Source: an optimization exercise on an open RTL-to-GDS flow (aim: small area and a short achievable clock period). Production flows keep margins and buffers that such runs may drop. RTL that was checked went through simulation tests only; none was proved equivalent to the original. Some runs may be left out. An edit can pass the tests and still lose a function that they never use. Only the layout flow was run in runs 1, 2 and 7; the RTL was not checked for function there. Power and IR drop assume default switching activity.

## flow/design.v in outline (module list and top-level ports)
// module full_adder: 5 lines
// module half_adder: 7 lines
// module mux2_1: 4 lines
// module adder_4bit: 19 lines
// module adder_6bit: 26 lines
// module adder_8bit: 32 lines
// module adder_12bit: 45 lines
// module adder_16bit: 58 lines
// module adder_24bit: 86 lines
// module mul_2x2: 17 lines
// module mul_4x4: 28 lines
// module mul_8x8: 27 lines
// module mul_16x16: 738 lines
// module accumulator: 15 lines
// module mac_unit: 7 lines
module mac_unit(input clk,en,clr,
                input [15:0]a,b,
                output [39:0]c);
  // ...
==> flow/run.sh <==
#!/bin/bash
# synth_recipe.tcl (not shown) runs the flow's synth.tcl, then flattens the netlist and writes it again
# the make line also repeats each setting of config.mk as NAME=value (left out here)
make -C /OpenROAD-flow-scripts/flow DESIGN_CONFIG=/design/flow/config.mk WORK_HOME=/design/flow/orfs CLKGATE_MAP_FILE= SYNTH_SCRIPT=/design/flow/synth_recipe.tcl finish
==> flow/config.mk <==
export PLATFORM = sky130hd
export DESIGN_NAME = mac_unit
export DESIGN_NICKNAME = mac_unit
export VERILOG_FILES = /design/flow/design.v
export SDC_FILE = /design/flow/constraint.sdc
export NUM_CORES = 4
export LEC_CHECK = 0
export CAP_MARGIN = 20
export CORE_MARGIN = 2
export CORE_UTILIZATION = 40
export SLEW_MARGIN = 20
==> flow/constraint.sdc <==
create_clock -name core_clock -period 13.5 [get_ports {clk}]
set_input_delay 2.7000 -clock core_clock [delete_from_list [all_inputs] [get_ports {clk}]]
set_output_delay 2.7000 -clock core_clock [all_outputs]
set_load 0.01 [all_outputs]
run_1/wire_density.png
Bar = 50 µm. 39 x 39 tiles, from dark purple (low) to yellow (high), scaled to the fullest tile. Values are wire area over tile area, all layers added.
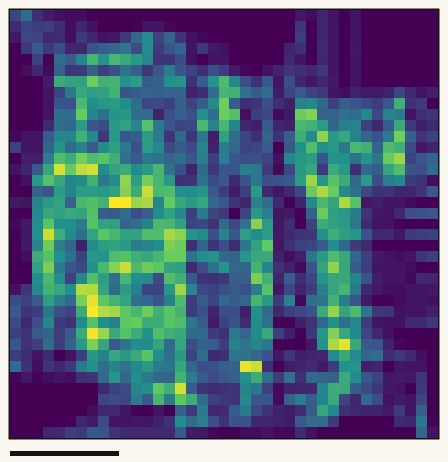
The densest ninth of the die: west. 16% of the tiles are nearly empty. The mean over all tiles is 0.14. The fullest tile reaches 0.48.
post-DR wirelength/cell: 16.2 µm
Detailed Route WL: 32.9 mm

run_1/metal_stack.png
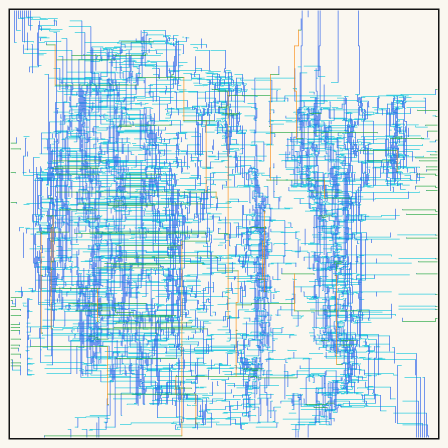
Key: met3 = green [wire length 1950 µm]; met4 = orange [wire length 722 µm]; met1 = cyan [wire length 15600 µm]; met2 = blue [wire length 14700 µm]

run_1/hierarchy.png
Other cells in gray.
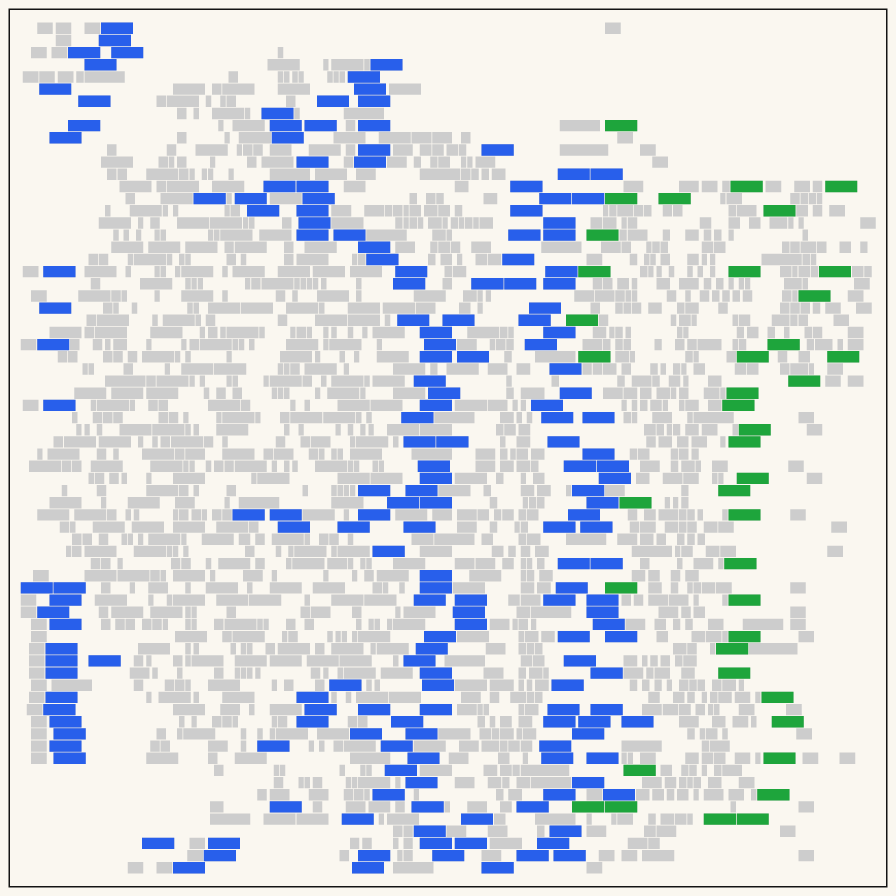
Key: m1 = blue [flops 184]; a1 = green [flops 40, where a vertical strip on the right]

==> flow_metrics.tcl, run 1 <==
set metrics [dict create \
    power.group.top "combinational logic" \
    cts.sinks 224 \
    grt-ovfl-total 0 \
    fin_tns_setup_ns 0 \
    syn_area_um2 14700 \
    cp.arrival_ns 1.62 \
    synthSimpleGateAreaFrac 0.162 \
    dp.cells 1979 \
    seq_area_frac_synth 0.305 \
    regArea_um2 4480 \
    synth_area_leaders "dfxtp_1 (30%), fa_1 (27%), and2_1 (6.8%)" \
    seq_cells 224 \
    seq_share 0.267 \
    route.met2.wl_mm 14.7 \
    dieArea_um2 38400 \
    largestClassByArea "multi-input gates" \
    finalCritPeriodShare 0.320 \
    yosys_warnings 2 \
    hold_viol 0 \
    n_all_buffers 77 \
    p_seq_uw 1030 \
    cts_tree "yes" \
    placed_area_um2 15800 \
    fillers 3457 \
    p_clk_frac 0.199 \
    path_cells "clkdlybuf4s50_1" \
    combinationalPowerShare 0.525 \
    areaGrowthSynthToFinish_pct 13.9 \
    fin_total_pwr_uw 3730 \
    cts_made_buffers 27 \
    r2r_cells 7 \
    num-clock-buffers 34 \
    synth_top_family_by_area "adder cells" \
    clk_latency_ns 0.56 \
    num_antenna_cells 0 \
    worst-path-buf-inv 1 \
    wl_met1_mm 15.6 \
    fmax_mhz 231 \
    hold_depth 0 \
    met3_usage 0.0309 \
    muxShareOfSynthArea 0.0181 \
    multi_input_area_um2 9300 \
    largest_reg_flops 88 \
    ys.flop_type "dfxtp_1" \
    period_needed_ns 4.32 \
    core_um2 36400 \
    outcome "complete, no violations" \
    stdcell_area_um2 16800 \
    place_ws_ns 8.93 \
    ys_types 64 \
    finish.utilization 0.460 \
    avgViaCountPerCell 4.96 \
    nNonClkInverters 194 \
    cp_slowest_cell "clkdlybuf4s50_1" \
    synthArstFlopShare 0 \
    worstSetupPathDepth 1 \
    portBuffers 74 \
    reg2reg_setup_slack_ns 9.88 \
    start_util 0.404 \
    syn_inst 1488 \
    cp-end-kind "output pin" \
    drv_slew 0 \
    required_ns 10.80 \
    drtPass1Iterations 5 \
    ctsHoldBuffers 0 \
    synth-compound-area-share 0.0903 \
    drtAntennaViolNets 0 \
    p_int_uw 2230 \
    synthXorXnorAreaFrac 0.0280 \
    die_w_um 196 \
    highest_layer "met4" \
    multi_input_gates 1016 \
    cts_setup_buffers 0 \
    place_hpwl_mm 23.8 \
    tightest_slew_ns 0.816 \
    use_met2 0.280 \
]
run_1/clock_map.png
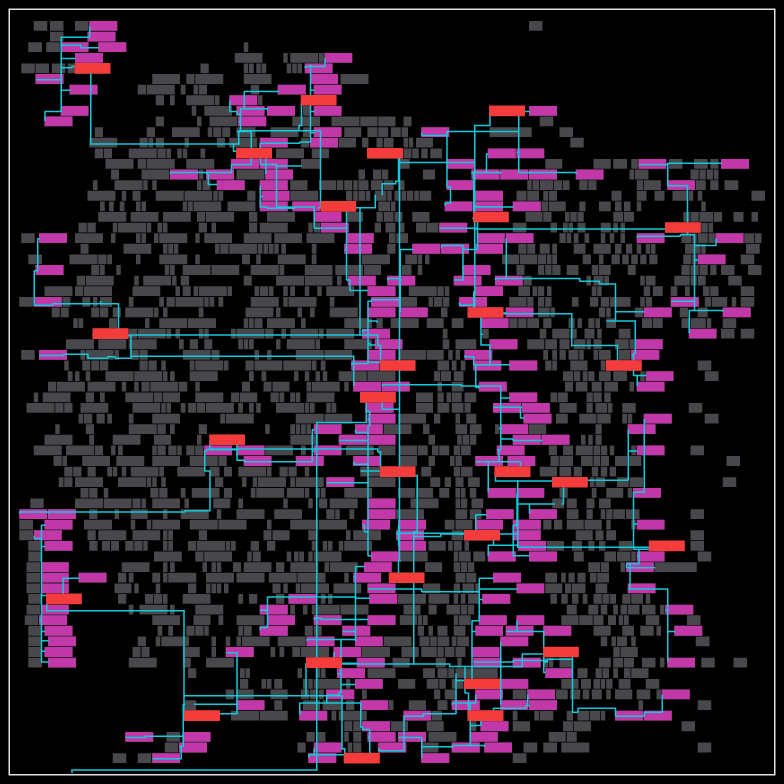

## Run 2: files that changed since run 1, shown whole
removed: flow/run.sh
==> flow/design.v <==
module full_adder(input a,b,cin,
                  output sum,co);
assign sum=a^b^cin;
assign co=(a&b)|(b&cin)|(cin&a);
endmodule
module half_adder(input a,
                  input b,
                  output sum,
                  output carry);
assign sum=a^b;
assign carry=a&b;
endmodule
module mux2_1(input h,s,en,clr,
              output d);
assign d=~clr&(en?s:h);
endmodule
module booth_enc(input b2,b1,b0,
                 output one,two,neg);
assign one=b1^b0;
assign two=(b2&~b1&~b0)|(~b2&b1&b0);
assign neg=b2&~(b1&b0);
endmodule
module booth_sel(input xj,xj1,one,two,
                 output p);
assign p=(one&xj)|(two&xj1);
endmodule
module mul_16x16(input clk,
                 input [15:0]a,
                 input [15:0]b,
                 output [31:0]c);
reg [15:0]ra,rb;
reg [62:0]s2;      
reg [31:0]p3,p4;
wire [17:-1]bx = {2'b00, rb, 1'b0};
wire one0, two0, neg0;
booth_enc be0(bx[1], bx[0], bx[-1], one0, two0, neg0);
wire [16:-1]bx0 = {neg0, ra ^ {16{neg0}}, neg0};
wire bp0_0 = (one0 & bx0[0]) | (two0 & neg0);
wire bp0_1;
booth_sel bs0_1(bx0[1], bx0[0], one0, two0, bp0_1);
wire bp0_2;
booth_sel bs0_2(bx0[2], bx0[1], one0, two0, bp0_2);
wire bp0_3;
booth_sel bs0_3(bx0[3], bx0[2], one0, two0, bp0_3);
wire bp0_4;
booth_sel bs0_4(bx0[4], bx0[3], one0, two0, bp0_4);
wire bp0_5;
booth_sel bs0_5(bx0[5], bx0[4], one0, two0, bp0_5);
wire bp0_6;
booth_sel bs0_6(bx0[6], bx0[5], one0, two0, bp0_6);
wire bp0_7;
booth_sel bs0_7(bx0[7], bx0[6], one0, two0, bp0_7);
wire bp0_8;
booth_sel bs0_8(bx0[8], bx0[7], one0, two0, bp0_8);
wire bp0_9;
booth_sel bs0_9(bx0[9], bx0[8], one0, two0, bp0_9);
wire bp0_10;
booth_sel bs0_10(bx0[10], bx0[9], one0, two0, bp0_10);
wire bp0_11;
booth_sel bs0_11(bx0[11], bx0[10], one0, two0, bp0_11);
wire bp0_12;
booth_sel bs0_12(bx0[12], bx0[11], one0, two0, bp0_12);
wire bp0_13;
booth_sel bs0_13(bx0[13], bx0[12], one0, two0, bp0_13);
wire bp0_14;
booth_sel bs0_14(bx0[14], bx0[13], one0, two0, bp0_14);
wire bp0_15;
booth_sel bs0_15(bx0[15], bx0[14], one0, two0, bp0_15);
wire bp0_16;
booth_sel bs0_16(bx0[16], bx0[15], one0, two0, bp0_16);
wire sn0 = ~neg0;
wire one1, two1, neg1;
booth_enc be1(bx[3], bx[2], bx[1], one1, two1, neg1);
wire [16:-1]bx1 = {neg1, ra ^ {16{neg1}}, neg1};
wire bp1_0 = (one1 & bx1[0]) | (two1 & neg1);
wire bp1_1;
booth_sel bs1_1(bx1[1], bx1[0], one1, two1, bp1_1);
wire bp1_2;
booth_sel bs1_2(bx1[2], bx1[1], one1, two1, bp1_2);
wire bp1_3;
booth_sel bs1_3(bx1[3], bx1[2], one1, two1, bp1_3);
wire bp1_4;
booth_sel bs1_4(bx1[4], bx1[3], one1, two1, bp1_4);
wire bp1_5;
booth_sel bs1_5(bx1[5], bx1[4], one1, two1, bp1_5);
wire bp1_6;
booth_sel bs1_6(bx1[6], bx1[5], one1, two1, bp1_6);
wire bp1_7;
booth_sel bs1_7(bx1[7], bx1[6], one1, two1, bp1_7);
wire bp1_8;
booth_sel bs1_8(bx1[8], bx1[7], one1, two1, bp1_8);
wire bp1_9;
booth_sel bs1_9(bx1[9], bx1[8], one1, two1, bp1_9);
wire bp1_10;
booth_sel bs1_10(bx1[10], bx1[9], one1, two1, bp1_10);
wire bp1_11;
booth_sel bs1_11(bx1[11], bx1[10], one1, two1, bp1_11);
wire bp1_12;
booth_sel bs1_12(bx1[12], bx1[11], one1, two1, bp1_12);
wire bp1_13;
booth_sel bs1_13(bx1[13], bx1[12], one1, two1, bp1_13);
wire bp1_14;
booth_sel bs1_14(bx1[14], bx1[13], one1, two1, bp1_14);
wire bp1_15;
booth_sel bs1_15(bx1[15], bx1[14], one1, two1, bp1_15);
wire bp1_16;
booth_sel bs1_16(bx1[16], bx1[15], one1, two1, bp1_16);
wire sn1 = ~neg1;
wire one2, two2, neg2;
booth_enc be2(bx[5], bx[4], bx[3], one2, two2, neg2);
wire [16:-1]bx2 = {neg2, ra ^ {16{neg2}}, neg2};
wire bp2_0 = (one2 & bx2[0]) | (two2 & neg2);
wire bp2_1;
booth_sel bs2_1(bx2[1], bx2[0], one2, two2, bp2_1);
wire bp2_2;
booth_sel bs2_2(bx2[2], bx2[1], one2, two2, bp2_2);
wire bp2_3;
booth_sel bs2_3(bx2[3], bx2[2], one2, two2, bp2_3);
wire bp2_4;
booth_sel bs2_4(bx2[4], bx2[3], one2, two2, bp2_4);
wire bp2_5;
booth_sel bs2_5(bx2[5], bx2[4], one2, two2, bp2_5);
wire bp2_6;
booth_sel bs2_6(bx2[6], bx2[5], one2, two2, bp2_6);
wire bp2_7;
booth_sel bs2_7(bx2[7], bx2[6], one2, two2, bp2_7);
wire bp2_8;
booth_sel bs2_8(bx2[8], bx2[7], one2, two2, bp2_8);
wire bp2_9;
booth_sel bs2_9(bx2[9], bx2[8], one2, two2, bp2_9);
wire bp2_10;
booth_sel bs2_10(bx2[10], bx2[9], one2, two2, bp2_10);
wire bp2_11;
booth_sel bs2_11(bx2[11], bx2[10], one2, two2, bp2_11);
wire bp2_12;
booth_sel bs2_12(bx2[12], bx2[11], one2, two2, bp2_12);
wire bp2_13;
booth_sel bs2_13(bx2[13], bx2[12], one2, two2, bp2_13);
wire bp2_14;
booth_sel bs2_14(bx2[14], bx2[13], one2, two2, bp2_14);
wire bp2_15;
booth_sel bs2_15(bx2[15], bx2[14], one2, two2, bp2_15);
wire bp2_16;
booth_sel bs2_16(bx2[16], bx2[15], one2, two2, bp2_16);
wire sn2 = ~neg2;
wire one3, two3, neg3;
booth_enc be3(bx[7], bx[6], bx[5], one3, two3, neg3);
wire [16:-1]bx3 = {neg3, ra ^ {16{neg3}}, neg3};
wire bp3_0 = (one3 & bx3[0]) | (two3 & neg3);
wire bp3_1;
booth_sel bs3_1(bx3[1], bx3[0], one3, two3, bp3_1);
wire bp3_2;
booth_sel bs3_2(bx3[2], bx3[1], one3, two3, bp3_2);
wire bp3_3;
booth_sel bs3_3(bx3[3], bx3[2], one3, two3, bp3_3);
wire bp3_4;
booth_sel bs3_4(bx3[4], bx3[3], one3, two3, bp3_4);
wire bp3_5;
booth_sel bs3_5(bx3[5], bx3[4], one3, two3, bp3_5);
wire bp3_6;
booth_sel bs3_6(bx3[6], bx3[5], one3, two3, bp3_6);
wire bp3_7;
booth_sel bs3_7(bx3[7], bx3[6], one3, two3, bp3_7);
wire bp3_8;
booth_sel bs3_8(bx3[8], bx3[7], one3, two3, bp3_8);
wire bp3_9;
booth_sel bs3_9(bx3[9], bx3[8], one3, two3, bp3_9);
wire bp3_10;
booth_sel bs3_10(bx3[10], bx3[9], one3, two3, bp3_10);
wire bp3_11;
booth_sel bs3_11(bx3[11], bx3[10], one3, two3, bp3_11);
wire bp3_12;
booth_sel bs3_12(bx3[12], bx3[11], one3, two3, bp3_12);
wire bp3_13;
booth_sel bs3_13(bx3[13], bx3[12], one3, two3, bp3_13);
wire bp3_14;
booth_sel bs3_14(bx3[14], bx3[13], one3, two3, bp3_14);
wire bp3_15;
booth_sel bs3_15(bx3[15], bx3[14], one3, two3, bp3_15);
wire bp3_16;
booth_sel bs3_16(bx3[16], bx3[15], one3, two3, bp3_16);
wire sn3 = ~neg3;
wire one4, two4, neg4;
booth_enc be4(bx[9], bx[8], bx[7], one4, two4, neg4);
wire [16:-1]bx4 = {neg4, ra ^ {16{neg4}}, neg4};
wire bp4_0 = (one4 & bx4[0]) | (two4 & neg4);
wire bp4_1;
booth_sel bs4_1(bx4[1], bx4[0], one4, two4, bp4_1);
wire bp4_2;
booth_sel bs4_2(bx4[2], bx4[1], one4, two4, bp4_2);
wire bp4_3;
booth_sel bs4_3(bx4[3], bx4[2], one4, two4, bp4_3);
wire bp4_4;
booth_sel bs4_4(bx4[4], bx4[3], one4, two4, bp4_4);
wire bp4_5;
booth_sel bs4_5(bx4[5], bx4[4], one4, two4, bp4_5);
wire bp4_6;
booth_sel bs4_6(bx4[6], bx4[5], one4, two4, bp4_6);
wire bp4_7;
booth_sel bs4_7(bx4[7], bx4[6], one4, two4, bp4_7);
wire bp4_8;
booth_sel bs4_8(bx4[8], bx4[7], one4, two4, bp4_8);
wire bp4_9;
booth_sel bs4_9(bx4[9], bx4[8], one4, two4, bp4_9);
wire bp4_10;
booth_sel bs4_10(bx4[10], bx4[9], one4, two4, bp4_10);
wire bp4_11;
booth_sel bs4_11(bx4[11], bx4[10], one4, two4, bp4_11);
wire bp4_12;
booth_sel bs4_12(bx4[12], bx4[11], one4, two4, bp4_12);
wire bp4_13;
booth_sel bs4_13(bx4[13], bx4[12], one4, two4, bp4_13);
wire bp4_14;
booth_sel bs4_14(bx4[14], bx4[13], one4, two4, bp4_14);
wire bp4_15;
booth_sel bs4_15(bx4[15], bx4[14], one4, two4, bp4_15);
wire bp4_16;
booth_sel bs4_16(bx4[16], bx4[15], one4, two4, bp4_16);
wire sn4 = ~neg4;
wire one5, two5, neg5;
booth_enc be5(bx[11], bx[10], bx[9], one5, two5, neg5);
wire [16:-1]bx5 = {neg5, ra ^ {16{neg5}}, neg5};
wire bp5_0 = (one5 & bx5[0]) | (two5 & neg5);
wire bp5_1;
booth_sel bs5_1(bx5[1], bx5[0], one5, two5, bp5_1);
wire bp5_2;
booth_sel bs5_2(bx5[2], bx5[1], one5, two5, bp5_2);
wire bp5_3;
booth_sel bs5_3(bx5[3], bx5[2], one5, two5, bp5_3);
wire bp5_4;
booth_sel bs5_4(bx5[4], bx5[3], one5, two5, bp5_4);
wire bp5_5;
booth_sel bs5_5(bx5[5], bx5[4], one5, two5, bp5_5);
wire bp5_6;
booth_sel bs5_6(bx5[6], bx5[5], one5, two5, bp5_6);
wire bp5_7;
booth_sel bs5_7(bx5[7], bx5[6], one5, two5, bp5_7);
wire bp5_8;
booth_sel bs5_8(bx5[8], bx5[7], one5, two5, bp5_8);
wire bp5_9;
booth_sel bs5_9(bx5[9], bx5[8], one5, two5, bp5_9);
wire bp5_10;
booth_sel bs5_10(bx5[10], bx5[9], one5, two5, bp5_10);
wire bp5_11;
booth_sel bs5_11(bx5[11], bx5[10], one5, two5, bp5_11);
wire bp5_12;
booth_sel bs5_12(bx5[12], bx5[11], one5, two5, bp5_12);
wire bp5_13;
booth_sel bs5_13(bx5[13], bx5[12], one5, two5, bp5_13);
wire bp5_14;
booth_sel bs5_14(bx5[14], bx5[13], one5, two5, bp5_14);
wire bp5_15;
booth_sel bs5_15(bx5[15], bx5[14], one5, two5, bp5_15);
wire bp5_16;
booth_sel bs5_16(bx5[16], bx5[15], one5, two5, bp5_16);
wire sn5 = ~neg5;
wire one6, two6, neg6;
booth_enc be6(bx[13], bx[12], bx[11], one6, two6, neg6);
wire [16:-1]bx6 = {neg6, ra ^ {16{neg6}}, neg6};
wire bp6_0 = (one6 & bx6[0]) | (two6 & neg6);
wire bp6_1;
booth_sel bs6_1(bx6[1], bx6[0], one6, two6, bp6_1);
wire bp6_2;
booth_sel bs6_2(bx6[2], bx6[1], one6, two6, bp6_2);
wire bp6_3;
booth_sel bs6_3(bx6[3], bx6[2], one6, two6, bp6_3);
wire bp6_4;
booth_sel bs6_4(bx6[4], bx6[3], one6, two6, bp6_4);
wire bp6_5;
booth_sel bs6_5(bx6[5], bx6[4], one6, two6, bp6_5);
wire bp6_6;
booth_sel bs6_6(bx6[6], bx6[5], one6, two6, bp6_6);
wire bp6_7;
booth_sel bs6_7(bx6[7], bx6[6], one6, two6, bp6_7);
wire bp6_8;
booth_sel bs6_8(bx6[8], bx6[7], one6, two6, bp6_8);
wire bp6_9;
booth_sel bs6_9(bx6[9], bx6[8], one6, two6, bp6_9);
wire bp6_10;
booth_sel bs6_10(bx6[10], bx6[9], one6, two6, bp6_10);
wire bp6_11;
booth_sel bs6_11(bx6[11], bx6[10], one6, two6, bp6_11);
wire bp6_12;
booth_sel bs6_12(bx6[12], bx6[11], one6, two6, bp6_12);
wire bp6_13;
booth_sel bs6_13(bx6[13], bx6[12], one6, two6, bp6_13);
wire bp6_14;
booth_sel bs6_14(bx6[14], bx6[13], one6, two6, bp6_14);
wire bp6_15;
booth_sel bs6_15(bx6[15], bx6[14], one6, two6, bp6_15);
wire bp6_16;
booth_sel bs6_16(bx6[16], bx6[15], one6, two6, bp6_16);
wire sn6 = ~neg6;
wire one7, two7, neg7;
booth_enc be7(bx[15], bx[14], bx[13], one7, two7, neg7);
wire [16:-1]bx7 = {neg7, ra ^ {16{neg7}}, neg7};
wire bp7_0 = (one7 & bx7[0]) | (two7 & neg7);
wire bp7_1;
booth_sel bs7_1(bx7[1], bx7[0], one7, two7, bp7_1);
wire bp7_2;
booth_sel bs7_2(bx7[2], bx7[1], one7, two7, bp7_2);
wire bp7_3;
booth_sel bs7_3(bx7[3], bx7[2], one7, two7, bp7_3);
wire bp7_4;
booth_sel bs7_4(bx7[4], bx7[3], one7, two7, bp7_4);
wire bp7_5;
booth_sel bs7_5(bx7[5], bx7[4], one7, two7, bp7_5);
wire bp7_6;
booth_sel bs7_6(bx7[6], bx7[5], one7, two7, bp7_6);
wire bp7_7;
booth_sel bs7_7(bx7[7], bx7[6], one7, two7, bp7_7);
wire bp7_8;
booth_sel bs7_8(bx7[8], bx7[7], one7, two7, bp7_8);
wire bp7_9;
booth_sel bs7_9(bx7[9], bx7[8], one7, two7, bp7_9);
wire bp7_10;
booth_sel bs7_10(bx7[10], bx7[9], one7, two7, bp7_10);
wire bp7_11;
booth_sel bs7_11(bx7[11], bx7[10], one7, two7, bp7_11);
wire bp7_12;
booth_sel bs7_12(bx7[12], bx7[11], one7, two7, bp7_12);
wire bp7_13;
booth_sel bs7_13(bx7[13], bx7[12], one7, two7, bp7_13);
wire bp7_14;
booth_sel bs7_14(bx7[14], bx7[13], one7, two7, bp7_14);
wire bp7_15;
booth_sel bs7_15(bx7[15], bx7[14], one7, two7, bp7_15);
wire bp7_16;
booth_sel bs7_16(bx7[16], bx7[15], one7, two7, bp7_16);
wire sn7 = ~neg7;
wire b8_0 = rb[15] & ra[0];
wire b8_1 = rb[15] & ra[1];
wire b8_2 = rb[15] & ra[2];
wire b8_3 = rb[15] & ra[3];
wire b8_4 = rb[15] & ra[4];
wire b8_5 = rb[15] & ra[5];
wire b8_6 = rb[15] & ra[6];
wire b8_7 = rb[15] & ra[7];
wire b8_8 = rb[15] & ra[8];
wire b8_9 = rb[15] & ra[9];
wire b8_10 = rb[15] & ra[10];
wire b8_11 = rb[15] & ra[11];
wire b8_12 = rb[15] & ra[12];
wire b8_13 = rb[15] & ra[13];
wire b8_14 = rb[15] & ra[14];
wire b8_15 = rb[15] & ra[15];
wire s1, c2;
half_adder ha2(1'b1, b8_1, s1, c2);
wire s3, c4;
half_adder ha4(1'b1, b8_2, s3, c4);
wire s5, c6;
half_adder ha6(neg5, bp0_10, s5, c6);
wire s7, c8;
half_adder ha8(bp0_11, bp1_9, s7, c8);
wire s9, c10;
full_adder fa10(neg6, bp0_12, bp1_10, s9, c10);
wire s11, c12;
half_adder ha12(bp2_8, bp3_6, s11, c12);
wire s13, c14;
full_adder fa14(bp0_13, bp1_11, bp2_9, s13, c14);
wire s15, c16;
half_adder ha16(bp3_7, bp4_5, s15, c16);
wire s17, c18;
full_adder fa18(neg7, bp0_14, bp1_12, s17, c18);
wire s19, c20;
full_adder fa20(bp2_10, bp3_8, bp4_6, s19, c20);
wire s21, c22;
half_adder ha22(bp5_4, bp6_2, s21, c22);
wire s23, c24;
full_adder fa24(bp0_15, bp1_13, bp2_11, s23, c24);
wire s25, c26;
full_adder fa26(bp3_9, bp4_7, bp5_5, s25, c26);
wire s27, c28;
half_adder ha28(bp6_3, bp7_1, s27, c28);
wire s29, c30;
full_adder fa30(b8_0, bp0_16, bp1_14, s29, c30);
wire s31, c32;
full_adder fa32(bp2_12, bp3_10, bp4_8, s31, c32);
wire s33, c34;
full_adder fa34(bp5_6, bp6_4, bp7_2, s33, c34);
wire s35, c36;
full_adder fa36(sn0, s1, bp1_15, s35, c36);
wire s37, c38;
full_adder fa38(bp2_13, bp3_11, bp4_9, s37, c38);
wire s39, c40;
full_adder fa40(bp5_7, bp6_5, bp7_3, s39, c40);
wire s41, c42;
full_adder fa42(c2, s3, bp1_16, s41, c42);
wire s43, c44;
full_adder fa44(bp2_14, bp3_12, bp4_10, s43, c44);
wire s45, c46;
full_adder fa46(bp5_8, bp6_6, bp7_4, s45, c46);
wire s47, c48;
full_adder fa48(b8_3, sn1, c4, s47, c48);
wire s49, c50;
full_adder fa50(bp2_15, bp3_13, bp4_11, s49, c50);
wire s51, c52;
full_adder fa52(bp5_9, bp6_7, bp7_5, s51, c52);
wire s53, c54;
full_adder fa54(1'b1, b8_4, bp2_16, s53, c54);
wire s55, c56;
full_adder fa56(bp3_14, bp4_12, bp5_10, s55, c56);
wire s57, c58;
half_adder ha58(bp6_8, bp7_6, s57, c58);
wire s59, c60;
full_adder fa60(b8_5, sn2, bp3_15, s59, c60);
wire s61, c62;
full_adder fa62(bp4_13, bp5_11, bp6_9, s61, c62);
wire s63, c64;
full_adder fa64(1'b1, b8_6, bp3_16, s63, c64);
wire s65, c66;
half_adder ha66(bp4_14, bp5_12, s65, c66);
wire s67, c68;
full_adder fa68(b8_7, sn3, bp4_15, s67, c68);
wire s69, c70;
half_adder ha70(1'b1, b8_8, s69, c70);
wire s71, c72;
half_adder ha72(neg3, bp0_6, s71, c72);
wire s73, c74;
half_adder ha74(bp0_7, bp1_5, s73, c74);
wire s75, c76;
full_adder fa76(neg4, bp0_8, bp1_6, s75, c76);
wire s77, c78;
half_adder ha78(bp2_4, bp3_2, s77, c78);
wire s79, c80;
full_adder fa80(bp0_9, bp1_7, bp2_5, s79, c80);
wire s81, c82;
half_adder ha82(bp3_3, bp4_1, s81, c82);
wire s83, c84;
full_adder fa84(bp1_8, bp2_6, bp3_4, s83, c84);
wire s85, c86;
full_adder fa86(bp4_2, bp5_0, s5, s85, c86);
wire s87, c88;
full_adder fa88(bp2_7, bp3_5, bp4_3, s87, c88);
wire s89, c90;
full_adder fa90(bp5_1, c6, s7, s89, c90);
wire s91, c92;
full_adder fa92(bp4_4, bp5_2, bp6_0, s91, c92);
wire s93, c94;
full_adder fa94(c8, s11, s9, s93, c94);
wire s95, c96;
full_adder fa96(bp5_3, bp6_1, c12, s95, c96);
wire s97, c98;
full_adder fa98(s15, c10, s13, s97, c98);
wire s99, c100;
full_adder fa100(bp7_0, c16, s21, s99, c100);
wire s101, c102;
full_adder fa102(c14, s17, s19, s101, c102);
wire s103, c104;
full_adder fa104(c22, s27, c18, s103, c104);
wire s105, c106;
full_adder fa106(c20, s23, s25, s105, c106);
wire s107, c108;
full_adder fa108(c28, c24, c26, s107, c108);
wire s109, c110;
full_adder fa110(s29, s31, s33, s109, c110);
wire s111, c112;
full_adder fa112(c30, c32, c34, s111, c112);
wire s113, c114;
full_adder fa114(s35, s37, s39, s113, c114);
wire s115, c116;
full_adder fa116(c36, c38, c40, s115, c116);
wire s117, c118;
full_adder fa118(s41, s43, s45, s117, c118);
wire s119, c120;
full_adder fa120(s47, c42, c44, s119, c120);
wire s121, c122;
full_adder fa122(c46, s49, s51, s121, c122);
wire s123, c124;
full_adder fa124(s57, c48, c50, s123, c124);
wire s125, c126;
full_adder fa126(c52, s53, s55, s125, c126);
wire s127, c128;
full_adder fa128(bp7_7, c58, c54, s127, c128);
wire s129, c130;
full_adder fa130(c56, s59, s61, s129, c130);
wire s131, c132;
full_adder fa132(bp6_10, bp7_8, s65, s131, c132);
wire s133, c134;
full_adder fa134(c60, c62, s63, s133, c134);
wire s135, c136;
full_adder fa136(bp5_13, bp6_11, bp7_9, s135, c136);
wire s137, c138;
full_adder fa138(c66, c64, s67, s137, c138);
wire s139, c140;
full_adder fa140(s69, bp4_16, bp5_14, s139, c140);
wire s141, c142;
full_adder fa142(bp6_12, bp7_10, c68, s141, c142);
wire s143, c144;
full_adder fa144(b8_9, sn4, c70, s143, c144);
wire s145, c146;
full_adder fa146(bp5_15, bp6_13, bp7_11, s145, c146);
wire s147, c148;
full_adder fa148(1'b1, b8_10, bp5_16, s147, c148);
wire s149, c150;
half_adder ha150(bp6_14, bp7_12, s149, c150);
wire s151, c152;
full_adder fa152(b8_11, sn5, bp6_15, s151, c152);
wire s153, c154;
half_adder ha154(1'b1, b8_12, s153, c154);
wire s155, c156;
half_adder ha156(neg2, bp0_4, s155, c156);
wire s157, c158;
half_adder ha158(bp0_5, bp1_3, s157, c158);
wire s159, c160;
full_adder fa160(bp1_4, bp2_2, bp3_0, s159, c160);
wire s161, c162;
full_adder fa162(bp2_3, bp3_1, c72, s161, c162);
wire s163, c164;
full_adder fa164(bp4_0, c74, s77, s163, c164);
wire s165, c166;
full_adder fa166(c78, s81, c76, s165, c166);
wire s167, c168;
full_adder fa168(c82, c80, s83, s167, c168);
wire s169, c170;
full_adder fa170(c84, s87, c86, s169, c170);
wire s171, c172;
full_adder fa172(c88, s91, c90, s171, c172);
wire s173, c174;
full_adder fa174(c92, s95, c94, s173, c174);
wire s175, c176;
full_adder fa176(c96, s99, c98, s175, c176);
wire s177, c178;
full_adder fa178(c100, c102, s103, s177, c178);
wire s179, c180;
full_adder fa180(c104, c106, s107, s179, c180);
wire s181, c182;
full_adder fa182(c108, c110, s111, s181, c182);
wire s183, c184;
full_adder fa184(c112, c114, s115, s183, c184);
wire s185, c186;
full_adder fa186(c116, c118, s119, s185, c186);
wire s187, c188;
full_adder fa188(c120, c122, s123, s187, c188);
wire s189, c190;
full_adder fa190(c124, c126, s127, s189, c190);
wire s191, c192;
full_adder fa192(s131, c128, c130, s191, c192);
wire s193, c194;
full_adder fa194(s135, c132, c134, s193, c194);
wire s195, c196;
full_adder fa196(c136, s139, c138, s195, c196);
wire s197, c198;
full_adder fa198(s143, c140, s145, s197, c198);
wire s199, c200;
full_adder fa200(s149, c144, c146, s199, c200);
wire s201, c202;
full_adder fa202(bp7_13, c150, c148, s201, c202);
wire s203, c204;
full_adder fa204(s153, bp6_16, bp7_14, s203, c204);
wire s205, c206;
full_adder fa206(b8_13, sn6, c154, s205, c206);
wire s207, c208;
half_adder ha208(1'b1, b8_14, s207, c208);
wire s209, c210;
half_adder ha210(neg1, bp0_2, s209, c210);
wire s211, c212;
half_adder ha212(bp0_3, bp1_1, s211, c212);
wire s213, c214;
full_adder fa214(bp1_2, bp2_0, s155, s213, c214);
wire s215, c216;
full_adder fa216(bp2_1, c156, s157, s215, c216);
wire s217, c218;
full_adder fa218(c158, s71, s159, s217, c218);
wire s219, c220;
full_adder fa220(s73, c160, s161, s219, c220);
wire s221, c222;
full_adder fa222(s75, c162, s163, s221, c222);
wire s223, c224;
full_adder fa224(s79, c164, s165, s223, c224);
wire s225, c226;
full_adder fa226(s85, c166, s167, s225, c226);
wire s227, c228;
full_adder fa228(s89, c168, s169, s227, c228);
wire s229, c230;
full_adder fa230(s93, c170, s171, s229, c230);
wire s231, c232;
full_adder fa232(s97, c172, s173, s231, c232);
wire s233, c234;
full_adder fa234(s101, c174, s175, s233, c234);
wire s235, c236;
full_adder fa236(s105, c176, s177, s235, c236);
wire s237, c238;
full_adder fa238(s109, c178, s179, s237, c238);
wire s239, c240;
full_adder fa240(s113, c180, s181, s239, c240);
wire s241, c242;
full_adder fa242(s117, c182, s183, s241, c242);
wire s243, c244;
full_adder fa244(s121, c184, s185, s243, c244);
wire s245, c246;
full_adder fa246(s125, c186, s187, s245, c246);
wire s247, c248;
full_adder fa248(s129, c188, s189, s247, c248);
wire s249, c250;
full_adder fa250(s133, c190, s191, s249, c250);
wire s251, c252;
full_adder fa252(s137, c192, s193, s251, c252);
wire s253, c254;
full_adder fa254(s141, c194, s195, s253, c254);
wire s255, c256;
full_adder fa256(s197, c142, c196, s255, c256);
wire s257, c258;
full_adder fa258(s147, c198, s199, s257, c258);
wire s259, c260;
full_adder fa260(s151, c200, s201, s259, c260);
wire s261, c262;
full_adder fa262(s203, c152, c202, s261, c262);
wire s263, c264;
full_adder fa264(bp7_15, s205, c204, s263, c264);
wire s265, c266;
full_adder fa266(s207, bp7_16, c206, s265, c266);
wire s267, c268;
full_adder fa268(b8_15, sn7, c208, s267, c268);
wire [62:0]s2_d;
assign s2_d[0] = neg0;    
assign s2_d[1] = bp0_0;    
assign s2_d[2] = bp0_1;    
assign s2_d[3] = s209;    
assign s2_d[4] = bp1_0;    
assign s2_d[5] = c210;    
assign s2_d[6] = s211;    
assign s2_d[7] = c212;    
assign s2_d[8] = s213;    
assign s2_d[9] = c214;    
assign s2_d[10] = s215;    
assign s2_d[11] = c216;    
assign s2_d[12] = s217;    
assign s2_d[13] = c218;    
assign s2_d[14] = s219;    
assign s2_d[15] = c220;    
assign s2_d[16] = s221;    
assign s2_d[17] = c222;    
assign s2_d[18] = s223;    
assign s2_d[19] = c224;    
assign s2_d[20] = s225;    
assign s2_d[21] = c226;    
assign s2_d[22] = s227;    
assign s2_d[23] = c228;    
assign s2_d[24] = s229;    
assign s2_d[25] = c230;    
assign s2_d[26] = s231;    
assign s2_d[27] = c232;    
assign s2_d[28] = s233;    
assign s2_d[29] = c234;    
assign s2_d[30] = s235;    
assign s2_d[31] = c236;    
assign s2_d[32] = s237;    
assign s2_d[33] = c238;    
assign s2_d[34] = s239;    
assign s2_d[35] = c240;    
assign s2_d[36] = s241;    
assign s2_d[37] = c242;    
assign s2_d[38] = s243;    
assign s2_d[39] = c244;    
assign s2_d[40] = s245;    
assign s2_d[41] = c246;    
assign s2_d[42] = s247;    
assign s2_d[43] = c248;    
assign s2_d[44] = s249;    
assign s2_d[45] = c250;    
assign s2_d[46] = s251;    
assign s2_d[47] = c252;    
assign s2_d[48] = s253;    
assign s2_d[49] = c254;    
assign s2_d[50] = s255;    
assign s2_d[51] = c256;    
assign s2_d[52] = s257;    
assign s2_d[53] = c258;    
assign s2_d[54] = s259;    
assign s2_d[55] = c260;    
assign s2_d[56] = s261;    
assign s2_d[57] = c262;    
assign s2_d[58] = s263;    
assign s2_d[59] = c264;    
assign s2_d[60] = s265;    
assign s2_d[61] = c266;    
assign s2_d[62] = s267;    
wire [31:0]x3 = {s2[61], s2[59], s2[57], s2[55], s2[53], s2[51], s2[49], s2[47], s2[45], s2[43], s2[41], s2[39], s2[37], s2[35], s2[33], s2[31], s2[29], s2[27], s2[25], s2[23], s2[21], s2[19], s2[17], s2[15], s2[13], s2[11], s2[9], s2[7], s2[5], s2[3], s2[2], s2[0]};
wire [31:0]y3 = {s2[62], s2[60], s2[58], s2[56], s2[54], s2[52], s2[50], s2[48], s2[46], s2[44], s2[42], s2[40], s2[38], s2[36], s2[34], s2[32], s2[30], s2[28], s2[26], s2[24], s2[22], s2[20], s2[18], s2[16], s2[14], s2[12], s2[10], s2[8], s2[6], s2[4], 1'b0, s2[1]};
always @(posedge clk)
 begin
  ra<=a;
  rb<=b;
  s2<=s2_d;
  p3<=x3+y3;
  p4<=p3;
 end
assign c=p4;
endmodule
module accumulator(input clk,en,clr,
                   input [31:0]a,
                   output [39:0]c);
reg [39:0]acc;
wire [39:0]sum=acc+{8'b0,a};
wire [39:0]d;
genvar i;
generate
 for (i=0;i<40;i=i+1)
  begin : sel
   mux2_1 m(acc[i],sum[i],en,clr,d[i]);
  end
endgenerate
always @(posedge clk)
  acc <= d;
assign c = acc;
endmodule
module mac_unit(input clk,en,clr,
                input [15:0]a,b,
                output [39:0]c);
wire [31:0]temp1;
mul_16x16 m1(clk,a,b,temp1);
accumulator a1(clk,en,clr,temp1,c);
endmodule
==> flow/flow/run.sh <==
#!/bin/bash
# The standard layout (standard.sh), with these changes:
#  - the port buffers are chosen here (flow/ports.tcl, run before global placement):
#    buf_1 on the inputs, buf_2 on the outputs, and the accumulator flip-flops
#    that drive the outputs sized to dfxtp_2;
#  - setup repair aims for 9.7 ns of slack at the design's clock period.
# ORFS writes each step's full log under orfs/logs/; make's own output goes to standard.log.
export DONT_BUFFER_PORTS=1
export PRE_GLOBAL_PLACE_TCL=$PWD/flow/ports.tcl
export SETUP_SLACK_MARGIN=9.7
bash standard.sh > standard.log 2>&1
==> flow/flow/ports.tcl <==
# Port buffers (in place of ORFS's buffer_ports call), and the output flip-flops' size.
buffer_ports -inputs -buffer_cell sky130_fd_sc_hd__buf_1
buffer_ports -outputs -buffer_cell sky130_fd_sc_hd__buf_2
foreach inst [get_cells {a1.acc*}] {
  replace_cell $inst sky130_fd_sc_hd__dfxtp_2
}
==> flow/standard.sh <==
#!/bin/bash
# synth_recipe.tcl (not shown) runs the flow's synth.tcl, then flattens the netlist and writes it again
# the make line also repeats each setting of config.mk as NAME=value (left out here)
make -C /OpenROAD-flow-scripts/flow DESIGN_CONFIG=/design/flow/config.mk WORK_HOME=/design/flow/orfs CLKGATE_MAP_FILE= SYNTH_SCRIPT=/design/flow/synth_recipe.tcl "${@:-finish}"
==> flow/config.mk <==
export PLATFORM = sky130hd
export DESIGN_NAME = mac_unit
export DESIGN_NICKNAME = mac_unit
export VERILOG_FILES = /design/flow/design.v
export SDC_FILE = /design/flow/constraint.sdc
export NUM_CORES = 4
export LEC_CHECK = 0
export CAP_MARGIN = 20
export CORE_MARGIN = 2
export CORE_UTILIZATION = 40
export CTS_BUF_LIST = sky130_fd_sc_hd__clkbuf_8
export SLEW_MARGIN = 20
export SYNTH_HIERARCHICAL = 1
export SYNTH_MINIMUM_KEEP_SIZE = 0
run_2/clock_map.png
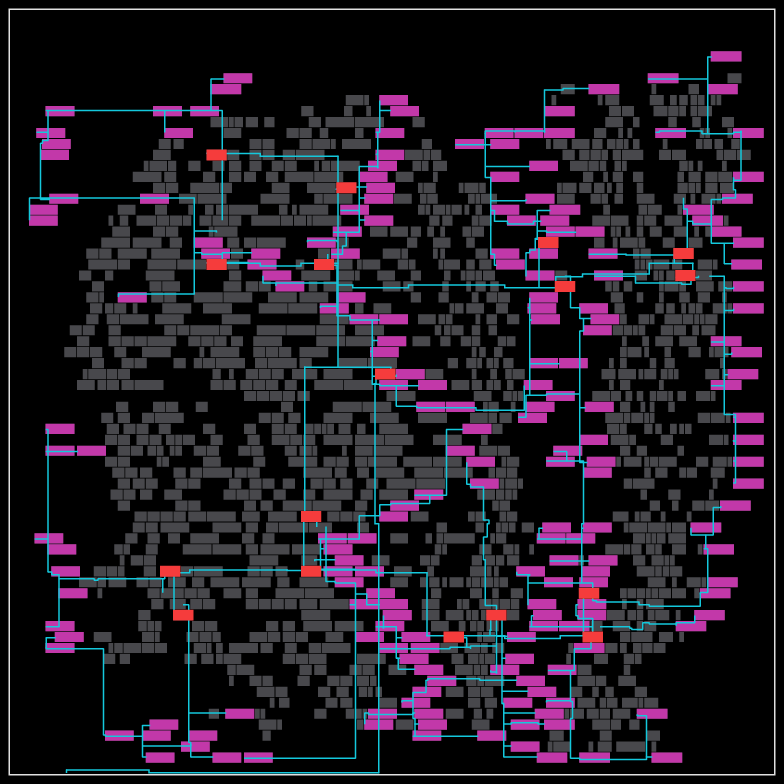
Key: flip-flops = magenta [count 199]; clock wires = cyan [length 2630 µm]; cells driving clock nets = red [count 17]
Position of the flops: all over the die.

==> run 2 against run 1 <==
  * Routed wire length shrank 4.0%
  * Die area shrank 6.2%
  * Still clean
  * Flip-flop and latch count shrank 25
  * Clock skew shrank 0.0019 ns
  * Critical endpoint unchanged
  * Register-to-register slack gained 0.07 ns
  * Cell count shrank 13%
  * Via count shrank 4.4%
  * Largest cell class unchanged
  * Utilization shrank 2.5 points
  * Sequential power shrank 6%
  * Sequential share of layout area grew 0.74 points
  * Hold slack gained 0.018 ns
==> flow_metrics.tcl, run 2 <==
set metrics [dict create \
    synth_area_leaders "dfxtp_1 (29%), fa_1 (16%), xor2_1 (9.8%)" \
    nNonClkInverters 28 \
    finalCritPeriodShare 0.271 \
    relSlewSlack 0.440 \
    cts.sinks 199 \
    synth-compound-area-share 0.202 \
    grt-ovfl-total 0 \
    yosys_warnings 8 \
    ys.flop_type "dfxtp_1" \
    regArea_um2 4040 \
    buffer_area_frac 0.00409 \
    dp.cells 1740 \
    p_leak_uw 0.00657 \
    power.group.top "combinational logic" \
    finalNetCount 1553 \
    required_ns 10.80 \
    fin_total_pwr_uw 3220 \
    die_h_um 190 \
    period_needed_ns 3.66 \
    p_clk_frac 0.120 \
    drv_slew 0 \
    p_clk_uw 386 \
    synthSimpleGateAreaFrac 0.0849 \
    switching_share 0.442 \
    hold_depth 0 \
    reg2reg_setup_slack_ns 9.95 \
    r2r_cells 9 \
    ctsHoldBuffers 0 \
    cts_setup_buffers 0 \
    setup_ws_ns 9.84 \
    fmax_mhz 274 \
    dieArea_um2 36000 \
    cp-end-kind "output pin" \
    portBuffers 74 \
    multi_input_area_um2 9520 \
    ios 75 \
    drc_errors 0 \
    p_switching_uw 1430 \
    die_w_um 190 \
    clock_tree_area_fraction 0.0273 \
    num_antenna_cells 0 \
    avgSynthCellArea_um2 10.3 \
    use_met2 0.283 \
    route.met2.wl_mm 14.1 \
    avgRoutedWirePerCell_um 17.8 \
    placed_area_um2 14300 \
    synthXorXnorAreaFrac 0.119 \
    clock_skew_ns 0.0174 \
    crit_type "reg2out" \
    netlist_top_cells_count "dfxtp_1 (199), xor2_1 (154), a22o_1 (128)" \
    grt_pass1_wl_mm 51.7 \
    largestClassByArea "multi-input gates" \
    ir_worst_vdd_mv 0.0991 \
    highest_layer "met4" \
    areaGrowthSynthToFinish_pct 6.47 \
    grt_max_degree 41 \
    seq_share 0.275 \
    n_all_buffers 8 \
    stdcell_area_um2 14700 \
    p_seq_uw 970 \
    wl_met1_mm 15.6 \
    routed_wl_mm 31.6 \
    ys_types 70 \
    fillers 3228 \
    outcome "complete, no violations" \
    muxShareOfSynthArea 0.0298 \
    synthArstFlopShare 0 \
    syn_inst 1334 \
    wl_met3_mm 1.52 \
    start_util 0.409 \
    num-clock-buffers 18 \
    drtAntennaViolNets 0 \
    p_per_area_nw_per_um2 220 \
    avgViaCountPerCell 5.42 \
    final_cell_count_no_fill 1773 \
    hold_viol 0 \
    met3_usage 0.0356 \
    worstSetupPathDepth 0 \
    final_cell_mix "dfxtp_1 (158), xor2_1 (154), a22o_1 (128)" \
    core_um2 33700 \
    synth_fa_ha_area_frac 0.248 \
    pg_comb_uw 1870 \
    combinationalPowerShare 0.579 \
    clk_pin_slew_ns 0.12 \
    p_int_uw 1800 \
    drive_gt1_frac 0.0868 \
    whs_ns 0.336 \
    rsz0062_at_grt "no" \
    cp.arrival_ns 0.96 \
    hold_path_class "reg2reg" \
    largest_reg_flops 63 \
    cts_tree "yes" \
    finish.utilization 0.436 \
    clk_latency_ns 0.50 \
    fin_tns_setup_ns 0 \
    synth_top_family_by_area "adder cells" \
    multi_input_gates 1058 \
    place_hpwl_mm 24.3 \
    grt_pass1_vias 9655 \
    pwr-share-seq 0.301 \
    tightest_slew_ns 0.840 \
    timing.critical_path.fanout_max 8 \
    track_usage 0.181 \
    vias 9617 \
    place_ws_ns 9.44 \
    drtPass1Iterations 4 \
    drtIter0Drc 550 \
    clock_path_buffers 2 \
    syn_area_um2 13800 \
    seq_area_frac_synth 0.289 \
]
run_2/cts_layout.png
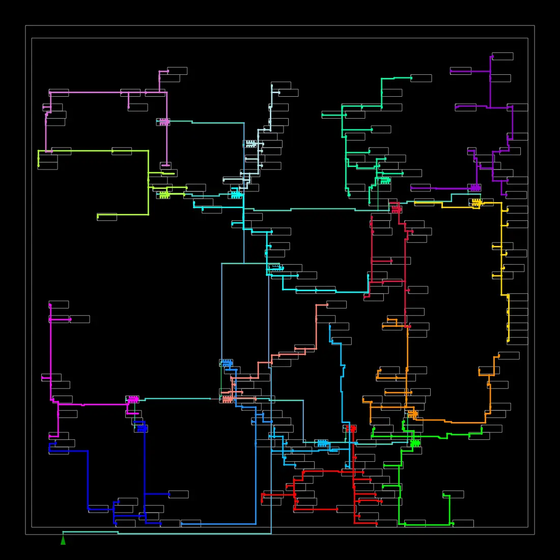
total CTS buffers: 17
sequential cells: 199
H-tree levels: 4

run_2/hierarchy.png
Other cells in gray.
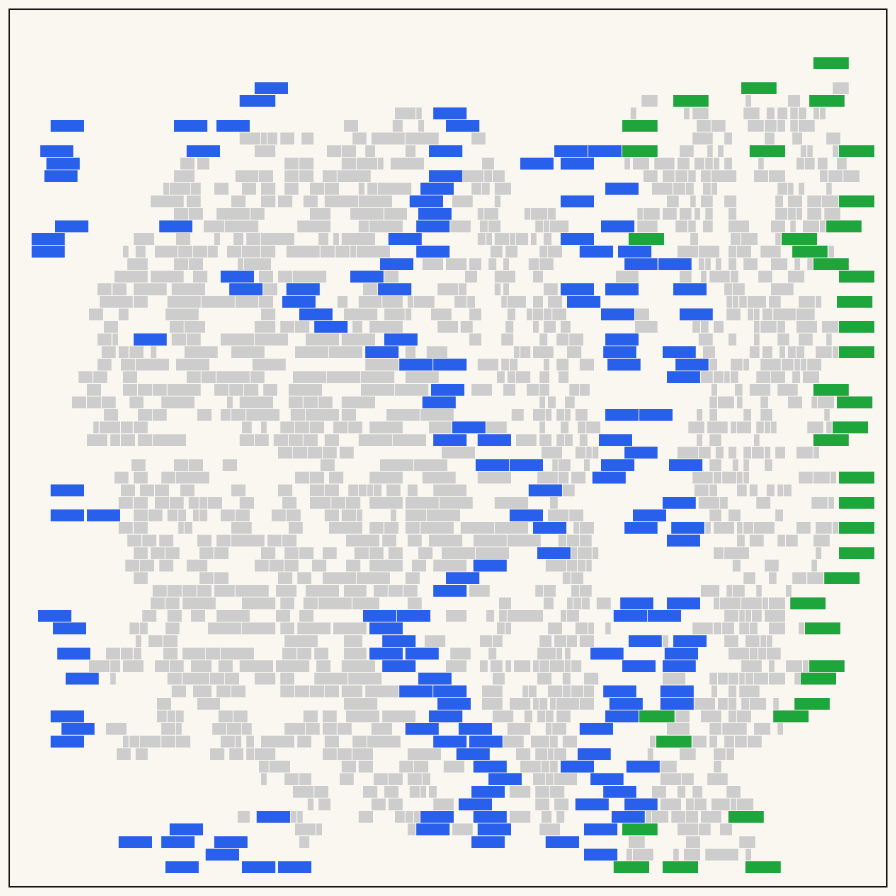

## Run 3: files that changed since run 2, shown whole
removed: flow/flow/ports.tcl
==> flow/design.v <==
module full_adder(input a,b,cin,
                  output sum,co);
assign sum=a^b^cin;
assign co=(a&b)|(b&cin)|(cin&a);
endmodule
module half_adder(input a,
                  input b,
                  output sum,
                  output carry);
assign sum=a^b;
assign carry=a&b;
endmodule
module mux2_1(input h,s,en,clr,
              output d);
assign d=~clr&(en?s:h);
endmodule
module mul_16x16(input clk,
                 input [15:0]a,
                 input [15:0]b,
                 output [31:0]c);
reg [15:0]ra_n,rb_n;    
reg [60:0]s2;      
reg [31:0]p3,p4;
wire pp0_0 = ~(ra_n[0] | rb_n[0]);
wire pp0_1 = ~(ra_n[0] | rb_n[1]);
wire pp0_2 = ~(ra_n[0] | rb_n[2]);
wire pp0_3 = ~(ra_n[0] | rb_n[3]);
wire pp0_4 = ~(ra_n[0] | rb_n[4]);
wire pp0_5 = ~(ra_n[0] | rb_n[5]);
wire pp0_6 = ~(ra_n[0] | rb_n[6]);
wire pp0_7 = ~(ra_n[0] | rb_n[7]);
wire pp0_8 = ~(ra_n[0] | rb_n[8]);
wire pp0_9 = ~(ra_n[0] | rb_n[9]);
wire pp0_10 = ~(ra_n[0] | rb_n[10]);
wire pp0_11 = ~(ra_n[0] | rb_n[11]);
wire pp0_12 = ~(ra_n[0] | rb_n[12]);
wire pp0_13 = ~(ra_n[0] | rb_n[13]);
wire pp0_14 = ~(ra_n[0] | rb_n[14]);
wire pp0_15 = ~(ra_n[0] | rb_n[15]);
wire pp1_0 = ~(ra_n[1] | rb_n[0]);
wire pp1_1 = ~(ra_n[1] | rb_n[1]);
wire pp1_2 = ~(ra_n[1] | rb_n[2]);
wire pp1_3 = ~(ra_n[1] | rb_n[3]);
wire pp1_4 = ~(ra_n[1] | rb_n[4]);
wire pp1_5 = ~(ra_n[1] | rb_n[5]);
wire pp1_6 = ~(ra_n[1] | rb_n[6]);
wire pp1_7 = ~(ra_n[1] | rb_n[7]);
wire pp1_8 = ~(ra_n[1] | rb_n[8]);
wire pp1_9 = ~(ra_n[1] | rb_n[9]);
wire pp1_10 = ~(ra_n[1] | rb_n[10]);
wire pp1_11 = ~(ra_n[1] | rb_n[11]);
wire pp1_12 = ~(ra_n[1] | rb_n[12]);
wire pp1_13 = ~(ra_n[1] | rb_n[13]);
wire pp1_14 = ~(ra_n[1] | rb_n[14]);
wire pp1_15 = ~(ra_n[1] | rb_n[15]);
wire pp2_0 = ~(ra_n[2] | rb_n[0]);
wire pp2_1 = ~(ra_n[2] | rb_n[1]);
wire pp2_2 = ~(ra_n[2] | rb_n[2]);
wire pp2_3 = ~(ra_n[2] | rb_n[3]);
wire pp2_4 = ~(ra_n[2] | rb_n[4]);
wire pp2_5 = ~(ra_n[2] | rb_n[5]);
wire pp2_6 = ~(ra_n[2] | rb_n[6]);
wire pp2_7 = ~(ra_n[2] | rb_n[7]);
wire pp2_8 = ~(ra_n[2] | rb_n[8]);
wire pp2_9 = ~(ra_n[2] | rb_n[9]);
wire pp2_10 = ~(ra_n[2] | rb_n[10]);
wire pp2_11 = ~(ra_n[2] | rb_n[11]);
wire pp2_12 = ~(ra_n[2] | rb_n[12]);
wire pp2_13 = ~(ra_n[2] | rb_n[13]);
wire pp2_14 = ~(ra_n[2] | rb_n[14]);
wire pp2_15 = ~(ra_n[2] | rb_n[15]);
wire pp3_0 = ~(ra_n[3] | rb_n[0]);
wire pp3_1 = ~(ra_n[3] | rb_n[1]);
wire pp3_2 = ~(ra_n[3] | rb_n[2]);
wire pp3_3 = ~(ra_n[3] | rb_n[3]);
wire pp3_4 = ~(ra_n[3] | rb_n[4]);
wire pp3_5 = ~(ra_n[3] | rb_n[5]);
wire pp3_6 = ~(ra_n[3] | rb_n[6]);
wire pp3_7 = ~(ra_n[3] | rb_n[7]);
wire pp3_8 = ~(ra_n[3] | rb_n[8]);
wire pp3_9 = ~(ra_n[3] | rb_n[9]);
wire pp3_10 = ~(ra_n[3] | rb_n[10]);
wire pp3_11 = ~(ra_n[3] | rb_n[11]);
wire pp3_12 = ~(ra_n[3] | rb_n[12]);
wire pp3_13 = ~(ra_n[3] | rb_n[13]);
wire pp3_14 = ~(ra_n[3] | rb_n[14]);
wire pp3_15 = ~(ra_n[3] | rb_n[15]);
wire pp4_0 = ~(ra_n[4] | rb_n[0]);
wire pp4_1 = ~(ra_n[4] | rb_n[1]);
wire pp4_2 = ~(ra_n[4] | rb_n[2]);
wire pp4_3 = ~(ra_n[4] | rb_n[3]);
wire pp4_4 = ~(ra_n[4] | rb_n[4]);
wire pp4_5 = ~(ra_n[4] | rb_n[5]);
wire pp4_6 = ~(ra_n[4] | rb_n[6]);
wire pp4_7 = ~(ra_n[4] | rb_n[7]);
wire pp4_8 = ~(ra_n[4] | rb_n[8]);
wire pp4_9 = ~(ra_n[4] | rb_n[9]);
wire pp4_10 = ~(ra_n[4] | rb_n[10]);
wire pp4_11 = ~(ra_n[4] | rb_n[11]);
wire pp4_12 = ~(ra_n[4] | rb_n[12]);
wire pp4_13 = ~(ra_n[4] | rb_n[13]);
wire pp4_14 = ~(ra_n[4] | rb_n[14]);
wire pp4_15 = ~(ra_n[4] | rb_n[15]);
wire pp5_0 = ~(ra_n[5] | rb_n[0]);
wire pp5_1 = ~(ra_n[5] | rb_n[1]);
wire pp5_2 = ~(ra_n[5] | rb_n[2]);
wire pp5_3 = ~(ra_n[5] | rb_n[3]);
wire pp5_4 = ~(ra_n[5] | rb_n[4]);
wire pp5_5 = ~(ra_n[5] | rb_n[5]);
wire pp5_6 = ~(ra_n[5] | rb_n[6]);
wire pp5_7 = ~(ra_n[5] | rb_n[7]);
wire pp5_8 = ~(ra_n[5] | rb_n[8]);
wire pp5_9 = ~(ra_n[5] | rb_n[9]);
wire pp5_10 = ~(ra_n[5] | rb_n[10]);
wire pp5_11 = ~(ra_n[5] | rb_n[11]);
wire pp5_12 = ~(ra_n[5] | rb_n[12]);
wire pp5_13 = ~(ra_n[5] | rb_n[13]);
wire pp5_14 = ~(ra_n[5] | rb_n[14]);
wire pp5_15 = ~(ra_n[5] | rb_n[15]);
wire pp6_0 = ~(ra_n[6] | rb_n[0]);
wire pp6_1 = ~(ra_n[6] | rb_n[1]);
wire pp6_2 = ~(ra_n[6] | rb_n[2]);
wire pp6_3 = ~(ra_n[6] | rb_n[3]);
wire pp6_4 = ~(ra_n[6] | rb_n[4]);
wire pp6_5 = ~(ra_n[6] | rb_n[5]);
wire pp6_6 = ~(ra_n[6] | rb_n[6]);
wire pp6_7 = ~(ra_n[6] | rb_n[7]);
wire pp6_8 = ~(ra_n[6] | rb_n[8]);
wire pp6_9 = ~(ra_n[6] | rb_n[9]);
wire pp6_10 = ~(ra_n[6] | rb_n[10]);
wire pp6_11 = ~(ra_n[6] | rb_n[11]);
wire pp6_12 = ~(ra_n[6] | rb_n[12]);
wire pp6_13 = ~(ra_n[6] | rb_n[13]);
wire pp6_14 = ~(ra_n[6] | rb_n[14]);
wire pp6_15 = ~(ra_n[6] | rb_n[15]);
wire pp7_0 = ~(ra_n[7] | rb_n[0]);
wire pp7_1 = ~(ra_n[7] | rb_n[1]);
wire pp7_2 = ~(ra_n[7] | rb_n[2]);
wire pp7_3 = ~(ra_n[7] | rb_n[3]);
wire pp7_4 = ~(ra_n[7] | rb_n[4]);
wire pp7_5 = ~(ra_n[7] | rb_n[5]);
wire pp7_6 = ~(ra_n[7] | rb_n[6]);
wire pp7_7 = ~(ra_n[7] | rb_n[7]);
wire pp7_8 = ~(ra_n[7] | rb_n[8]);
wire pp7_9 = ~(ra_n[7] | rb_n[9]);
wire pp7_10 = ~(ra_n[7] | rb_n[10]);
wire pp7_11 = ~(ra_n[7] | rb_n[11]);
wire pp7_12 = ~(ra_n[7] | rb_n[12]);
wire pp7_13 = ~(ra_n[7] | rb_n[13]);
wire pp7_14 = ~(ra_n[7] | rb_n[14]);
wire pp7_15 = ~(ra_n[7] | rb_n[15]);
wire pp8_0 = ~(ra_n[8] | rb_n[0]);
wire pp8_1 = ~(ra_n[8] | rb_n[1]);
wire pp8_2 = ~(ra_n[8] | rb_n[2]);
wire pp8_3 = ~(ra_n[8] | rb_n[3]);
wire pp8_4 = ~(ra_n[8] | rb_n[4]);
wire pp8_5 = ~(ra_n[8] | rb_n[5]);
wire pp8_6 = ~(ra_n[8] | rb_n[6]);
wire pp8_7 = ~(ra_n[8] | rb_n[7]);
wire pp8_8 = ~(ra_n[8] | rb_n[8]);
wire pp8_9 = ~(ra_n[8] | rb_n[9]);
wire pp8_10 = ~(ra_n[8] | rb_n[10]);
wire pp8_11 = ~(ra_n[8] | rb_n[11]);
wire pp8_12 = ~(ra_n[8] | rb_n[12]);
wire pp8_13 = ~(ra_n[8] | rb_n[13]);
wire pp8_14 = ~(ra_n[8] | rb_n[14]);
wire pp8_15 = ~(ra_n[8] | rb_n[15]);
wire pp9_0 = ~(ra_n[9] | rb_n[0]);
wire pp9_1 = ~(ra_n[9] | rb_n[1]);
wire pp9_2 = ~(ra_n[9] | rb_n[2]);
wire pp9_3 = ~(ra_n[9] | rb_n[3]);
wire pp9_4 = ~(ra_n[9] | rb_n[4]);
wire pp9_5 = ~(ra_n[9] | rb_n[5]);
wire pp9_6 = ~(ra_n[9] | rb_n[6]);
wire pp9_7 = ~(ra_n[9] | rb_n[7]);
wire pp9_8 = ~(ra_n[9] | rb_n[8]);
wire pp9_9 = ~(ra_n[9] | rb_n[9]);
wire pp9_10 = ~(ra_n[9] | rb_n[10]);
wire pp9_11 = ~(ra_n[9] | rb_n[11]);
wire pp9_12 = ~(ra_n[9] | rb_n[12]);
wire pp9_13 = ~(ra_n[9] | rb_n[13]);
wire pp9_14 = ~(ra_n[9] | rb_n[14]);
wire pp9_15 = ~(ra_n[9] | rb_n[15]);
wire pp10_0 = ~(ra_n[10] | rb_n[0]);
wire pp10_1 = ~(ra_n[10] | rb_n[1]);
wire pp10_2 = ~(ra_n[10] | rb_n[2]);
wire pp10_3 = ~(ra_n[10] | rb_n[3]);
wire pp10_4 = ~(ra_n[10] | rb_n[4]);
wire pp10_5 = ~(ra_n[10] | rb_n[5]);
wire pp10_6 = ~(ra_n[10] | rb_n[6]);
wire pp10_7 = ~(ra_n[10] | rb_n[7]);
wire pp10_8 = ~(ra_n[10] | rb_n[8]);
wire pp10_9 = ~(ra_n[10] | rb_n[9]);
wire pp10_10 = ~(ra_n[10] | rb_n[10]);
wire pp10_11 = ~(ra_n[10] | rb_n[11]);
wire pp10_12 = ~(ra_n[10] | rb_n[12]);
wire pp10_13 = ~(ra_n[10] | rb_n[13]);
wire pp10_14 = ~(ra_n[10] | rb_n[14]);
wire pp10_15 = ~(ra_n[10] | rb_n[15]);
wire pp11_0 = ~(ra_n[11] | rb_n[0]);
wire pp11_1 = ~(ra_n[11] | rb_n[1]);
wire pp11_2 = ~(ra_n[11] | rb_n[2]);
wire pp11_3 = ~(ra_n[11] | rb_n[3]);
wire pp11_4 = ~(ra_n[11] | rb_n[4]);
wire pp11_5 = ~(ra_n[11] | rb_n[5]);
wire pp11_6 = ~(ra_n[11] | rb_n[6]);
wire pp11_7 = ~(ra_n[11] | rb_n[7]);
wire pp11_8 = ~(ra_n[11] | rb_n[8]);
wire pp11_9 = ~(ra_n[11] | rb_n[9]);
wire pp11_10 = ~(ra_n[11] | rb_n[10]);
wire pp11_11 = ~(ra_n[11] | rb_n[11]);
wire pp11_12 = ~(ra_n[11] | rb_n[12]);
wire pp11_13 = ~(ra_n[11] | rb_n[13]);
wire pp11_14 = ~(ra_n[11] | rb_n[14]);
wire pp11_15 = ~(ra_n[11] | rb_n[15]);
wire pp12_0 = ~(ra_n[12] | rb_n[0]);
wire pp12_1 = ~(ra_n[12] | rb_n[1]);
wire pp12_2 = ~(ra_n[12] | rb_n[2]);
wire pp12_3 = ~(ra_n[12] | rb_n[3]);
wire pp12_4 = ~(ra_n[12] | rb_n[4]);
wire pp12_5 = ~(ra_n[12] | rb_n[5]);
wire pp12_6 = ~(ra_n[12] | rb_n[6]);
wire pp12_7 = ~(ra_n[12] | rb_n[7]);
wire pp12_8 = ~(ra_n[12] | rb_n[8]);
wire pp12_9 = ~(ra_n[12] | rb_n[9]);
wire pp12_10 = ~(ra_n[12] | rb_n[10]);
wire pp12_11 = ~(ra_n[12] | rb_n[11]);
wire pp12_12 = ~(ra_n[12] | rb_n[12]);
wire pp12_13 = ~(ra_n[12] | rb_n[13]);
wire pp12_14 = ~(ra_n[12] | rb_n[14]);
wire pp12_15 = ~(ra_n[12] | rb_n[15]);
wire pp13_0 = ~(ra_n[13] | rb_n[0]);
wire pp13_1 = ~(ra_n[13] | rb_n[1]);
wire pp13_2 = ~(ra_n[13] | rb_n[2]);
wire pp13_3 = ~(ra_n[13] | rb_n[3]);
wire pp13_4 = ~(ra_n[13] | rb_n[4]);
wire pp13_5 = ~(ra_n[13] | rb_n[5]);
wire pp13_6 = ~(ra_n[13] | rb_n[6]);
wire pp13_7 = ~(ra_n[13] | rb_n[7]);
wire pp13_8 = ~(ra_n[13] | rb_n[8]);
wire pp13_9 = ~(ra_n[13] | rb_n[9]);
wire pp13_10 = ~(ra_n[13] | rb_n[10]);
wire pp13_11 = ~(ra_n[13] | rb_n[11]);
wire pp13_12 = ~(ra_n[13] | rb_n[12]);
wire pp13_13 = ~(ra_n[13] | rb_n[13]);
wire pp13_14 = ~(ra_n[13] | rb_n[14]);
wire pp13_15 = ~(ra_n[13] | rb_n[15]);
wire pp14_0 = ~(ra_n[14] | rb_n[0]);
wire pp14_1 = ~(ra_n[14] | rb_n[1]);
wire pp14_2 = ~(ra_n[14] | rb_n[2]);
wire pp14_3 = ~(ra_n[14] | rb_n[3]);
wire pp14_4 = ~(ra_n[14] | rb_n[4]);
wire pp14_5 = ~(ra_n[14] | rb_n[5]);
wire pp14_6 = ~(ra_n[14] | rb_n[6]);
wire pp14_7 = ~(ra_n[14] | rb_n[7]);
wire pp14_8 = ~(ra_n[14] | rb_n[8]);
wire pp14_9 = ~(ra_n[14] | rb_n[9]);
wire pp14_10 = ~(ra_n[14] | rb_n[10]);
wire pp14_11 = ~(ra_n[14] | rb_n[11]);
wire pp14_12 = ~(ra_n[14] | rb_n[12]);
wire pp14_13 = ~(ra_n[14] | rb_n[13]);
wire pp14_14 = ~(ra_n[14] | rb_n[14]);
wire pp14_15 = ~(ra_n[14] | rb_n[15]);
wire pp15_0 = ~(ra_n[15] | rb_n[0]);
wire pp15_1 = ~(ra_n[15] | rb_n[1]);
wire pp15_2 = ~(ra_n[15] | rb_n[2]);
wire pp15_3 = ~(ra_n[15] | rb_n[3]);
wire pp15_4 = ~(ra_n[15] | rb_n[4]);
wire pp15_5 = ~(ra_n[15] | rb_n[5]);
wire pp15_6 = ~(ra_n[15] | rb_n[6]);
wire pp15_7 = ~(ra_n[15] | rb_n[7]);
wire pp15_8 = ~(ra_n[15] | rb_n[8]);
wire pp15_9 = ~(ra_n[15] | rb_n[9]);
wire pp15_10 = ~(ra_n[15] | rb_n[10]);
wire pp15_11 = ~(ra_n[15] | rb_n[11]);
wire pp15_12 = ~(ra_n[15] | rb_n[12]);
wire pp15_13 = ~(ra_n[15] | rb_n[13]);
wire pp15_14 = ~(ra_n[15] | rb_n[14]);
wire pp15_15 = ~(ra_n[15] | rb_n[15]);
wire s1, c2;
half_adder ha2(pp0_13, pp1_12, s1, c2);
wire s3, c4;
full_adder fa4(pp0_14, pp1_13, pp2_12, s3, c4);
wire s5, c6;
half_adder ha6(pp3_11, pp4_10, s5, c6);
wire s7, c8;
full_adder fa8(pp0_15, pp1_14, pp2_13, s7, c8);
wire s9, c10;
full_adder fa10(pp3_12, pp4_11, pp5_10, s9, c10);
wire s11, c12;
half_adder ha12(pp6_9, pp7_8, s11, c12);
wire s13, c14;
full_adder fa14(pp1_15, pp2_14, pp3_13, s13, c14);
wire s15, c16;
full_adder fa16(pp4_12, pp5_11, pp6_10, s15, c16);
wire s17, c18;
half_adder ha18(pp7_9, pp8_8, s17, c18);
wire s19, c20;
full_adder fa20(pp2_15, pp3_14, pp4_13, s19, c20);
wire s21, c22;
full_adder fa22(pp5_12, pp6_11, pp7_10, s21, c22);
wire s23, c24;
full_adder fa24(pp3_15, pp4_14, pp5_13, s23, c24);
wire s25, c26;
half_adder ha26(pp0_9, pp1_8, s25, c26);
wire s27, c28;
full_adder fa28(pp0_10, pp1_9, pp2_8, s27, c28);
wire s29, c30;
half_adder ha30(pp3_7, pp4_6, s29, c30);
wire s31, c32;
full_adder fa32(pp0_11, pp1_10, pp2_9, s31, c32);
wire s33, c34;
full_adder fa34(pp3_8, pp4_7, pp5_6, s33, c34);
wire s35, c36;
half_adder ha36(pp6_5, pp7_4, s35, c36);
wire s37, c38;
full_adder fa38(pp0_12, pp1_11, pp2_10, s37, c38);
wire s39, c40;
full_adder fa40(pp3_9, pp4_8, pp5_7, s39, c40);
wire s41, c42;
full_adder fa42(pp6_6, pp7_5, pp8_4, s41, c42);
wire s43, c44;
half_adder ha44(pp9_3, pp10_2, s43, c44);
wire s45, c46;
full_adder fa46(pp2_11, pp3_10, pp4_9, s45, c46);
wire s47, c48;
full_adder fa48(pp5_8, pp6_7, pp7_6, s47, c48);
wire s49, c50;
full_adder fa50(pp8_5, pp9_4, pp10_3, s49, c50);
wire s51, c52;
full_adder fa52(pp11_2, pp12_1, pp13_0, s51, c52);
wire s53, c54;
full_adder fa54(pp5_9, pp6_8, pp7_7, s53, c54);
wire s55, c56;
full_adder fa56(pp8_6, pp9_5, pp10_4, s55, c56);
wire s57, c58;
full_adder fa58(pp11_3, pp12_2, pp13_1, s57, c58);
wire s59, c60;
full_adder fa60(pp14_0, c2, s5, s59, c60);
wire s61, c62;
full_adder fa62(pp8_7, pp9_6, pp10_5, s61, c62);
wire s63, c64;
full_adder fa64(pp11_4, pp12_3, pp13_2, s63, c64);
wire s65, c66;
full_adder fa66(pp14_1, pp15_0, c6, s65, c66);
wire s67, c68;
full_adder fa68(s11, c4, s7, s67, c68);
wire s69, c70;
full_adder fa70(pp9_7, pp10_6, pp11_5, s69, c70);
wire s71, c72;
full_adder fa72(pp12_4, pp13_3, pp14_2, s71, c72);
wire s73, c74;
full_adder fa74(pp15_1, c12, s17, s73, c74);
wire s75, c76;
full_adder fa76(c8, c10, s13, s75, c76);
wire s77, c78;
full_adder fa78(pp8_9, pp9_8, pp10_7, s77, c78);
wire s79, c80;
full_adder fa80(pp11_6, pp12_5, pp13_4, s79, c80);
wire s81, c82;
full_adder fa82(pp14_3, pp15_2, c18, s81, c82);
wire s83, c84;
full_adder fa84(c14, c16, s19, s83, c84);
wire s85, c86;
full_adder fa86(pp6_12, pp7_11, pp8_10, s85, c86);
wire s87, c88;
full_adder fa88(pp9_9, pp10_8, pp11_7, s87, c88);
wire s89, c90;
full_adder fa90(pp12_6, pp13_5, pp14_4, s89, c90);
wire s91, c92;
full_adder fa92(pp15_3, c20, c22, s91, c92);
wire s93, c94;
full_adder fa94(pp4_15, pp5_14, pp6_13, s93, c94);
wire s95, c96;
full_adder fa96(pp7_12, pp8_11, pp9_10, s95, c96);
wire s97, c98;
full_adder fa98(pp10_9, pp11_8, pp12_7, s97, c98);
wire s99, c100;
full_adder fa100(pp13_6, pp14_5, pp15_4, s99, c100);
wire s101, c102;
full_adder fa102(pp5_15, pp6_14, pp7_13, s101, c102);
wire s103, c104;
full_adder fa104(pp8_12, pp9_11, pp10_10, s103, c104);
wire s105, c106;
full_adder fa106(pp11_9, pp12_8, pp13_7, s105, c106);
wire s107, c108;
full_adder fa108(pp6_15, pp7_14, pp8_13, s107, c108);
wire s109, c110;
full_adder fa110(pp9_12, pp10_11, pp11_10, s109, c110);
wire s111, c112;
full_adder fa112(pp7_15, pp8_14, pp9_13, s111, c112);
wire s113, c114;
half_adder ha114(pp0_6, pp1_5, s113, c114);
wire s115, c116;
full_adder fa116(pp0_7, pp1_6, pp2_5, s115, c116);
wire s117, c118;
half_adder ha118(pp3_4, pp4_3, s117, c118);
wire s119, c120;
full_adder fa120(pp0_8, pp1_7, pp2_6, s119, c120);
wire s121, c122;
full_adder fa122(pp3_5, pp4_4, pp5_3, s121, c122);
wire s123, c124;
half_adder ha124(pp6_2, pp7_1, s123, c124);
wire s125, c126;
full_adder fa126(pp2_7, pp3_6, pp4_5, s125, c126);
wire s127, c128;
full_adder fa128(pp5_4, pp6_3, pp7_2, s127, c128);
wire s129, c130;
full_adder fa130(pp8_1, pp9_0, s25, s129, c130);
wire s131, c132;
full_adder fa132(pp5_5, pp6_4, pp7_3, s131, c132);
wire s133, c134;
full_adder fa134(pp8_2, pp9_1, pp10_0, s133, c134);
wire s135, c136;
full_adder fa136(c26, s29, s27, s135, c136);
wire s137, c138;
full_adder fa138(pp8_3, pp9_2, pp10_1, s137, c138);
wire s139, c140;
full_adder fa140(pp11_0, c30, s35, s139, c140);
wire s141, c142;
full_adder fa142(c28, s31, s33, s141, c142);
wire s143, c144;
full_adder fa144(pp11_1, pp12_0, c36, s143, c144);
wire s145, c146;
full_adder fa146(s43, c32, c34, s145, c146);
wire s147, c148;
full_adder fa148(s37, s39, s41, s147, c148);
wire s149, c150;
full_adder fa150(c44, s1, c38, s149, c150);
wire s151, c152;
full_adder fa152(c40, c42, s45, s151, c152);
wire s153, c154;
full_adder fa154(s47, s49, s51, s153, c154);
wire s155, c156;
full_adder fa156(c46, c48, c50, s155, c156);
wire s157, c158;
full_adder fa158(c52, s53, s55, s157, c158);
wire s159, c160;
full_adder fa160(s57, s3, s59, s159, c160);
wire s161, c162;
full_adder fa162(c54, c56, c58, s161, c162);
wire s163, c164;
full_adder fa164(s61, s63, s9, s163, c164);
wire s165, c166;
full_adder fa166(c60, s65, s67, s165, c166);
wire s167, c168;
full_adder fa168(c62, c64, s69, s167, c168);
wire s169, c170;
full_adder fa170(s71, s15, c66, s169, c170);
wire s171, c172;
full_adder fa172(s73, c68, s75, s171, c172);
wire s173, c174;
full_adder fa174(c70, c72, s77, s173, c174);
wire s175, c176;
full_adder fa176(s79, s21, c74, s175, c176);
wire s177, c178;
full_adder fa178(s81, c76, s83, s177, c178);
wire s179, c180;
full_adder fa180(c78, c80, s85, s179, c180);
wire s181, c182;
full_adder fa182(s87, s89, s23, s181, c182);
wire s183, c184;
full_adder fa184(c82, c84, s91, s183, c184);
wire s185, c186;
full_adder fa186(c86, c88, c90, s185, c186);
wire s187, c188;
full_adder fa188(s93, s95, s97, s187, c188);
wire s189, c190;
full_adder fa190(s99, c24, c92, s189, c190);
wire s191, c192;
full_adder fa192(pp14_6, pp15_5, c94, s191, c192);
wire s193, c194;
full_adder fa194(c96, c98, c100, s193, c194);
wire s195, c196;
full_adder fa196(s101, s103, s105, s195, c196);
wire s197, c198;
full_adder fa198(pp12_9, pp13_8, pp14_7, s197, c198);
wire s199, c200;
full_adder fa200(pp15_6, c102, c104, s199, c200);
wire s201, c202;
full_adder fa202(c106, s107, s109, s201, c202);
wire s203, c204;
full_adder fa204(pp10_12, pp11_11, pp12_10, s203, c204);
wire s205, c206;
full_adder fa206(pp13_9, pp14_8, pp15_7, s205, c206);
wire s207, c208;
full_adder fa208(c108, c110, s111, s207, c208);
wire s209, c210;
full_adder fa210(pp8_15, pp9_14, pp10_13, s209, c210);
wire s211, c212;
full_adder fa212(pp11_12, pp12_11, pp13_10, s211, c212);
wire s213, c214;
full_adder fa214(pp14_9, pp15_8, c112, s213, c214);
wire s215, c216;
full_adder fa216(pp9_15, pp10_14, pp11_13, s215, c216);
wire s217, c218;
full_adder fa218(pp12_12, pp13_11, pp14_10, s217, c218);
wire s219, c220;
full_adder fa220(pp10_15, pp11_14, pp12_13, s219, c220);
wire s221, c222;
half_adder ha222(pp0_4, pp1_3, s221, c222);
wire s223, c224;
full_adder fa224(pp0_5, pp1_4, pp2_3, s223, c224);
wire s225, c226;
half_adder ha226(pp3_2, pp4_1, s225, c226);
wire s227, c228;
full_adder fa228(pp2_4, pp3_3, pp4_2, s227, c228);
wire s229, c230;
full_adder fa230(pp5_1, pp6_0, s113, s229, c230);
wire s231, c232;
full_adder fa232(pp5_2, pp6_1, pp7_0, s231, c232);
wire s233, c234;
full_adder fa234(c114, s117, s115, s233, c234);
wire s235, c236;
full_adder fa236(pp8_0, c118, s123, s235, c236);
wire s237, c238;
full_adder fa238(c116, s119, s121, s237, c238);
wire s239, c240;
full_adder fa240(c124, c120, c122, s239, c240);
wire s241, c242;
full_adder fa242(s125, s127, s129, s241, c242);
wire s243, c244;
full_adder fa244(c126, c128, s131, s243, c244);
wire s245, c246;
full_adder fa246(s133, c130, s135, s245, c246);
wire s247, c248;
full_adder fa248(c132, c134, s137, s247, c248);
wire s249, c250;
full_adder fa250(s139, c136, s141, s249, c250);
wire s251, c252;
full_adder fa252(c138, c140, s143, s251, c252);
wire s253, c254;
full_adder fa254(c142, s145, s147, s253, c254);
wire s255, c256;
full_adder fa256(c144, c146, c148, s255, c256);
wire s257, c258;
full_adder fa258(s149, s151, s153, s257, c258);
wire s259, c260;
full_adder fa260(c150, c152, c154, s259, c260);
wire s261, c262;
full_adder fa262(s155, s157, s159, s261, c262);
wire s263, c264;
full_adder fa264(c156, c158, s161, s263, c264);
wire s265, c266;
full_adder fa266(s163, c160, s165, s265, c266);
wire s267, c268;
full_adder fa268(c162, c164, s167, s267, c268);
wire s269, c270;
full_adder fa270(s169, c166, s171, s269, c270);
wire s271, c272;
full_adder fa272(c168, s173, c170, s271, c272);
wire s273, c274;
full_adder fa274(s175, c172, s177, s273, c274);
wire s275, c276;
full_adder fa276(c174, s179, s181, s275, c276);
wire s277, c278;
full_adder fa278(c176, c178, s183, s277, c278);
wire s279, c280;
full_adder fa280(c180, c182, s185, s279, c280);
wire s281, c282;
full_adder fa282(s187, c184, s189, s281, c282);
wire s283, c284;
full_adder fa284(c186, c188, s191, s283, c284);
wire s285, c286;
full_adder fa286(s193, s195, c190, s285, c286);
wire s287, c288;
full_adder fa288(s197, c192, c194, s287, c288);
wire s289, c290;
full_adder fa290(c196, s199, s201, s289, c290);
wire s291, c292;
full_adder fa292(c198, s203, s205, s291, c292);
wire s293, c294;
full_adder fa294(c200, c202, s207, s293, c294);
wire s295, c296;
full_adder fa296(c204, c206, s209, s295, c296);
wire s297, c298;
full_adder fa298(s211, c208, s213, s297, c298);
wire s299, c300;
full_adder fa300(pp15_9, c210, c212, s299, c300);
wire s301, c302;
full_adder fa302(s215, s217, c214, s301, c302);
wire s303, c304;
full_adder fa304(pp13_12, pp14_11, pp15_10, s303, c304);
wire s305, c306;
full_adder fa306(c216, c218, s219, s305, c306);
wire s307, c308;
full_adder fa308(pp11_15, pp12_14, pp13_13, s307, c308);
wire s309, c310;
full_adder fa310(pp14_12, pp15_11, c220, s309, c310);
wire s311, c312;
full_adder fa312(pp12_15, pp13_14, pp14_13, s311, c312);
wire s313, c314;
half_adder ha314(pp0_3, pp1_2, s313, c314);
wire s315, c316;
full_adder fa316(pp2_2, pp3_1, pp4_0, s315, c316);
wire s317, c318;
full_adder fa318(pp5_0, c222, s225, s317, c318);
wire s319, c320;
full_adder fa320(c226, c224, s227, s319, c320);
wire s321, c322;
full_adder fa322(c228, s231, c230, s321, c322);
wire s323, c324;
full_adder fa324(c232, s235, c234, s323, c324);
wire s325, c326;
full_adder fa326(c236, c238, s239, s325, c326);
wire s327, c328;
full_adder fa328(c240, s243, c242, s327, c328);
wire s329, c330;
full_adder fa330(c244, s247, c246, s329, c330);
wire s331, c332;
full_adder fa332(c248, s251, c250, s331, c332);
wire s333, c334;
full_adder fa334(c252, c254, s255, s333, c334);
wire s335, c336;
full_adder fa336(c256, c258, s259, s335, c336);
wire s337, c338;
full_adder fa338(c260, s263, c262, s337, c338);
wire s339, c340;
full_adder fa340(c264, s267, c266, s339, c340);
wire s341, c342;
full_adder fa342(c268, s271, c270, s341, c342);
wire s343, c344;
full_adder fa344(s275, c272, c274, s343, c344);
wire s345, c346;
full_adder fa346(c276, s279, c278, s345, c346);
wire s347, c348;
full_adder fa348(c280, s283, c282, s347, c348);
wire s349, c350;
full_adder fa350(c284, s287, s289, s349, c350);
wire s351, c352;
full_adder fa352(s291, c288, c290, s351, c352);
wire s353, c354;
full_adder fa354(c292, s295, c294, s353, c354);
wire s355, c356;
full_adder fa356(c296, s299, c298, s355, c356);
wire s357, c358;
full_adder fa358(s303, c300, s305, s357, c358);
wire s359, c360;
full_adder fa360(c304, s307, c306, s359, c360);
wire s361, c362;
full_adder fa362(pp15_12, c308, s311, s361, c362);
wire s363, c364;
full_adder fa364(pp13_15, pp14_14, pp15_13, s363, c364);
wire s365, c366;
half_adder ha366(pp0_2, pp1_1, s365, c366);
wire s367, c368;
full_adder fa368(pp2_1, pp3_0, s313, s367, c368);
wire s369, c370;
full_adder fa370(c314, s221, s315, s369, c370);
wire s371, c372;
full_adder fa372(c316, s223, s317, s371, c372);
wire s373, c374;
full_adder fa374(c318, s229, s319, s373, c374);
wire s375, c376;
full_adder fa376(c320, s233, s321, s375, c376);
wire s377, c378;
full_adder fa378(s237, c322, s323, s377, c378);
wire s379, c380;
full_adder fa380(s241, c324, s325, s379, c380);
wire s381, c382;
full_adder fa382(c326, s245, s327, s381, c382);
wire s383, c384;
full_adder fa384(s249, c328, s329, s383, c384);
wire s385, c386;
full_adder fa386(s253, c330, s331, s385, c386);
wire s387, c388;
full_adder fa388(s257, c332, s333, s387, c388);
wire s389, c390;
full_adder fa390(s261, c334, s335, s389, c390);
wire s391, c392;
full_adder fa392(c336, s265, s337, s391, c392);
wire s393, c394;
full_adder fa394(s269, c338, s339, s393, c394);
wire s395, c396;
full_adder fa396(s273, c340, s341, s395, c396);
wire s397, c398;
full_adder fa398(s277, c342, s343, s397, c398);
wire s399, c400;
full_adder fa400(s281, c344, s345, s399, c400);
wire s401, c402;
full_adder fa402(s285, c346, s347, s401, c402);
wire s403, c404;
full_adder fa404(s349, c286, c348, s403, c404);
wire s405, c406;
full_adder fa406(s293, c350, s351, s405, c406);
wire s407, c408;
full_adder fa408(s297, c352, s353, s407, c408);
wire s409, c410;
full_adder fa410(s301, c354, s355, s409, c410);
wire s411, c412;
full_adder fa412(s357, c302, c356, s411, c412);
wire s413, c414;
full_adder fa414(s309, c358, s359, s413, c414);
wire s415, c416;
full_adder fa416(s361, c310, c360, s415, c416);
wire s417, c418;
full_adder fa418(s363, c312, c362, s417, c418);
wire s419, c420;
full_adder fa420(pp14_15, pp15_14, c364, s419, c420);
wire [60:0]s2_d;
assign s2_d[0] = pp0_0;    
assign s2_d[1] = pp0_1;    
assign s2_d[2] = pp1_0;    
assign s2_d[3] = s365;    
assign s2_d[4] = pp2_0;    
assign s2_d[5] = c366;    
assign s2_d[6] = s367;    
assign s2_d[7] = c368;    
assign s2_d[8] = s369;    
assign s2_d[9] = c370;    
assign s2_d[10] = s371;    
assign s2_d[11] = c372;    
assign s2_d[12] = s373;    
assign s2_d[13] = c374;    
assign s2_d[14] = s375;    
assign s2_d[15] = c376;    
assign s2_d[16] = s377;    
assign s2_d[17] = c378;    
assign s2_d[18] = s379;    
assign s2_d[19] = c380;    
assign s2_d[20] = s381;    
assign s2_d[21] = c382;    
assign s2_d[22] = s383;    
assign s2_d[23] = c384;    
assign s2_d[24] = s385;    
assign s2_d[25] = c386;    
assign s2_d[26] = s387;    
assign s2_d[27] = c388;    
assign s2_d[28] = s389;    
assign s2_d[29] = c390;    
assign s2_d[30] = s391;    
assign s2_d[31] = c392;    
assign s2_d[32] = s393;    
assign s2_d[33] = c394;    
assign s2_d[34] = s395;    
assign s2_d[35] = c396;    
assign s2_d[36] = s397;    
assign s2_d[37] = c398;    
assign s2_d[38] = s399;    
assign s2_d[39] = c400;    
assign s2_d[40] = s401;    
assign s2_d[41] = c402;    
assign s2_d[42] = s403;    
assign s2_d[43] = c404;    
assign s2_d[44] = s405;    
assign s2_d[45] = c406;    
assign s2_d[46] = s407;    
assign s2_d[47] = c408;    
assign s2_d[48] = s409;    
assign s2_d[49] = c410;    
assign s2_d[50] = s411;    
assign s2_d[51] = c412;    
assign s2_d[52] = s413;    
assign s2_d[53] = c414;    
assign s2_d[54] = s415;    
assign s2_d[55] = c416;    
assign s2_d[56] = s417;    
assign s2_d[57] = c418;    
assign s2_d[58] = s419;    
assign s2_d[59] = c420;    
assign s2_d[60] = pp15_15;    
wire [31:0]x3 = {1'b0, s2[59], s2[57], s2[55], s2[53], s2[51], s2[49], s2[47], s2[45], s2[43], s2[41], s2[39], s2[37], s2[35], s2[33], s2[31], s2[29], s2[27], s2[25], s2[23], s2[21], s2[19], s2[17], s2[15], s2[13], s2[11], s2[9], s2[7], s2[5], s2[3], s2[1], s2[0]};
wire [31:0]y3 = {1'b0, s2[60], s2[58], s2[56], s2[54], s2[52], s2[50], s2[48], s2[46], s2[44], s2[42], s2[40], s2[38], s2[36], s2[34], s2[32], s2[30], s2[28], s2[26], s2[24], s2[22], s2[20], s2[18], s2[16], s2[14], s2[12], s2[10], s2[8], s2[6], s2[4], s2[2], 1'b0};
always @(posedge clk)
 begin
  ra_n<=~a;
  rb_n<=~b;
  s2<=s2_d;
  p3<=x3+y3;
  p4<=p3;
 end
assign c=p4;
endmodule
module accumulator(input clk,en,clr,
                   input [31:0]a,
                   output [39:0]c);
reg [39:0]acc;
wire [39:0]sum=acc+{8'b0,a};
wire [39:0]d;
genvar i;
generate
 for (i=0;i<40;i=i+1)
  begin : sel
   mux2_1 m(acc[i],sum[i],en,clr,d[i]);
  end
endgenerate
always @(posedge clk)
  acc <= d;
assign c = acc;
endmodule
module mac_unit(input clk,en,clr,
                input [15:0]a,b,
                output [39:0]c);
wire [31:0]temp1;
mul_16x16 m1(clk,a,b,temp1);
accumulator a1(clk,en,clr,temp1,c);
endmodule
==> flow/flow/run.sh <==
#!/bin/bash
# The standard layout (standard.sh), with two changes:
#  - the port buffers are plain buf_1 cells;
#  - setup repair aims for 9.7 ns of slack at the design's clock period.
# ORFS writes each step's full log under orfs/logs/; make's own output goes to standard.log.
export BUFFER_PORTS_ARGS="-buffer_cell sky130_fd_sc_hd__buf_1"
export SETUP_SLACK_MARGIN=9.7
bash standard.sh > standard.log 2>&1
==> flow/config.mk <==
export PLATFORM = sky130hd
export DESIGN_NAME = mac_unit
export DESIGN_NICKNAME = mac_unit
export VERILOG_FILES = /design/flow/design.v
export SDC_FILE = /design/flow/constraint.sdc
export NUM_CORES = 4
export LEC_CHECK = 0
export CAP_MARGIN = 20
export CORE_MARGIN = 2
export CORE_UTILIZATION = 40
export SLEW_MARGIN = 20
export SYNTH_HIERARCHICAL = 1
export SYNTH_MINIMUM_KEEP_SIZE = 0
run_3/hierarchy.png
Other cells in gray.
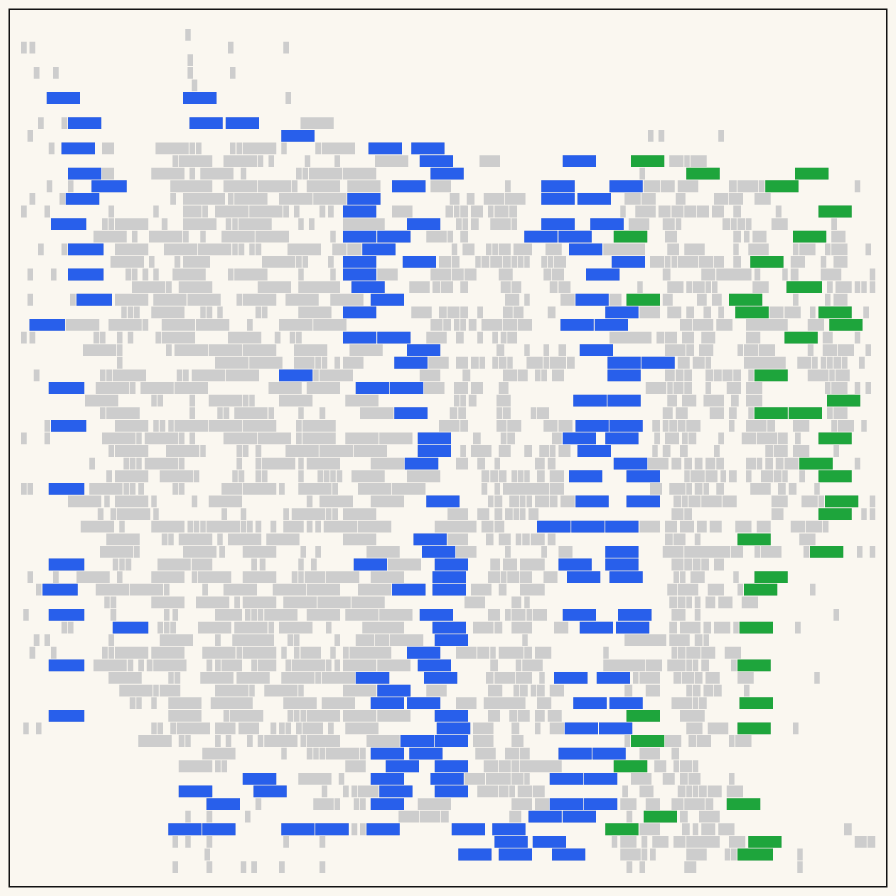
Key: a1 = green [flops 40, where a vertical strip on the right]; m1 = blue [flops 157, where all over the die]
Final Util: 0.440
Final Non-Filler Cells: 1847
die area: 35700 µm²

==> run 3 against run 2 <==
  * Worst setup slack got worse by 0.074 ns
  * Non-clock buffer count grew 69
  * First-iteration DRC count is 55% higher
  * Critical path type unchanged
  * Critical endpoint is now c[33]
==> flow_metrics.tcl, run 3 <==
set metrics [dict create \
    use_met2 0.295 \
    finalWeightedCongestion 0.868 \
    synth_top_cell_by_area "dfxtp_1" \
    met3_usage 0.0393 \
    hold_path_class "reg2reg" \
    seq_cells 197 \
    pwr-share-seq 0.288 \
    drtPass1Iterations 5 \
    dp.cells 1815 \
    yosysTopAreaCellShare 0.288 \
    clk_pin_slew_ns 0.08 \
    finalCritPeriodShare 0.276 \
    p_switching_uw 1370 \
    largestClassByArea "multi-input gates" \
    synth_edf_count 0 \
    place_ws_ns 9.65 \
    multi_input_area_um2 9220 \
    ios 75 \
    cp.arrival_ns 1.03 \
    ys_types 74 \
    grt-ovfl-total 0 \
    vias 9601 \
    num-clock-buffers 18 \
    fin_total_pwr_uw 3160 \
    num_rows 67 \
    fin_tns_setup_ns 0 \
    tightest_slew_ns 0.893 \
    crit_family "flip-flops" \
    period_needed_ns 3.73 \
    worst-path-buf-inv 1 \
    met1_usage 0.253 \
    clock_path_buffers 2 \
    final_cell_mix "nor2_1 (340), fa_1 (197), dfxtp_1 (180)" \
    postCtsResizedCells 9 \
    ys_ff_latch 197 \
    path_cells "buf_1" \
    p_per_area_nw_per_um2 213 \
    cp-end-kind "output pin" \
    cts_htree_levels 4 \
    combinationalPowerShare 0.556 \
    setup_viol 0 \
    setup_ws_ns 9.77 \
    die_h_um 189 \
    ir_worst_vdd_mv 0.126 \
    synth_area_leaders "dfxtp_1 (29%), fa_1 (29%), nor2_1 (9.3%)" \
    cp_slowest_cell "dfxtp_1" \
    regArea_um2 3970 \
    yosys_warnings 8 \
    syn_area_um2 13700 \
    switching_share 0.434 \
    wl_met3_mm 1.86 \
    portBuffers 74 \
    seq_area_frac_synth 0.288 \
    num_antenna_cells 0 \
    avgViaCountPerCell 5.20 \
    netlist_top_cells_count "nor2_1 (340), dfxtp_1 (197), fa_1 (197)" \
    largest_reg_flops 61 \
    p_leak_uw 0.00661 \
    seq_share 0.268 \
    relSlewSlack 0.404 \
    buffer_area_frac 0.0205 \
    nNonClkInverters 50 \
    avgSynthCellArea_um2 9.99 \
    synth-compound-area-share 0.105 \
    start_util 0.407 \
    busiest_layer "met2" \
    wl_met1_mm 14.6 \
    placed_area_um2 14200 \
    hold_viol 0 \
    synthArstFlopShare 0 \
    grt_antenna_before_repair 0 \
    maxCapViolCount 0 \
    grt_pass1_vias 10000 \
    required_ns 10.80 \
    p_clk_uw 491 \
    n_all_buffers 77 \
    root_buffer "clkbuf_16" \
    r2r_cells 6 \
    stdcell_area_um2 14800 \
    p_seq_uw 911 \
    slowest_delay_ns 0.41 \
    drv_slew 0 \
    fillers 3209 \
    cp-start-kind "register" \
    clock_skew_ns 0.0102 \
    yosysMostFrequentCell "nor2_1" \
    hold_depth 0 \
    timing.critical_path.fanout_max 5 \
    synth_fa_ha_area_frac 0.359 \
    cts_tree "yes" \
    ys.flop_type "dfxtp_1" \
    core_um2 33600 \
    p_int_uw 1790 \
    areaGrowthSynthToFinish_pct 8.12 \
    rsz0062_at_grt "yes" \
    die_w_um 189 \
    muxShareOfSynthArea 0.0315 \
    synthSimpleGateAreaFrac 0.142 \
    synth_top_family_by_area "adder cells" \
    route.met2.wl_mm 14.3 \
    outcome "complete, no violations" \
    drtAntennaViolNets 0 \
    ctsHoldBuffers 0 \
    drtIter0Drc 855 \
    finalNetCount 1695 \
    clock_tree_area_fraction 0.0384 \
    reg2reg_setup_slack_ns 9.83 \
    synthXorXnorAreaFrac 0.0365 \
    grt_max_degree 41 \
    syn_inst 1370 \
    multi_input_area_share 0.623 \
    grt_pass1_wl_mm 52.3 \
    multi_input_gates 1043 \
    highest_layer "met4" \
    fmax_mhz 268 \
    pg_comb_uw 1760 \
    cts_setup_buffers 0 \
    drc_errors 0 \
    cts_made_buffers 17 \
    nWellTaps 448 \
    drive_gt1_frac 0.0586 \
    worstSetupPathDepth 1 \
    cts.sinks 197 \
    whs_ns 0.318 \
    power.group.top "combinational logic" \
    p_clk_frac 0.156 \
    clk_latency_ns 0.45 \
    place_hpwl_mm 23.4 \
    layout_commonest_cell "nor2_1" \
    crit_type "reg2out" \
]
run_3/metal_stack.png
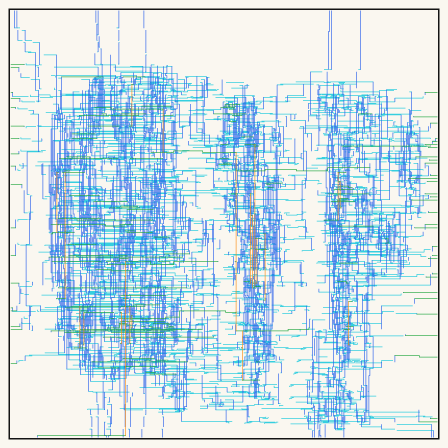
Key: met2 = blue [wire length 14300 µm]; met3 = green [wire length 1860 µm]; met1 = cyan [wire length 14600 µm]; met4 = orange [wire length 600 µm]
total track usage: 0.185
post-DR wirelength/cell: 17.0 µm
Detailed Route WL: 31.3 mm

run_3/clock_map.png
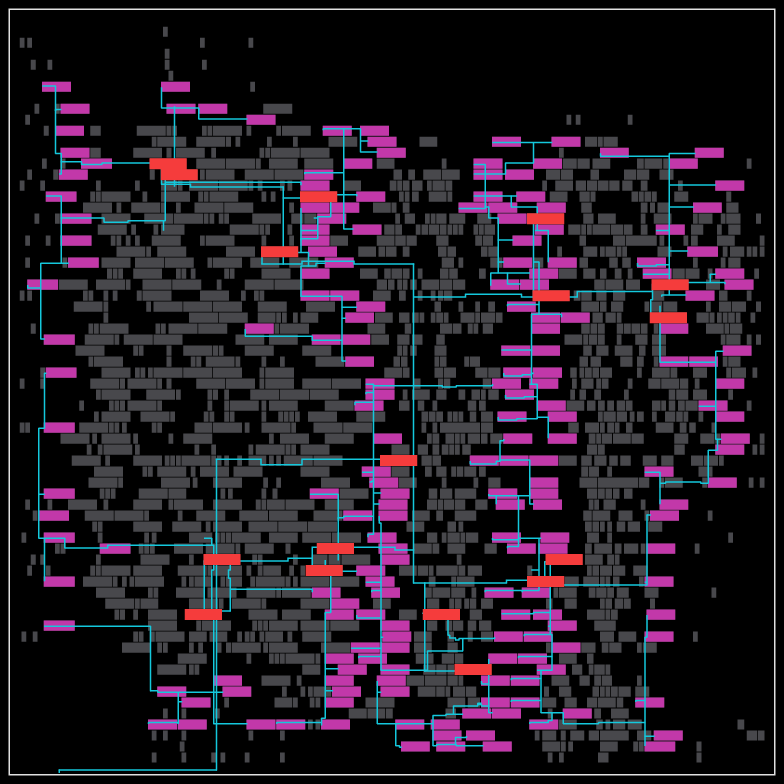

==> run 4, diff against run 3 <==
--- a/flow/config.mk
+++ b/flow/config.mk
@@ -8,6 +8,7 @@
 export CAP_MARGIN = 20
 export CORE_MARGIN = 2
 export CORE_UTILIZATION = 40
+export CTS_BUF_LIST = sky130_fd_sc_hd__clkbuf_8
 export SLEW_MARGIN = 20
 export SYNTH_HIERARCHICAL = 1
 export SYNTH_MINIMUM_KEEP_SIZE = 0
run_4/clock_map.png
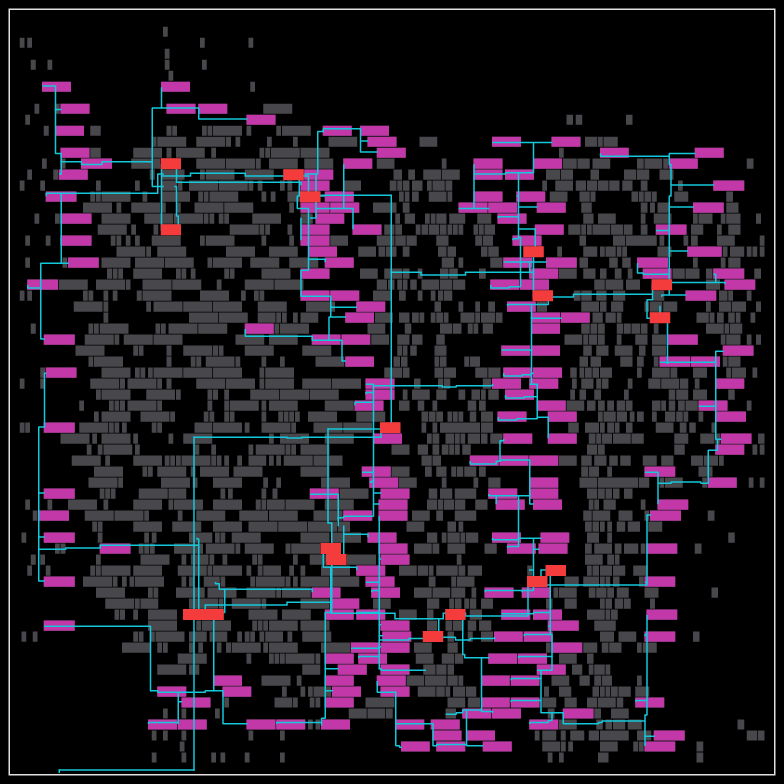
Clock Power Share: 0.120
Clock Skews: 0.0131 ns
Clock Power: 365 µW
Clk Latency, worst-skew pair: 0.48 ns

run_4/wire_density.png
Bar = 50 µm. 38 x 38 tiles, from dark purple (low) to yellow (high), scaled to the fullest tile. Values are wire area over tile area, all layers added.
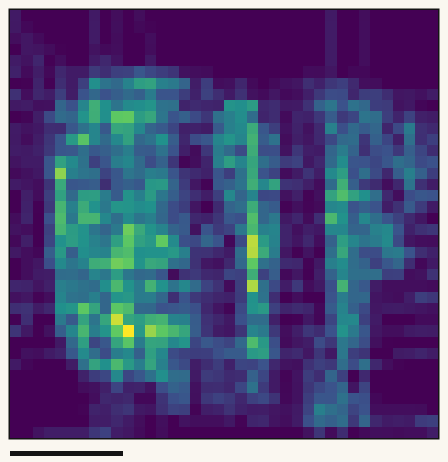
The emptiest ninth of the die: north-east. The fullest tile reaches 0.70. The mean over all tiles is 0.14. 21% of the tiles are nearly empty.
post-DR wirelength/cell: 16.9 µm
Detailed Route WL: 31.2 mm
via count: 9598

==> run 4 against run 3 <==
  * Largest power group unchanged
  * Routed wire length shrank 0.27%
  * Clock power decreased by 26%
  * Critical endpoint is now c[18]
  * Sequential power about the same
==> flow_metrics.tcl, run 4 <==
set metrics [dict create \
    hold_depth 0 \
    ys_ff_latch 197 \
    met3_usage 0.0354 \
    n_all_buffers 77 \
    cp_slowest_cell "dfxtp_1" \
    syn_inst 1370 \
    wl_met3_mm 2.04 \
    layout_commonest_cell "nor2_1" \
    ctsHoldBuffers 0 \
    reg2reg_setup_slack_ns 9.83 \
    cts_setup_buffers 0 \
    synthSimpleGateAreaFrac 0.142 \
    synth_top_family_by_area "adder cells" \
    netlist_top_cells_count "nor2_1 (340), dfxtp_1 (197), fa_1 (197)" \
    drive_gt1_frac 0.0893 \
    cts_made_buffers 17 \
    period_needed_ns 3.73 \
    die_h_um 189 \
    ir_worst_vdd_mv 0.0942 \
    track_usage 0.184 \
    ys_types 74 \
    grt_antenna_before_repair 0 \
    tightest_slew_ns 0.889 \
    wl_met1_mm 14.5 \
    synth_fa_ha_area_frac 0.359 \
    worst-path-buf-inv 1 \
    fillers 3228 \
    pwr-share-seq 0.301 \
    setup_viol 0 \
    power.group.top "combinational logic" \
    buffer_area_frac 0.0223 \
    ys.flop_type "dfxtp_1" \
    cts.sinks 197 \
    yosysMostFrequentCell "nor2_1" \
    highest_layer "met4" \
    avgSynthCellArea_um2 9.99 \
    placed_area_um2 14200 \
    fin_total_pwr_uw 3040 \
    multi_input_area_um2 9220 \
    synthXorXnorAreaFrac 0.0365 \
    relSlewSlack 0.407 \
    crit_type "reg2out" \
    multi_input_gates 1043 \
    yosysTopAreaCellShare 0.288 \
    use_met2 0.296 \
    core_um2 33600 \
    hold_path_class "reg2reg" \
    route.met2.wl_mm 14.2 \
    regArea_um2 4000 \
    grt_pass1_vias 10000 \
    synthArstFlopShare 0 \
    grt_max_degree 41 \
    root_buffer "clkbuf_8" \
    timing.critical_path.fanout_max 3 \
    drtIter0Drc 879 \
    finalCritPeriodShare 0.277 \
    nWellTaps 448 \
    drtPass1Iterations 8 \
    postCtsResizedCells 24 \
    clock_tree_area_fraction 0.0257 \
    fmax_mhz 268 \
    place_hpwl_mm 23.4 \
    seq_area_frac_synth 0.288 \
    clk_pin_slew_ns 0.11 \
    cp-end-kind "output pin" \
    setup_ws_ns 9.77 \
    rsz0062_at_grt "yes" \
    dp.cells 1815 \
    fin_tns_setup_ns 0 \
    synth-compound-area-share 0.105 \
    yosys_warnings 8 \
    stdcell_area_um2 14700 \
    worstSetupPathDepth 1 \
    maxCapViolCount 0 \
    start_util 0.407 \
    pg_comb_uw 1760 \
    slowest_delay_ns 0.39 \
    largest_reg_flops 61 \
    syn_area_um2 13700 \
    areaGrowthSynthToFinish_pct 7.13 \
    busiest_layer "met2" \
    clock_path_buffers 2 \
    switching_share 0.446 \
    p_per_area_nw_per_um2 207 \
    multi_input_area_share 0.628 \
    drv_slew 0 \
    ios 75 \
    p_seq_uw 914 \
    grt_pass1_wl_mm 52.2 \
    p_int_uw 1690 \
    finish.utilization 0.436 \
    combinationalPowerShare 0.579 \
    met1_usage 0.255 \
    r2r_cells 6 \
    final_cell_count_no_fill 1847 \
    place_ws_ns 9.65 \
    dieArea_um2 35700 \
    cts_htree_levels 4 \
    synth_area_leaders "dfxtp_1 (29%), fa_1 (29%), nor2_1 (9.3%)" \
    synth_top_cell_by_area "dfxtp_1" \
    muxShareOfSynthArea 0.0315 \
    drc_errors 0 \
    drtAntennaViolNets 0 \
    portBuffers 74 \
    num-clock-buffers 17 \
    grt-ovfl-total 0 \
    p_switching_uw 1360 \
    cp.arrival_ns 1.03 \
    avgViaCountPerCell 5.20 \
    path_cells "buf_1" \
    nNonClkInverters 50 \
    crit_family "flip-flops" \
    num_rows 67 \
    seq_share 0.273 \
    cts_tree "yes" \
    largestClassByArea "multi-input gates" \
    finalNetCount 1695 \
    hold_viol 0 \
    outcome "complete, no violations" \
    seq_cells 197 \
    num_antenna_cells 0 \
    cp-start-kind "register" \
    final_cell_mix "nor2_1 (340), fa_1 (197), dfxtp_1 (156)" \
    synth_edf_count 0 \
    required_ns 10.80 \
    whs_ns 0.322 \
    p_leak_uw 0.00660 \
    die_w_um 189 \
    finalWeightedCongestion 0.868 \
]
run_4/metal_stack.png
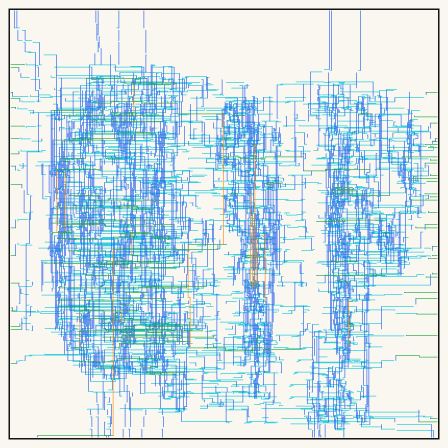

==> run 5, diff against run 4 <==
==> flow/flow/run.sh (replaced) <==
#!/bin/bash
# The standard layout (standard.sh), with two changes:
#  - the port buffers are plain buf_1 cells;
#  - setup repair aims for 10.0 ns of slack at the design's clock period.
# ORFS writes each step's full log under orfs/logs/; make's own output goes to standard.log.
export BUFFER_PORTS_ARGS="-buffer_cell sky130_fd_sc_hd__buf_1"
export SETUP_SLACK_MARGIN=10.0
bash standard.sh > standard.log 2>&1
--- a/flow/config.mk
+++ b/flow/config.mk
@@ -8,7 +8,6 @@
 export CAP_MARGIN = 20
 export CORE_MARGIN = 2
 export CORE_UTILIZATION = 40
-export CTS_BUF_LIST = sky130_fd_sc_hd__clkbuf_8
 export SLEW_MARGIN = 20
 export SYNTH_HIERARCHICAL = 1
 export SYNTH_MINIMUM_KEEP_SIZE = 0
run_5/metal_stack.png
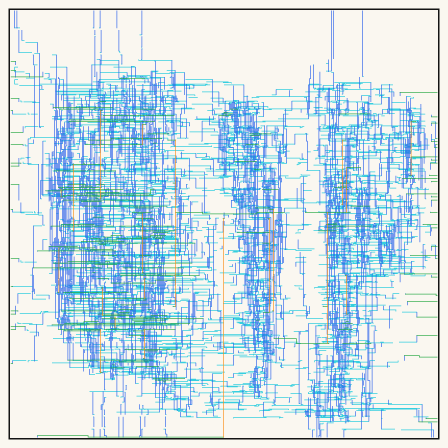
Detailed Route WL: 31.9 mm
via count: 9989

run_5/clock_map.png
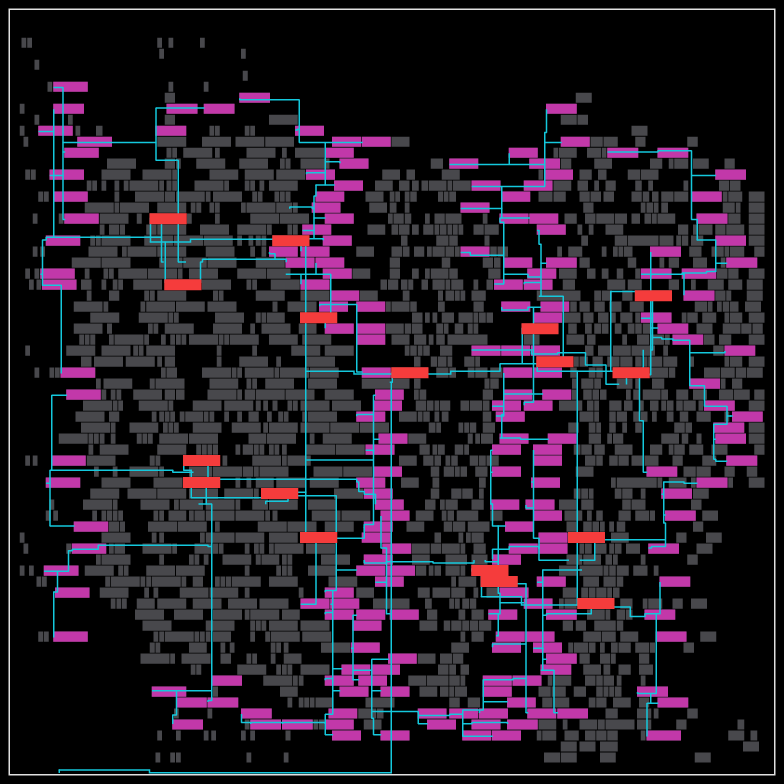
Key: clock wires = cyan [length 2590 µm]; cells driving clock nets = red [count 17]; flip-flops = magenta [count 197]
There are 18 routed clock nets.
Clock Skews: 0.0189 ns
Clk Latency, worst-skew pair: 0.45 ns
Clock Power Share: 0.166

==> run 5 against run 4 <==
  * Critical path depth stayed put
  * Clock power is 51% higher
  * Global-route usage about the same
  * Sequential power fell by 1%
  * Via count up 4.1%
  * Highest routed layer unchanged
  * Register-to-register slack better by 0.25 ns
  * Total power is 9.2% higher
  * Still clean
  * Critical endpoint is now c[24]
  * Utilization increased by 3.3 points
  * Critical path type unchanged
  * Non-clock buffer count is 63 higher
  * Synthesized area stayed put
  * Hold slack gained 0.0067 ns
  * Sequential share of layout area fell by 1.4 points
==> flow_metrics.tcl, run 5 <==
set metrics [dict create \
    outcome "complete, no violations" \
    cts_setup_buffers 39 \
    num-clock-buffers 17 \
    worst-path-buf-inv 1 \
    ctsHoldBuffers 0 \
    cp.arrival_ns 0.92 \
    yosysMostFrequentCell "nor2_1" \
    pg_comb_uw 1860 \
    buffer_area_frac 0.0682 \
    track_usage 0.184 \
    num_antenna_cells 0 \
    power.group.top "combinational logic" \
    busiest_layer "met2" \
    cts_tree "yes" \
    drtIter0Drc 879 \
    nNonClkInverters 50 \
    yosysTopAreaCellShare 0.288 \
    synth_top_family_by_area "adder cells" \
    cp-end-kind "output pin" \
    drtAntennaViolNets 0 \
    p_seq_uw 904 \
    ir_worst_vdd_mv 0.123 \
    worstSetupPathDepth 1 \
    r2r_cells 7 \
    tightest_slew_ns 0.904 \
    regArea_um2 4090 \
    synth-compound-area-share 0.105 \
    dp.cells 1813 \
    core_um2 33600 \
    largest_reg_flops 61 \
    crit_family "flip-flops" \
    combinationalPowerShare 0.561 \
    grt_pass1_vias 10400 \
    synthXorXnorAreaFrac 0.0365 \
    fin_tns_setup_ns 0 \
    finalNetCount 1758 \
    route.met2.wl_mm 14.7 \
    p_clk_uw 552 \
    start_util 0.407 \
    ys.flop_type "dfxtp_1" \
    p_per_area_nw_per_um2 210 \
    fmax_mhz 276 \
    relSlewSlack 0.398 \
    root_buffer "clkbuf_16" \
    n_all_buffers 140 \
    largestClassByArea "multi-input gates" \
    fin_total_pwr_uw 3320 \
    met3_usage 0.0386 \
    num_rows 67 \
    synth_edf_count 0 \
    p_leak_uw 0.00719 \
    yosys_warnings 8 \
    areaGrowthSynthToFinish_pct 15.3 \
    drtPass1Iterations 5 \
    finalCritPeriodShare 0.268 \
    syn_inst 1370 \
    multi_input_gates 1043 \
    maxCapViolCount 0 \
    synth_fa_ha_area_frac 0.359 \
    grt_max_degree 41 \
    nWellTaps 448 \
    ys_types 74 \
    switching_share 0.427 \
    drive_gt1_frac 0.166 \
    placed_area_um2 14200 \
    slowest_delay_ns 0.37 \
    place_hpwl_mm 23.1 \
    avgViaCountPerCell 5.23 \
    place_ws_ns 9.63 \
    synthSimpleGateAreaFrac 0.142 \
    wl_met3_mm 2.25 \
    cts_made_buffers 17 \
    drc_errors 0 \
    met1_usage 0.243 \
    avgSynthCellArea_um2 9.99 \
    whs_ns 0.328 \
    clock_tree_area_fraction 0.0414 \
    multi_input_area_um2 9220 \
    seq_area_frac_synth 0.288 \
    hold_viol 0 \
    clk_pin_slew_ns 0.09 \
    ios 75 \
    portBuffers 74 \
    fillers 3138 \
    synthArstFlopShare 0 \
    clock_path_buffers 2 \
    p_switching_uw 1420 \
    path_cells "buf_6" \
    syn_area_um2 13700 \
    wl_met1_mm 14.3 \
    required_ns 10.80 \
    grt_pass1_wl_mm 52.5 \
    highest_layer "met4" \
    layout_commonest_cell "nor2_1" \
    stdcell_area_um2 15800 \
    hold_path_class "reg2reg" \
    reg2reg_setup_slack_ns 10.08 \
    synth_top_cell_by_area "dfxtp_1" \
]
run_5/cts_layout.png
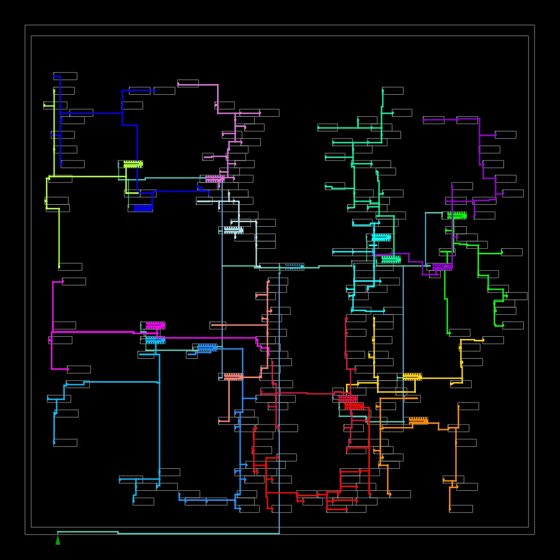

==> run 6, diff against run 5 <==
==> flow/flow/run.sh (replaced) <==
#!/bin/bash
# The standard layout (standard.sh), with two changes:
#  - the port buffers are plain buf_1 cells;
#  - setup repair aims for 9.80 ns of slack at the design's clock period.
# ORFS writes each step's full log under orfs/logs/; make's own output goes to standard.log.
export BUFFER_PORTS_ARGS="-buffer_cell sky130_fd_sc_hd__buf_1"
export SETUP_SLACK_MARGIN=9.80
bash standard.sh > standard.log 2>&1
--- a/flow/config.mk
+++ b/flow/config.mk
@@ -8,6 +8,7 @@
 export CAP_MARGIN = 20
 export CORE_MARGIN = 2
 export CORE_UTILIZATION = 40
+export CTS_BUF_LIST = sky130_fd_sc_hd__clkbuf_8
 export SLEW_MARGIN = 20
 export SYNTH_HIERARCHICAL = 1
 export SYNTH_MINIMUM_KEEP_SIZE = 0
run_6/cts_layout.png
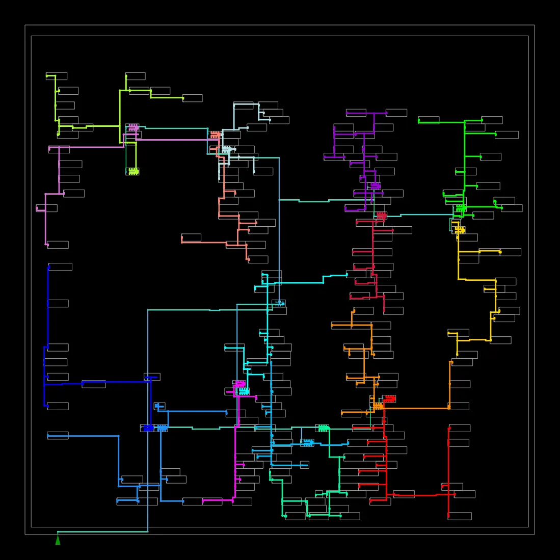
sequential cells: 197
CTS root buffer: clkbuf_8
clk sink count: 197

==> run 6 against run 5 <==
  * Still clean on timing, DRC and antenna
  * Worst setup slack worse by 0.047 ns
  * Flip-flop and latch count unchanged
  * Non-clock buffer count down 22
  * First-iteration DRC count down 2.2%
  * Utilization down 1.6 points
  * Hold slack worse by 0.0087 ns
  * Cell area down 3.4%
  * Global-route usage up 0.17 points
  * Total power down 5.8%
  * Die area unchanged
  * Critical endpoint is now c[35]
  * Highest routed layer unchanged
==> flow_metrics.tcl, run 6 <==
set metrics [dict create \
    whs_ns 0.320 \
    synth_fa_ha_area_frac 0.359 \
    maxCapViolCount 0 \
    cts_tree "yes" \
    ctsHoldBuffers 0 \
    pwr-share-seq 0.291 \
    clock_path_buffers 2 \
    postCtsResizedCells 112 \
    buffer_area_frac 0.0569 \
    avgViaCountPerCell 5.18 \
    use_met2 0.303 \
    clock_tree_area_fraction 0.0247 \
    dieArea_um2 35700 \
    p_clk_frac 0.118 \
    yosysTopAreaCellShare 0.288 \
    route.met2.wl_mm 14.6 \
    cp.arrival_ns 0.97 \
    start_util 0.407 \
    finalWeightedCongestion 0.868 \
    crit_type "reg2out" \
    p_leak_uw 0.00695 \
    areaGrowthSynthToFinish_pct 11.4 \
    regArea_um2 4040 \
    highest_layer "met4" \
    synthArstFlopShare 0 \
    hold_viol 0 \
    drtPass1Iterations 5 \
    core_um2 33600 \
    worst-path-buf-inv 1 \
    grt_antenna_before_repair 0 \
    drtAntennaViolNets 0 \
    drtIter0Drc 860 \
    synth_top_cell_by_area "dfxtp_1" \
    switching_share 0.439 \
    synthSimpleGateAreaFrac 0.142 \
    p_int_uw 1760 \
    stdcell_area_um2 15200 \
    num_rows 67 \
    drive_gt1_frac 0.142 \
    timing.critical_path.fanout_max 4 \
    die_w_um 189 \
    fmax_mhz 273 \
    synth_area_leaders "dfxtp_1 (29%), fa_1 (29%), nor2_1 (9.3%)" \
    avgSynthCellArea_um2 9.99 \
    reg2reg_setup_slack_ns 9.85 \
    combinationalPowerShare 0.592 \
    place_hpwl_mm 23.4 \
    n_all_buffers 118 \
    busiest_layer "met2" \
    multi_input_area_um2 9220 \
    cts_htree_levels 4 \
    synth_top_family_by_area "adder cells" \
    ios 75 \
    synth-compound-area-share 0.105 \
    ir_worst_vdd_mv 0.0943 \
    yosysMostFrequentCell "nor2_1" \
    crit_family "flip-flops" \
    p_clk_uw 368 \
    cp_slowest_cell "dfxtp_4" \
    met1_usage 0.255 \
    fillers 3163 \
    fin_total_pwr_uw 3130 \
    hold_depth 0 \
    wl_met3_mm 1.83 \
    netlist_top_cells_count "nor2_1 (340), dfxtp_1 (197), fa_1 (197)" \
    finalNetCount 1736 \
    slowest_delay_ns 0.37 \
    finalCritPeriodShare 0.272 \
    synthXorXnorAreaFrac 0.0365 \
    ys_types 74 \
    p_per_area_nw_per_um2 205 \
    setup_ws_ns 9.83 \
    final_cell_mix "nor2_1 (340), fa_1 (197), dfxtp_1 (138)" \
    grt_pass1_wl_mm 52.9 \
    muxShareOfSynthArea 0.0315 \
    largest_reg_flops 61 \
    multi_input_gates 1043 \
    setup_viol 0 \
    hold_path_class "reg2reg" \
    seq_share 0.265 \
    required_ns 10.80 \
    layout_commonest_cell "nor2_1" \
    power.group.top "combinational logic" \
    portBuffers 74 \
    p_switching_uw 1370 \
    num-clock-buffers 17 \
    dp.cells 1815 \
    grt-ovfl-total 0 \
    wl_met1_mm 14.7 \
    final_cell_count_no_fill 1888 \
    drv_slew 0 \
    tightest_slew_ns 0.904 \
    p_seq_uw 910 \
    clk_latency_ns 0.49 \
    place_ws_ns 9.65 \
    r2r_cells 6 \
    die_h_um 189 \
    synth_edf_count 0 \
    ys_ff_latch 197 \
    nWellTaps 448 \
    grt_max_degree 41 \
    syn_area_um2 13700 \
    path_cells "buf_6" \
    rsz0062_at_grt "yes" \
    num_antenna_cells 0 \
    met3_usage 0.0347 \
    cts_made_buffers 17 \
    ys.flop_type "dfxtp_1" \
    seq_area_frac_synth 0.288 \
    largestClassByArea "multi-input gates" \
    drc_errors 0 \
    pg_comb_uw 1850 \
    cp-end-kind "output pin" \
    worstSetupPathDepth 1 \
    cts_setup_buffers 39 \
    placed_area_um2 14200 \
    grt_pass1_vias 10300 \
    clock_skew_ns 0.0143 \
    finish.utilization 0.453 \
    cp-start-kind "register" \
    track_usage 0.186 \
    outcome "complete, no violations" \
    syn_inst 1370 \
    period_needed_ns 3.67 \
    relSlewSlack 0.397 \
    nNonClkInverters 50 \
    clk_pin_slew_ns 0.11 \
    multi_input_area_share 0.605 \
    fin_tns_setup_ns 0 \
    yosys_warnings 8 \
    avgRoutedWirePerCell_um 16.8 \
]
run_6/wire_density.png
Bar = 50 µm. 38 x 38 tiles, from dark purple (low) to yellow (high), scaled to the fullest tile. Values are wire area over tile area, all layers added.
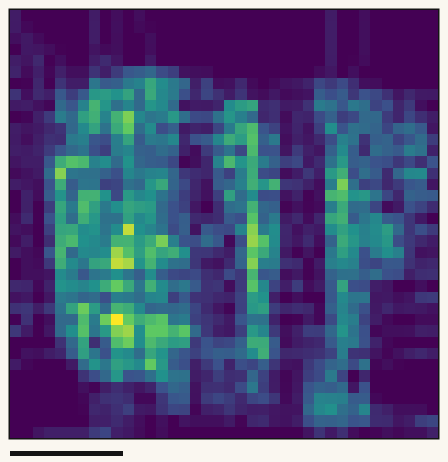
via count: 9774
Detailed Route WL: 31.6 mm

run_6/clock_map.png
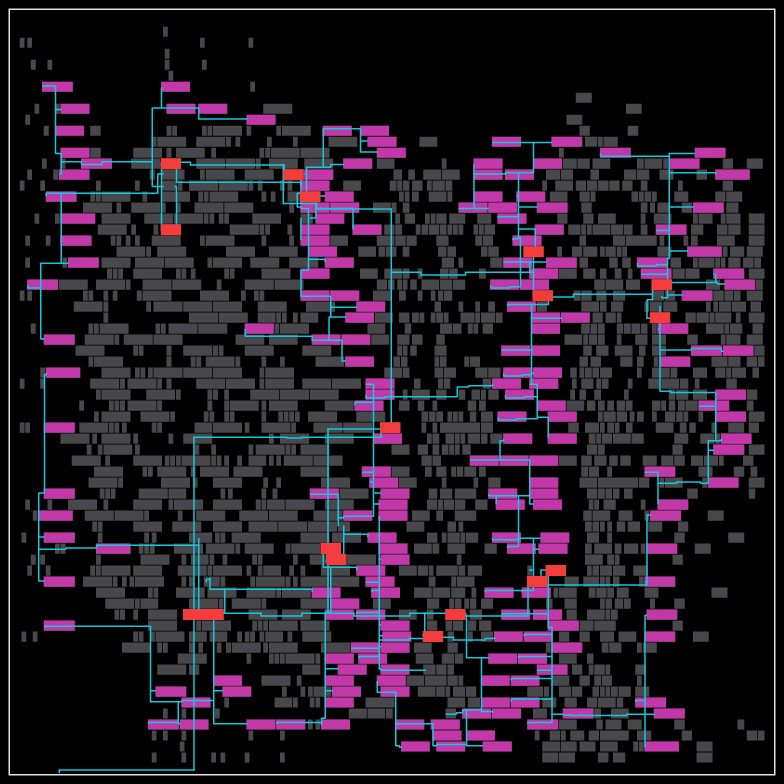

## Run 7: large edit since run 6, in outline
flow/design.v: 797 -> 810 lines; modules unchanged: 5
  half_adder_n: new, 7 lines
  xnor2: new, 3 lines
  or2: new, 3 lines
  mul_16x16: edited, 757 -> 757 lines
==> module half_adder_n as of run 7 <==
module half_adder_n(input a_n,
                    input b_n,
                    output sum_n,
                    output carry_n);
xnor2 x(a_n,b_n,sum_n);
or2 o(a_n,b_n,carry_n);
endmodule
==> module xnor2 as of run 7 <==
module xnor2(input a,b, output y);
assign y=~(a^b);
endmodule
==> module or2 as of run 7 <==
module or2(input a,b, output y);
assign y=a|b;
endmodule
==> flow/flow/run.sh (replaced) <==
#!/bin/bash
# The standard layout (standard.sh), with these changes:
#  - the port buffers are chosen here (flow/ports.tcl, run before global placement):
#    buf_1 on the inputs, buf_2 on the outputs, and the accumulator flip-flops
#    that drive the outputs sized to dfxtp_2;
#  - setup repair aims for 9.85 ns of slack at the design's clock period.
# ORFS writes each step's full log under orfs/logs/; make's own output goes to standard.log.
export DONT_BUFFER_PORTS=1
export PRE_GLOBAL_PLACE_TCL=$PWD/flow/ports.tcl
export SETUP_SLACK_MARGIN=9.85
bash standard.sh > standard.log 2>&1
==> flow/flow/ports.tcl (new file) <==
# Port buffers (in place of ORFS's buffer_ports call), and the output flip-flops' size.
buffer_ports -inputs -buffer_cell sky130_fd_sc_hd__buf_1
buffer_ports -outputs -buffer_cell sky130_fd_sc_hd__buf_2
foreach inst [get_cells {a1.acc*}] {
  replace_cell $inst sky130_fd_sc_hd__dfxtp_2
}
run_7/clock_map.png
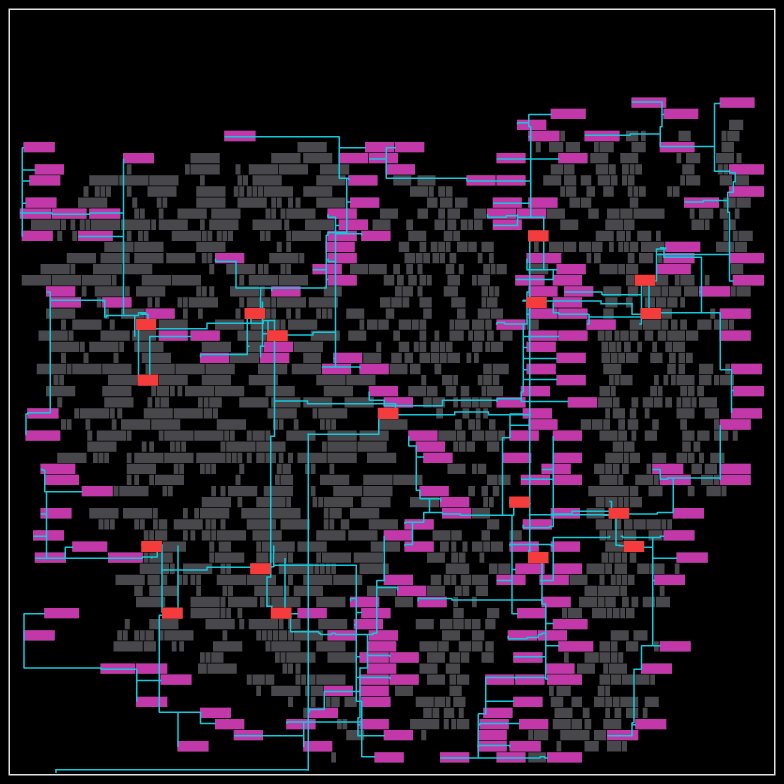
Key: cells driving clock nets = red [count 17]; clock wires = cyan [length 2620 µm]; flip-flops = magenta [count 197]
There are 18 routed clock nets.

run_7/hierarchy.png
Other cells in gray.
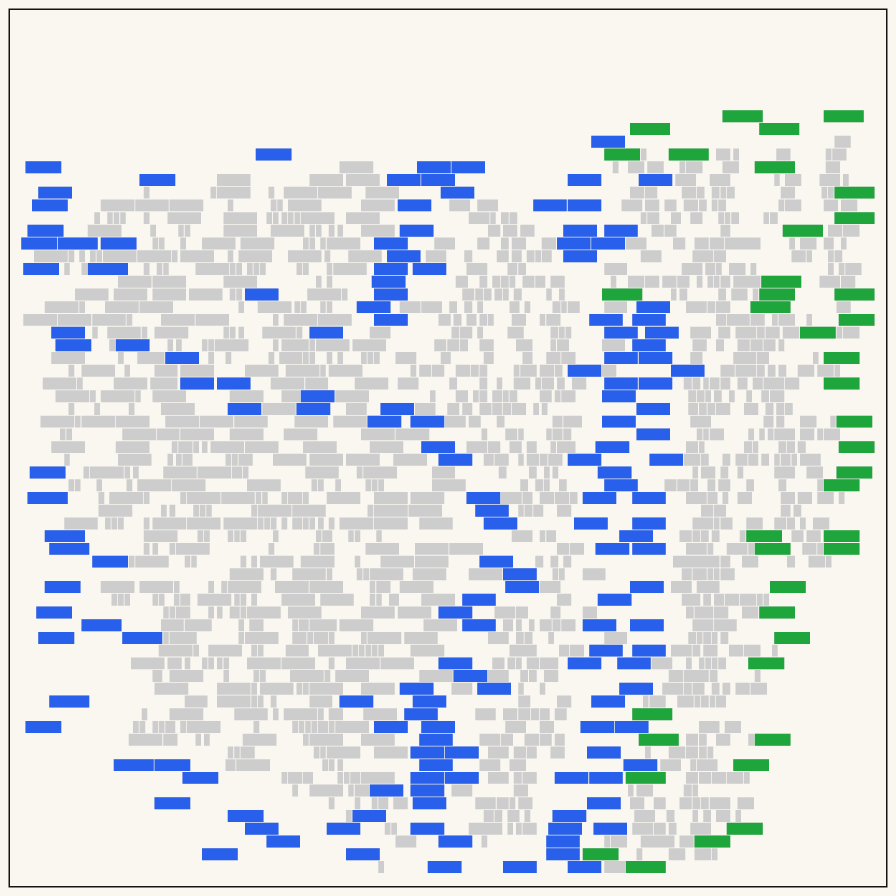
Key: a1 = green [flops 40, where a vertical strip on the right]; m1 = blue [flops 157, where all over the die]
Final Non-Filler Cells: 1737
die area: 35100 µm²
Final Util: 0.429

==> run 7 against run 6 <==
  * First-iteration DRC count shrank 28%
  * Synthesized area down 1.8%
  * Critical path type unchanged
  * Cell count shrank 8.0%
  * Via count fell by 6.6%
  * Largest cell class unchanged
  * Worst setup slack improved by 0.061 ns
  * Global-route usage fell by 0.24 points
  * Sequential power up 4.4%
==> flow_metrics.tcl, run 7 <==
set metrics [dict create \
    use_met2 0.297 \
    worstSetupPathDepth 0 \
    r2r_cells 7 \
    finalWeightedCongestion 0.859 \
    ys_types 68 \
    timing.critical_path.fanout_max 6 \
    yosysTopAreaCellShare 0.293 \
    seq_cells 197 \
    fillers 3152 \
    drc_errors 0 \
    finalCritPeriodShare 0.267 \
    drv_slew 0 \
    synthXorXnorAreaFrac 0.0482 \
    syn_area_um2 13400 \
    wl_met1_mm 14.1 \
    combinationalPowerShare 0.570 \
    layout_commonest_cell "nand2_1" \
    route.met2.wl_mm 14.0 \
    clk_latency_ns 0.50 \
    syn_inst 1335 \
    cts_htree_levels 4 \
    clock_path_buffers 2 \
    fmax_mhz 277 \
    avgViaCountPerCell 5.25 \
    reg2reg_setup_slack_ns 9.98 \
    p_leak_uw 0.00554 \
    vias 9127 \
    synthSimpleGateAreaFrac 0.141 \
    stdcell_area_um2 14300 \
    drtAntennaViolNets 0 \
    grt_pass1_wl_mm 50.9 \
    muxShareOfSynthArea 0.0306 \
    outcome "complete, no violations" \
    multi_input_gates 1039 \
    multi_input_area_um2 9110 \
    die_w_um 187 \
    netlist_top_cells_count "nand2_1 (301), dfxtp_1 (197), fa_1 (197)" \
    cts_tree "yes" \
    p_clk_frac 0.126 \
    synth_edf_count 0 \
    nWellTaps 448 \
    nNonClkInverters 21 \
    highest_layer "met4" \
    synth-compound-area-share 0.107 \
    p_int_uw 1740 \
    cts.sinks 197 \
    postCtsResizedCells 30 \
    required_ns 10.80 \
    rsz0062_at_grt "yes" \
    grt_antenna_before_repair 0 \
    cp.arrival_ns 0.91 \
    num_rows 67 \
    p_clk_uw 396 \
    track_usage 0.184 \
    fin_total_pwr_uw 3130 \
    place_hpwl_mm 22.8 \
    synthArstFlopShare 0 \
    cp-start-kind "register" \
    drtIter0Drc 622 \
    ios 75 \
    pwr-share-seq 0.303 \
    met1_usage 0.246 \
    areaGrowthSynthToFinish_pct 6.24 \
    buffer_area_frac 0 \
    place_ws_ns 9.63 \
    tightest_slew_ns 0.759 \
    synth_top_cell_by_area "dfxtp_1" \
    core_um2 33300 \
    ctsHoldBuffers 0 \
    busiest_layer "met2" \
    finalNetCount 1570 \
    die_h_um 187 \
    root_buffer "clkbuf_8" \
    setup_ws_ns 9.89 \
    ys.flop_type "dfxtp_1" \
    p_seq_uw 950 \
    maxCapViolCount 0 \
    grt_max_degree 41 \
    switching_share 0.446 \
    largestClassByArea "multi-input gates" \
    grt_pass1_vias 9553 \
    hold_depth 0 \
    cts_made_buffers 17 \
    avgRoutedWirePerCell_um 17.7 \
    yosys_warnings 8 \
    final_cell_mix "nand2_1 (301), fa_1 (197), dfxtp_1 (128)" \
    grt-ovfl-total 0 \
    dp.cells 1705 \
    regArea_um2 4100 \
    seq_area_frac_synth 0.293 \
    num-clock-buffers 18 \
    whs_ns 0.332 \
    placed_area_um2 13700 \
    multi_input_area_share 0.638 \
    seq_share 0.287 \
    pg_comb_uw 1790 \
    avgSynthCellArea_um2 10.1 \
    yosysMostFrequentCell "nand2_1" \
    p_switching_uw 1400 \
    routed_wl_mm 30.7 \
    synth_fa_ha_area_frac 0.351 \
    cts_setup_buffers 0 \
    synth_area_leaders "dfxtp_1 (29%), fa_1 (29%), nand2_1 (8.4%)" \
    met3_usage 0.0465 \
    ys_ff_latch 197 \
    period_needed_ns 3.61 \
    power.group.top "combinational logic" \
    largest_reg_flops 61 \
    clk_pin_slew_ns 0.12 \
    cp-end-kind "output pin" \
    hold_viol 0 \
    fin_tns_setup_ns 0 \
    drive_gt1_frac 0.0900 \
    synth_top_family_by_area "adder cells" \
    portBuffers 74 \
    hold_path_class "reg2reg" \
    clock_tree_area_fraction 0.0300 \
    ir_worst_vdd_mv 0.0853 \
    setup_viol 0 \
    wl_met3_mm 2.13 \
    crit_type "reg2out" \
    relSlewSlack 0.488 \
    n_all_buffers 0 \
    drtPass1Iterations 6 \
    num_antenna_cells 0 \
    clock_skew_ns 0.0213 \
    p_per_area_nw_per_um2 219 \
    start_util 0.404 \
]

static timing again, ports no longer ideal:
How much do the figures lean on ideal ports? The routed layouts below were timed once more, with nothing changed but the port constraints. Step 1 (the two cells are an assumption about what drives the block):
set clk [get_ports {clk}]
set_driving_cell -lib_cell sky130_fd_sc_hd__clkbuf_16 $clk
set_driving_cell -lib_cell sky130_fd_sc_hd__buf_2 [delete_from_list [all_inputs] $clk]
Step 2 also shifts input and output timing later by t, the mid clock arrival at the registers, as if the neighbouring blocks saw the same clock. Slacks: ideal / step 1 / step 2; pairs: ideal / step 1.
run | t (ns) | slack for setup (ns) | worst register clock-pin slew, ns
run 1 | 0.599 | 9.179 / 9.131 / 8.905 | 0.07 / 0.07
run 2 | 0.537 | 9.844 / 9.802 / 9.461 | 0.12 / 0.12
run 3 | 0.488 | 9.770 / 9.721 / 9.652 | 0.08 / 0.08
run 4 | 0.527 | 9.767 / 9.719 / 9.649 | 0.11 / 0.11
run 5 | 0.488 | 9.878 / 9.833 / 9.771 | 0.09 / 0.09
run 6 | 0.530 | 9.831 / 9.783 / 9.643 | 0.11 / 0.11
run 7 | 0.530 | 9.892 / 9.847 / 9.467 | 0.12 / 0.12
After both steps setup and hold are still met in every run listed. For run 7, which loses most, drivers alone change the setup slack by -0.045 ns; drivers and shift together by -0.425 ns.
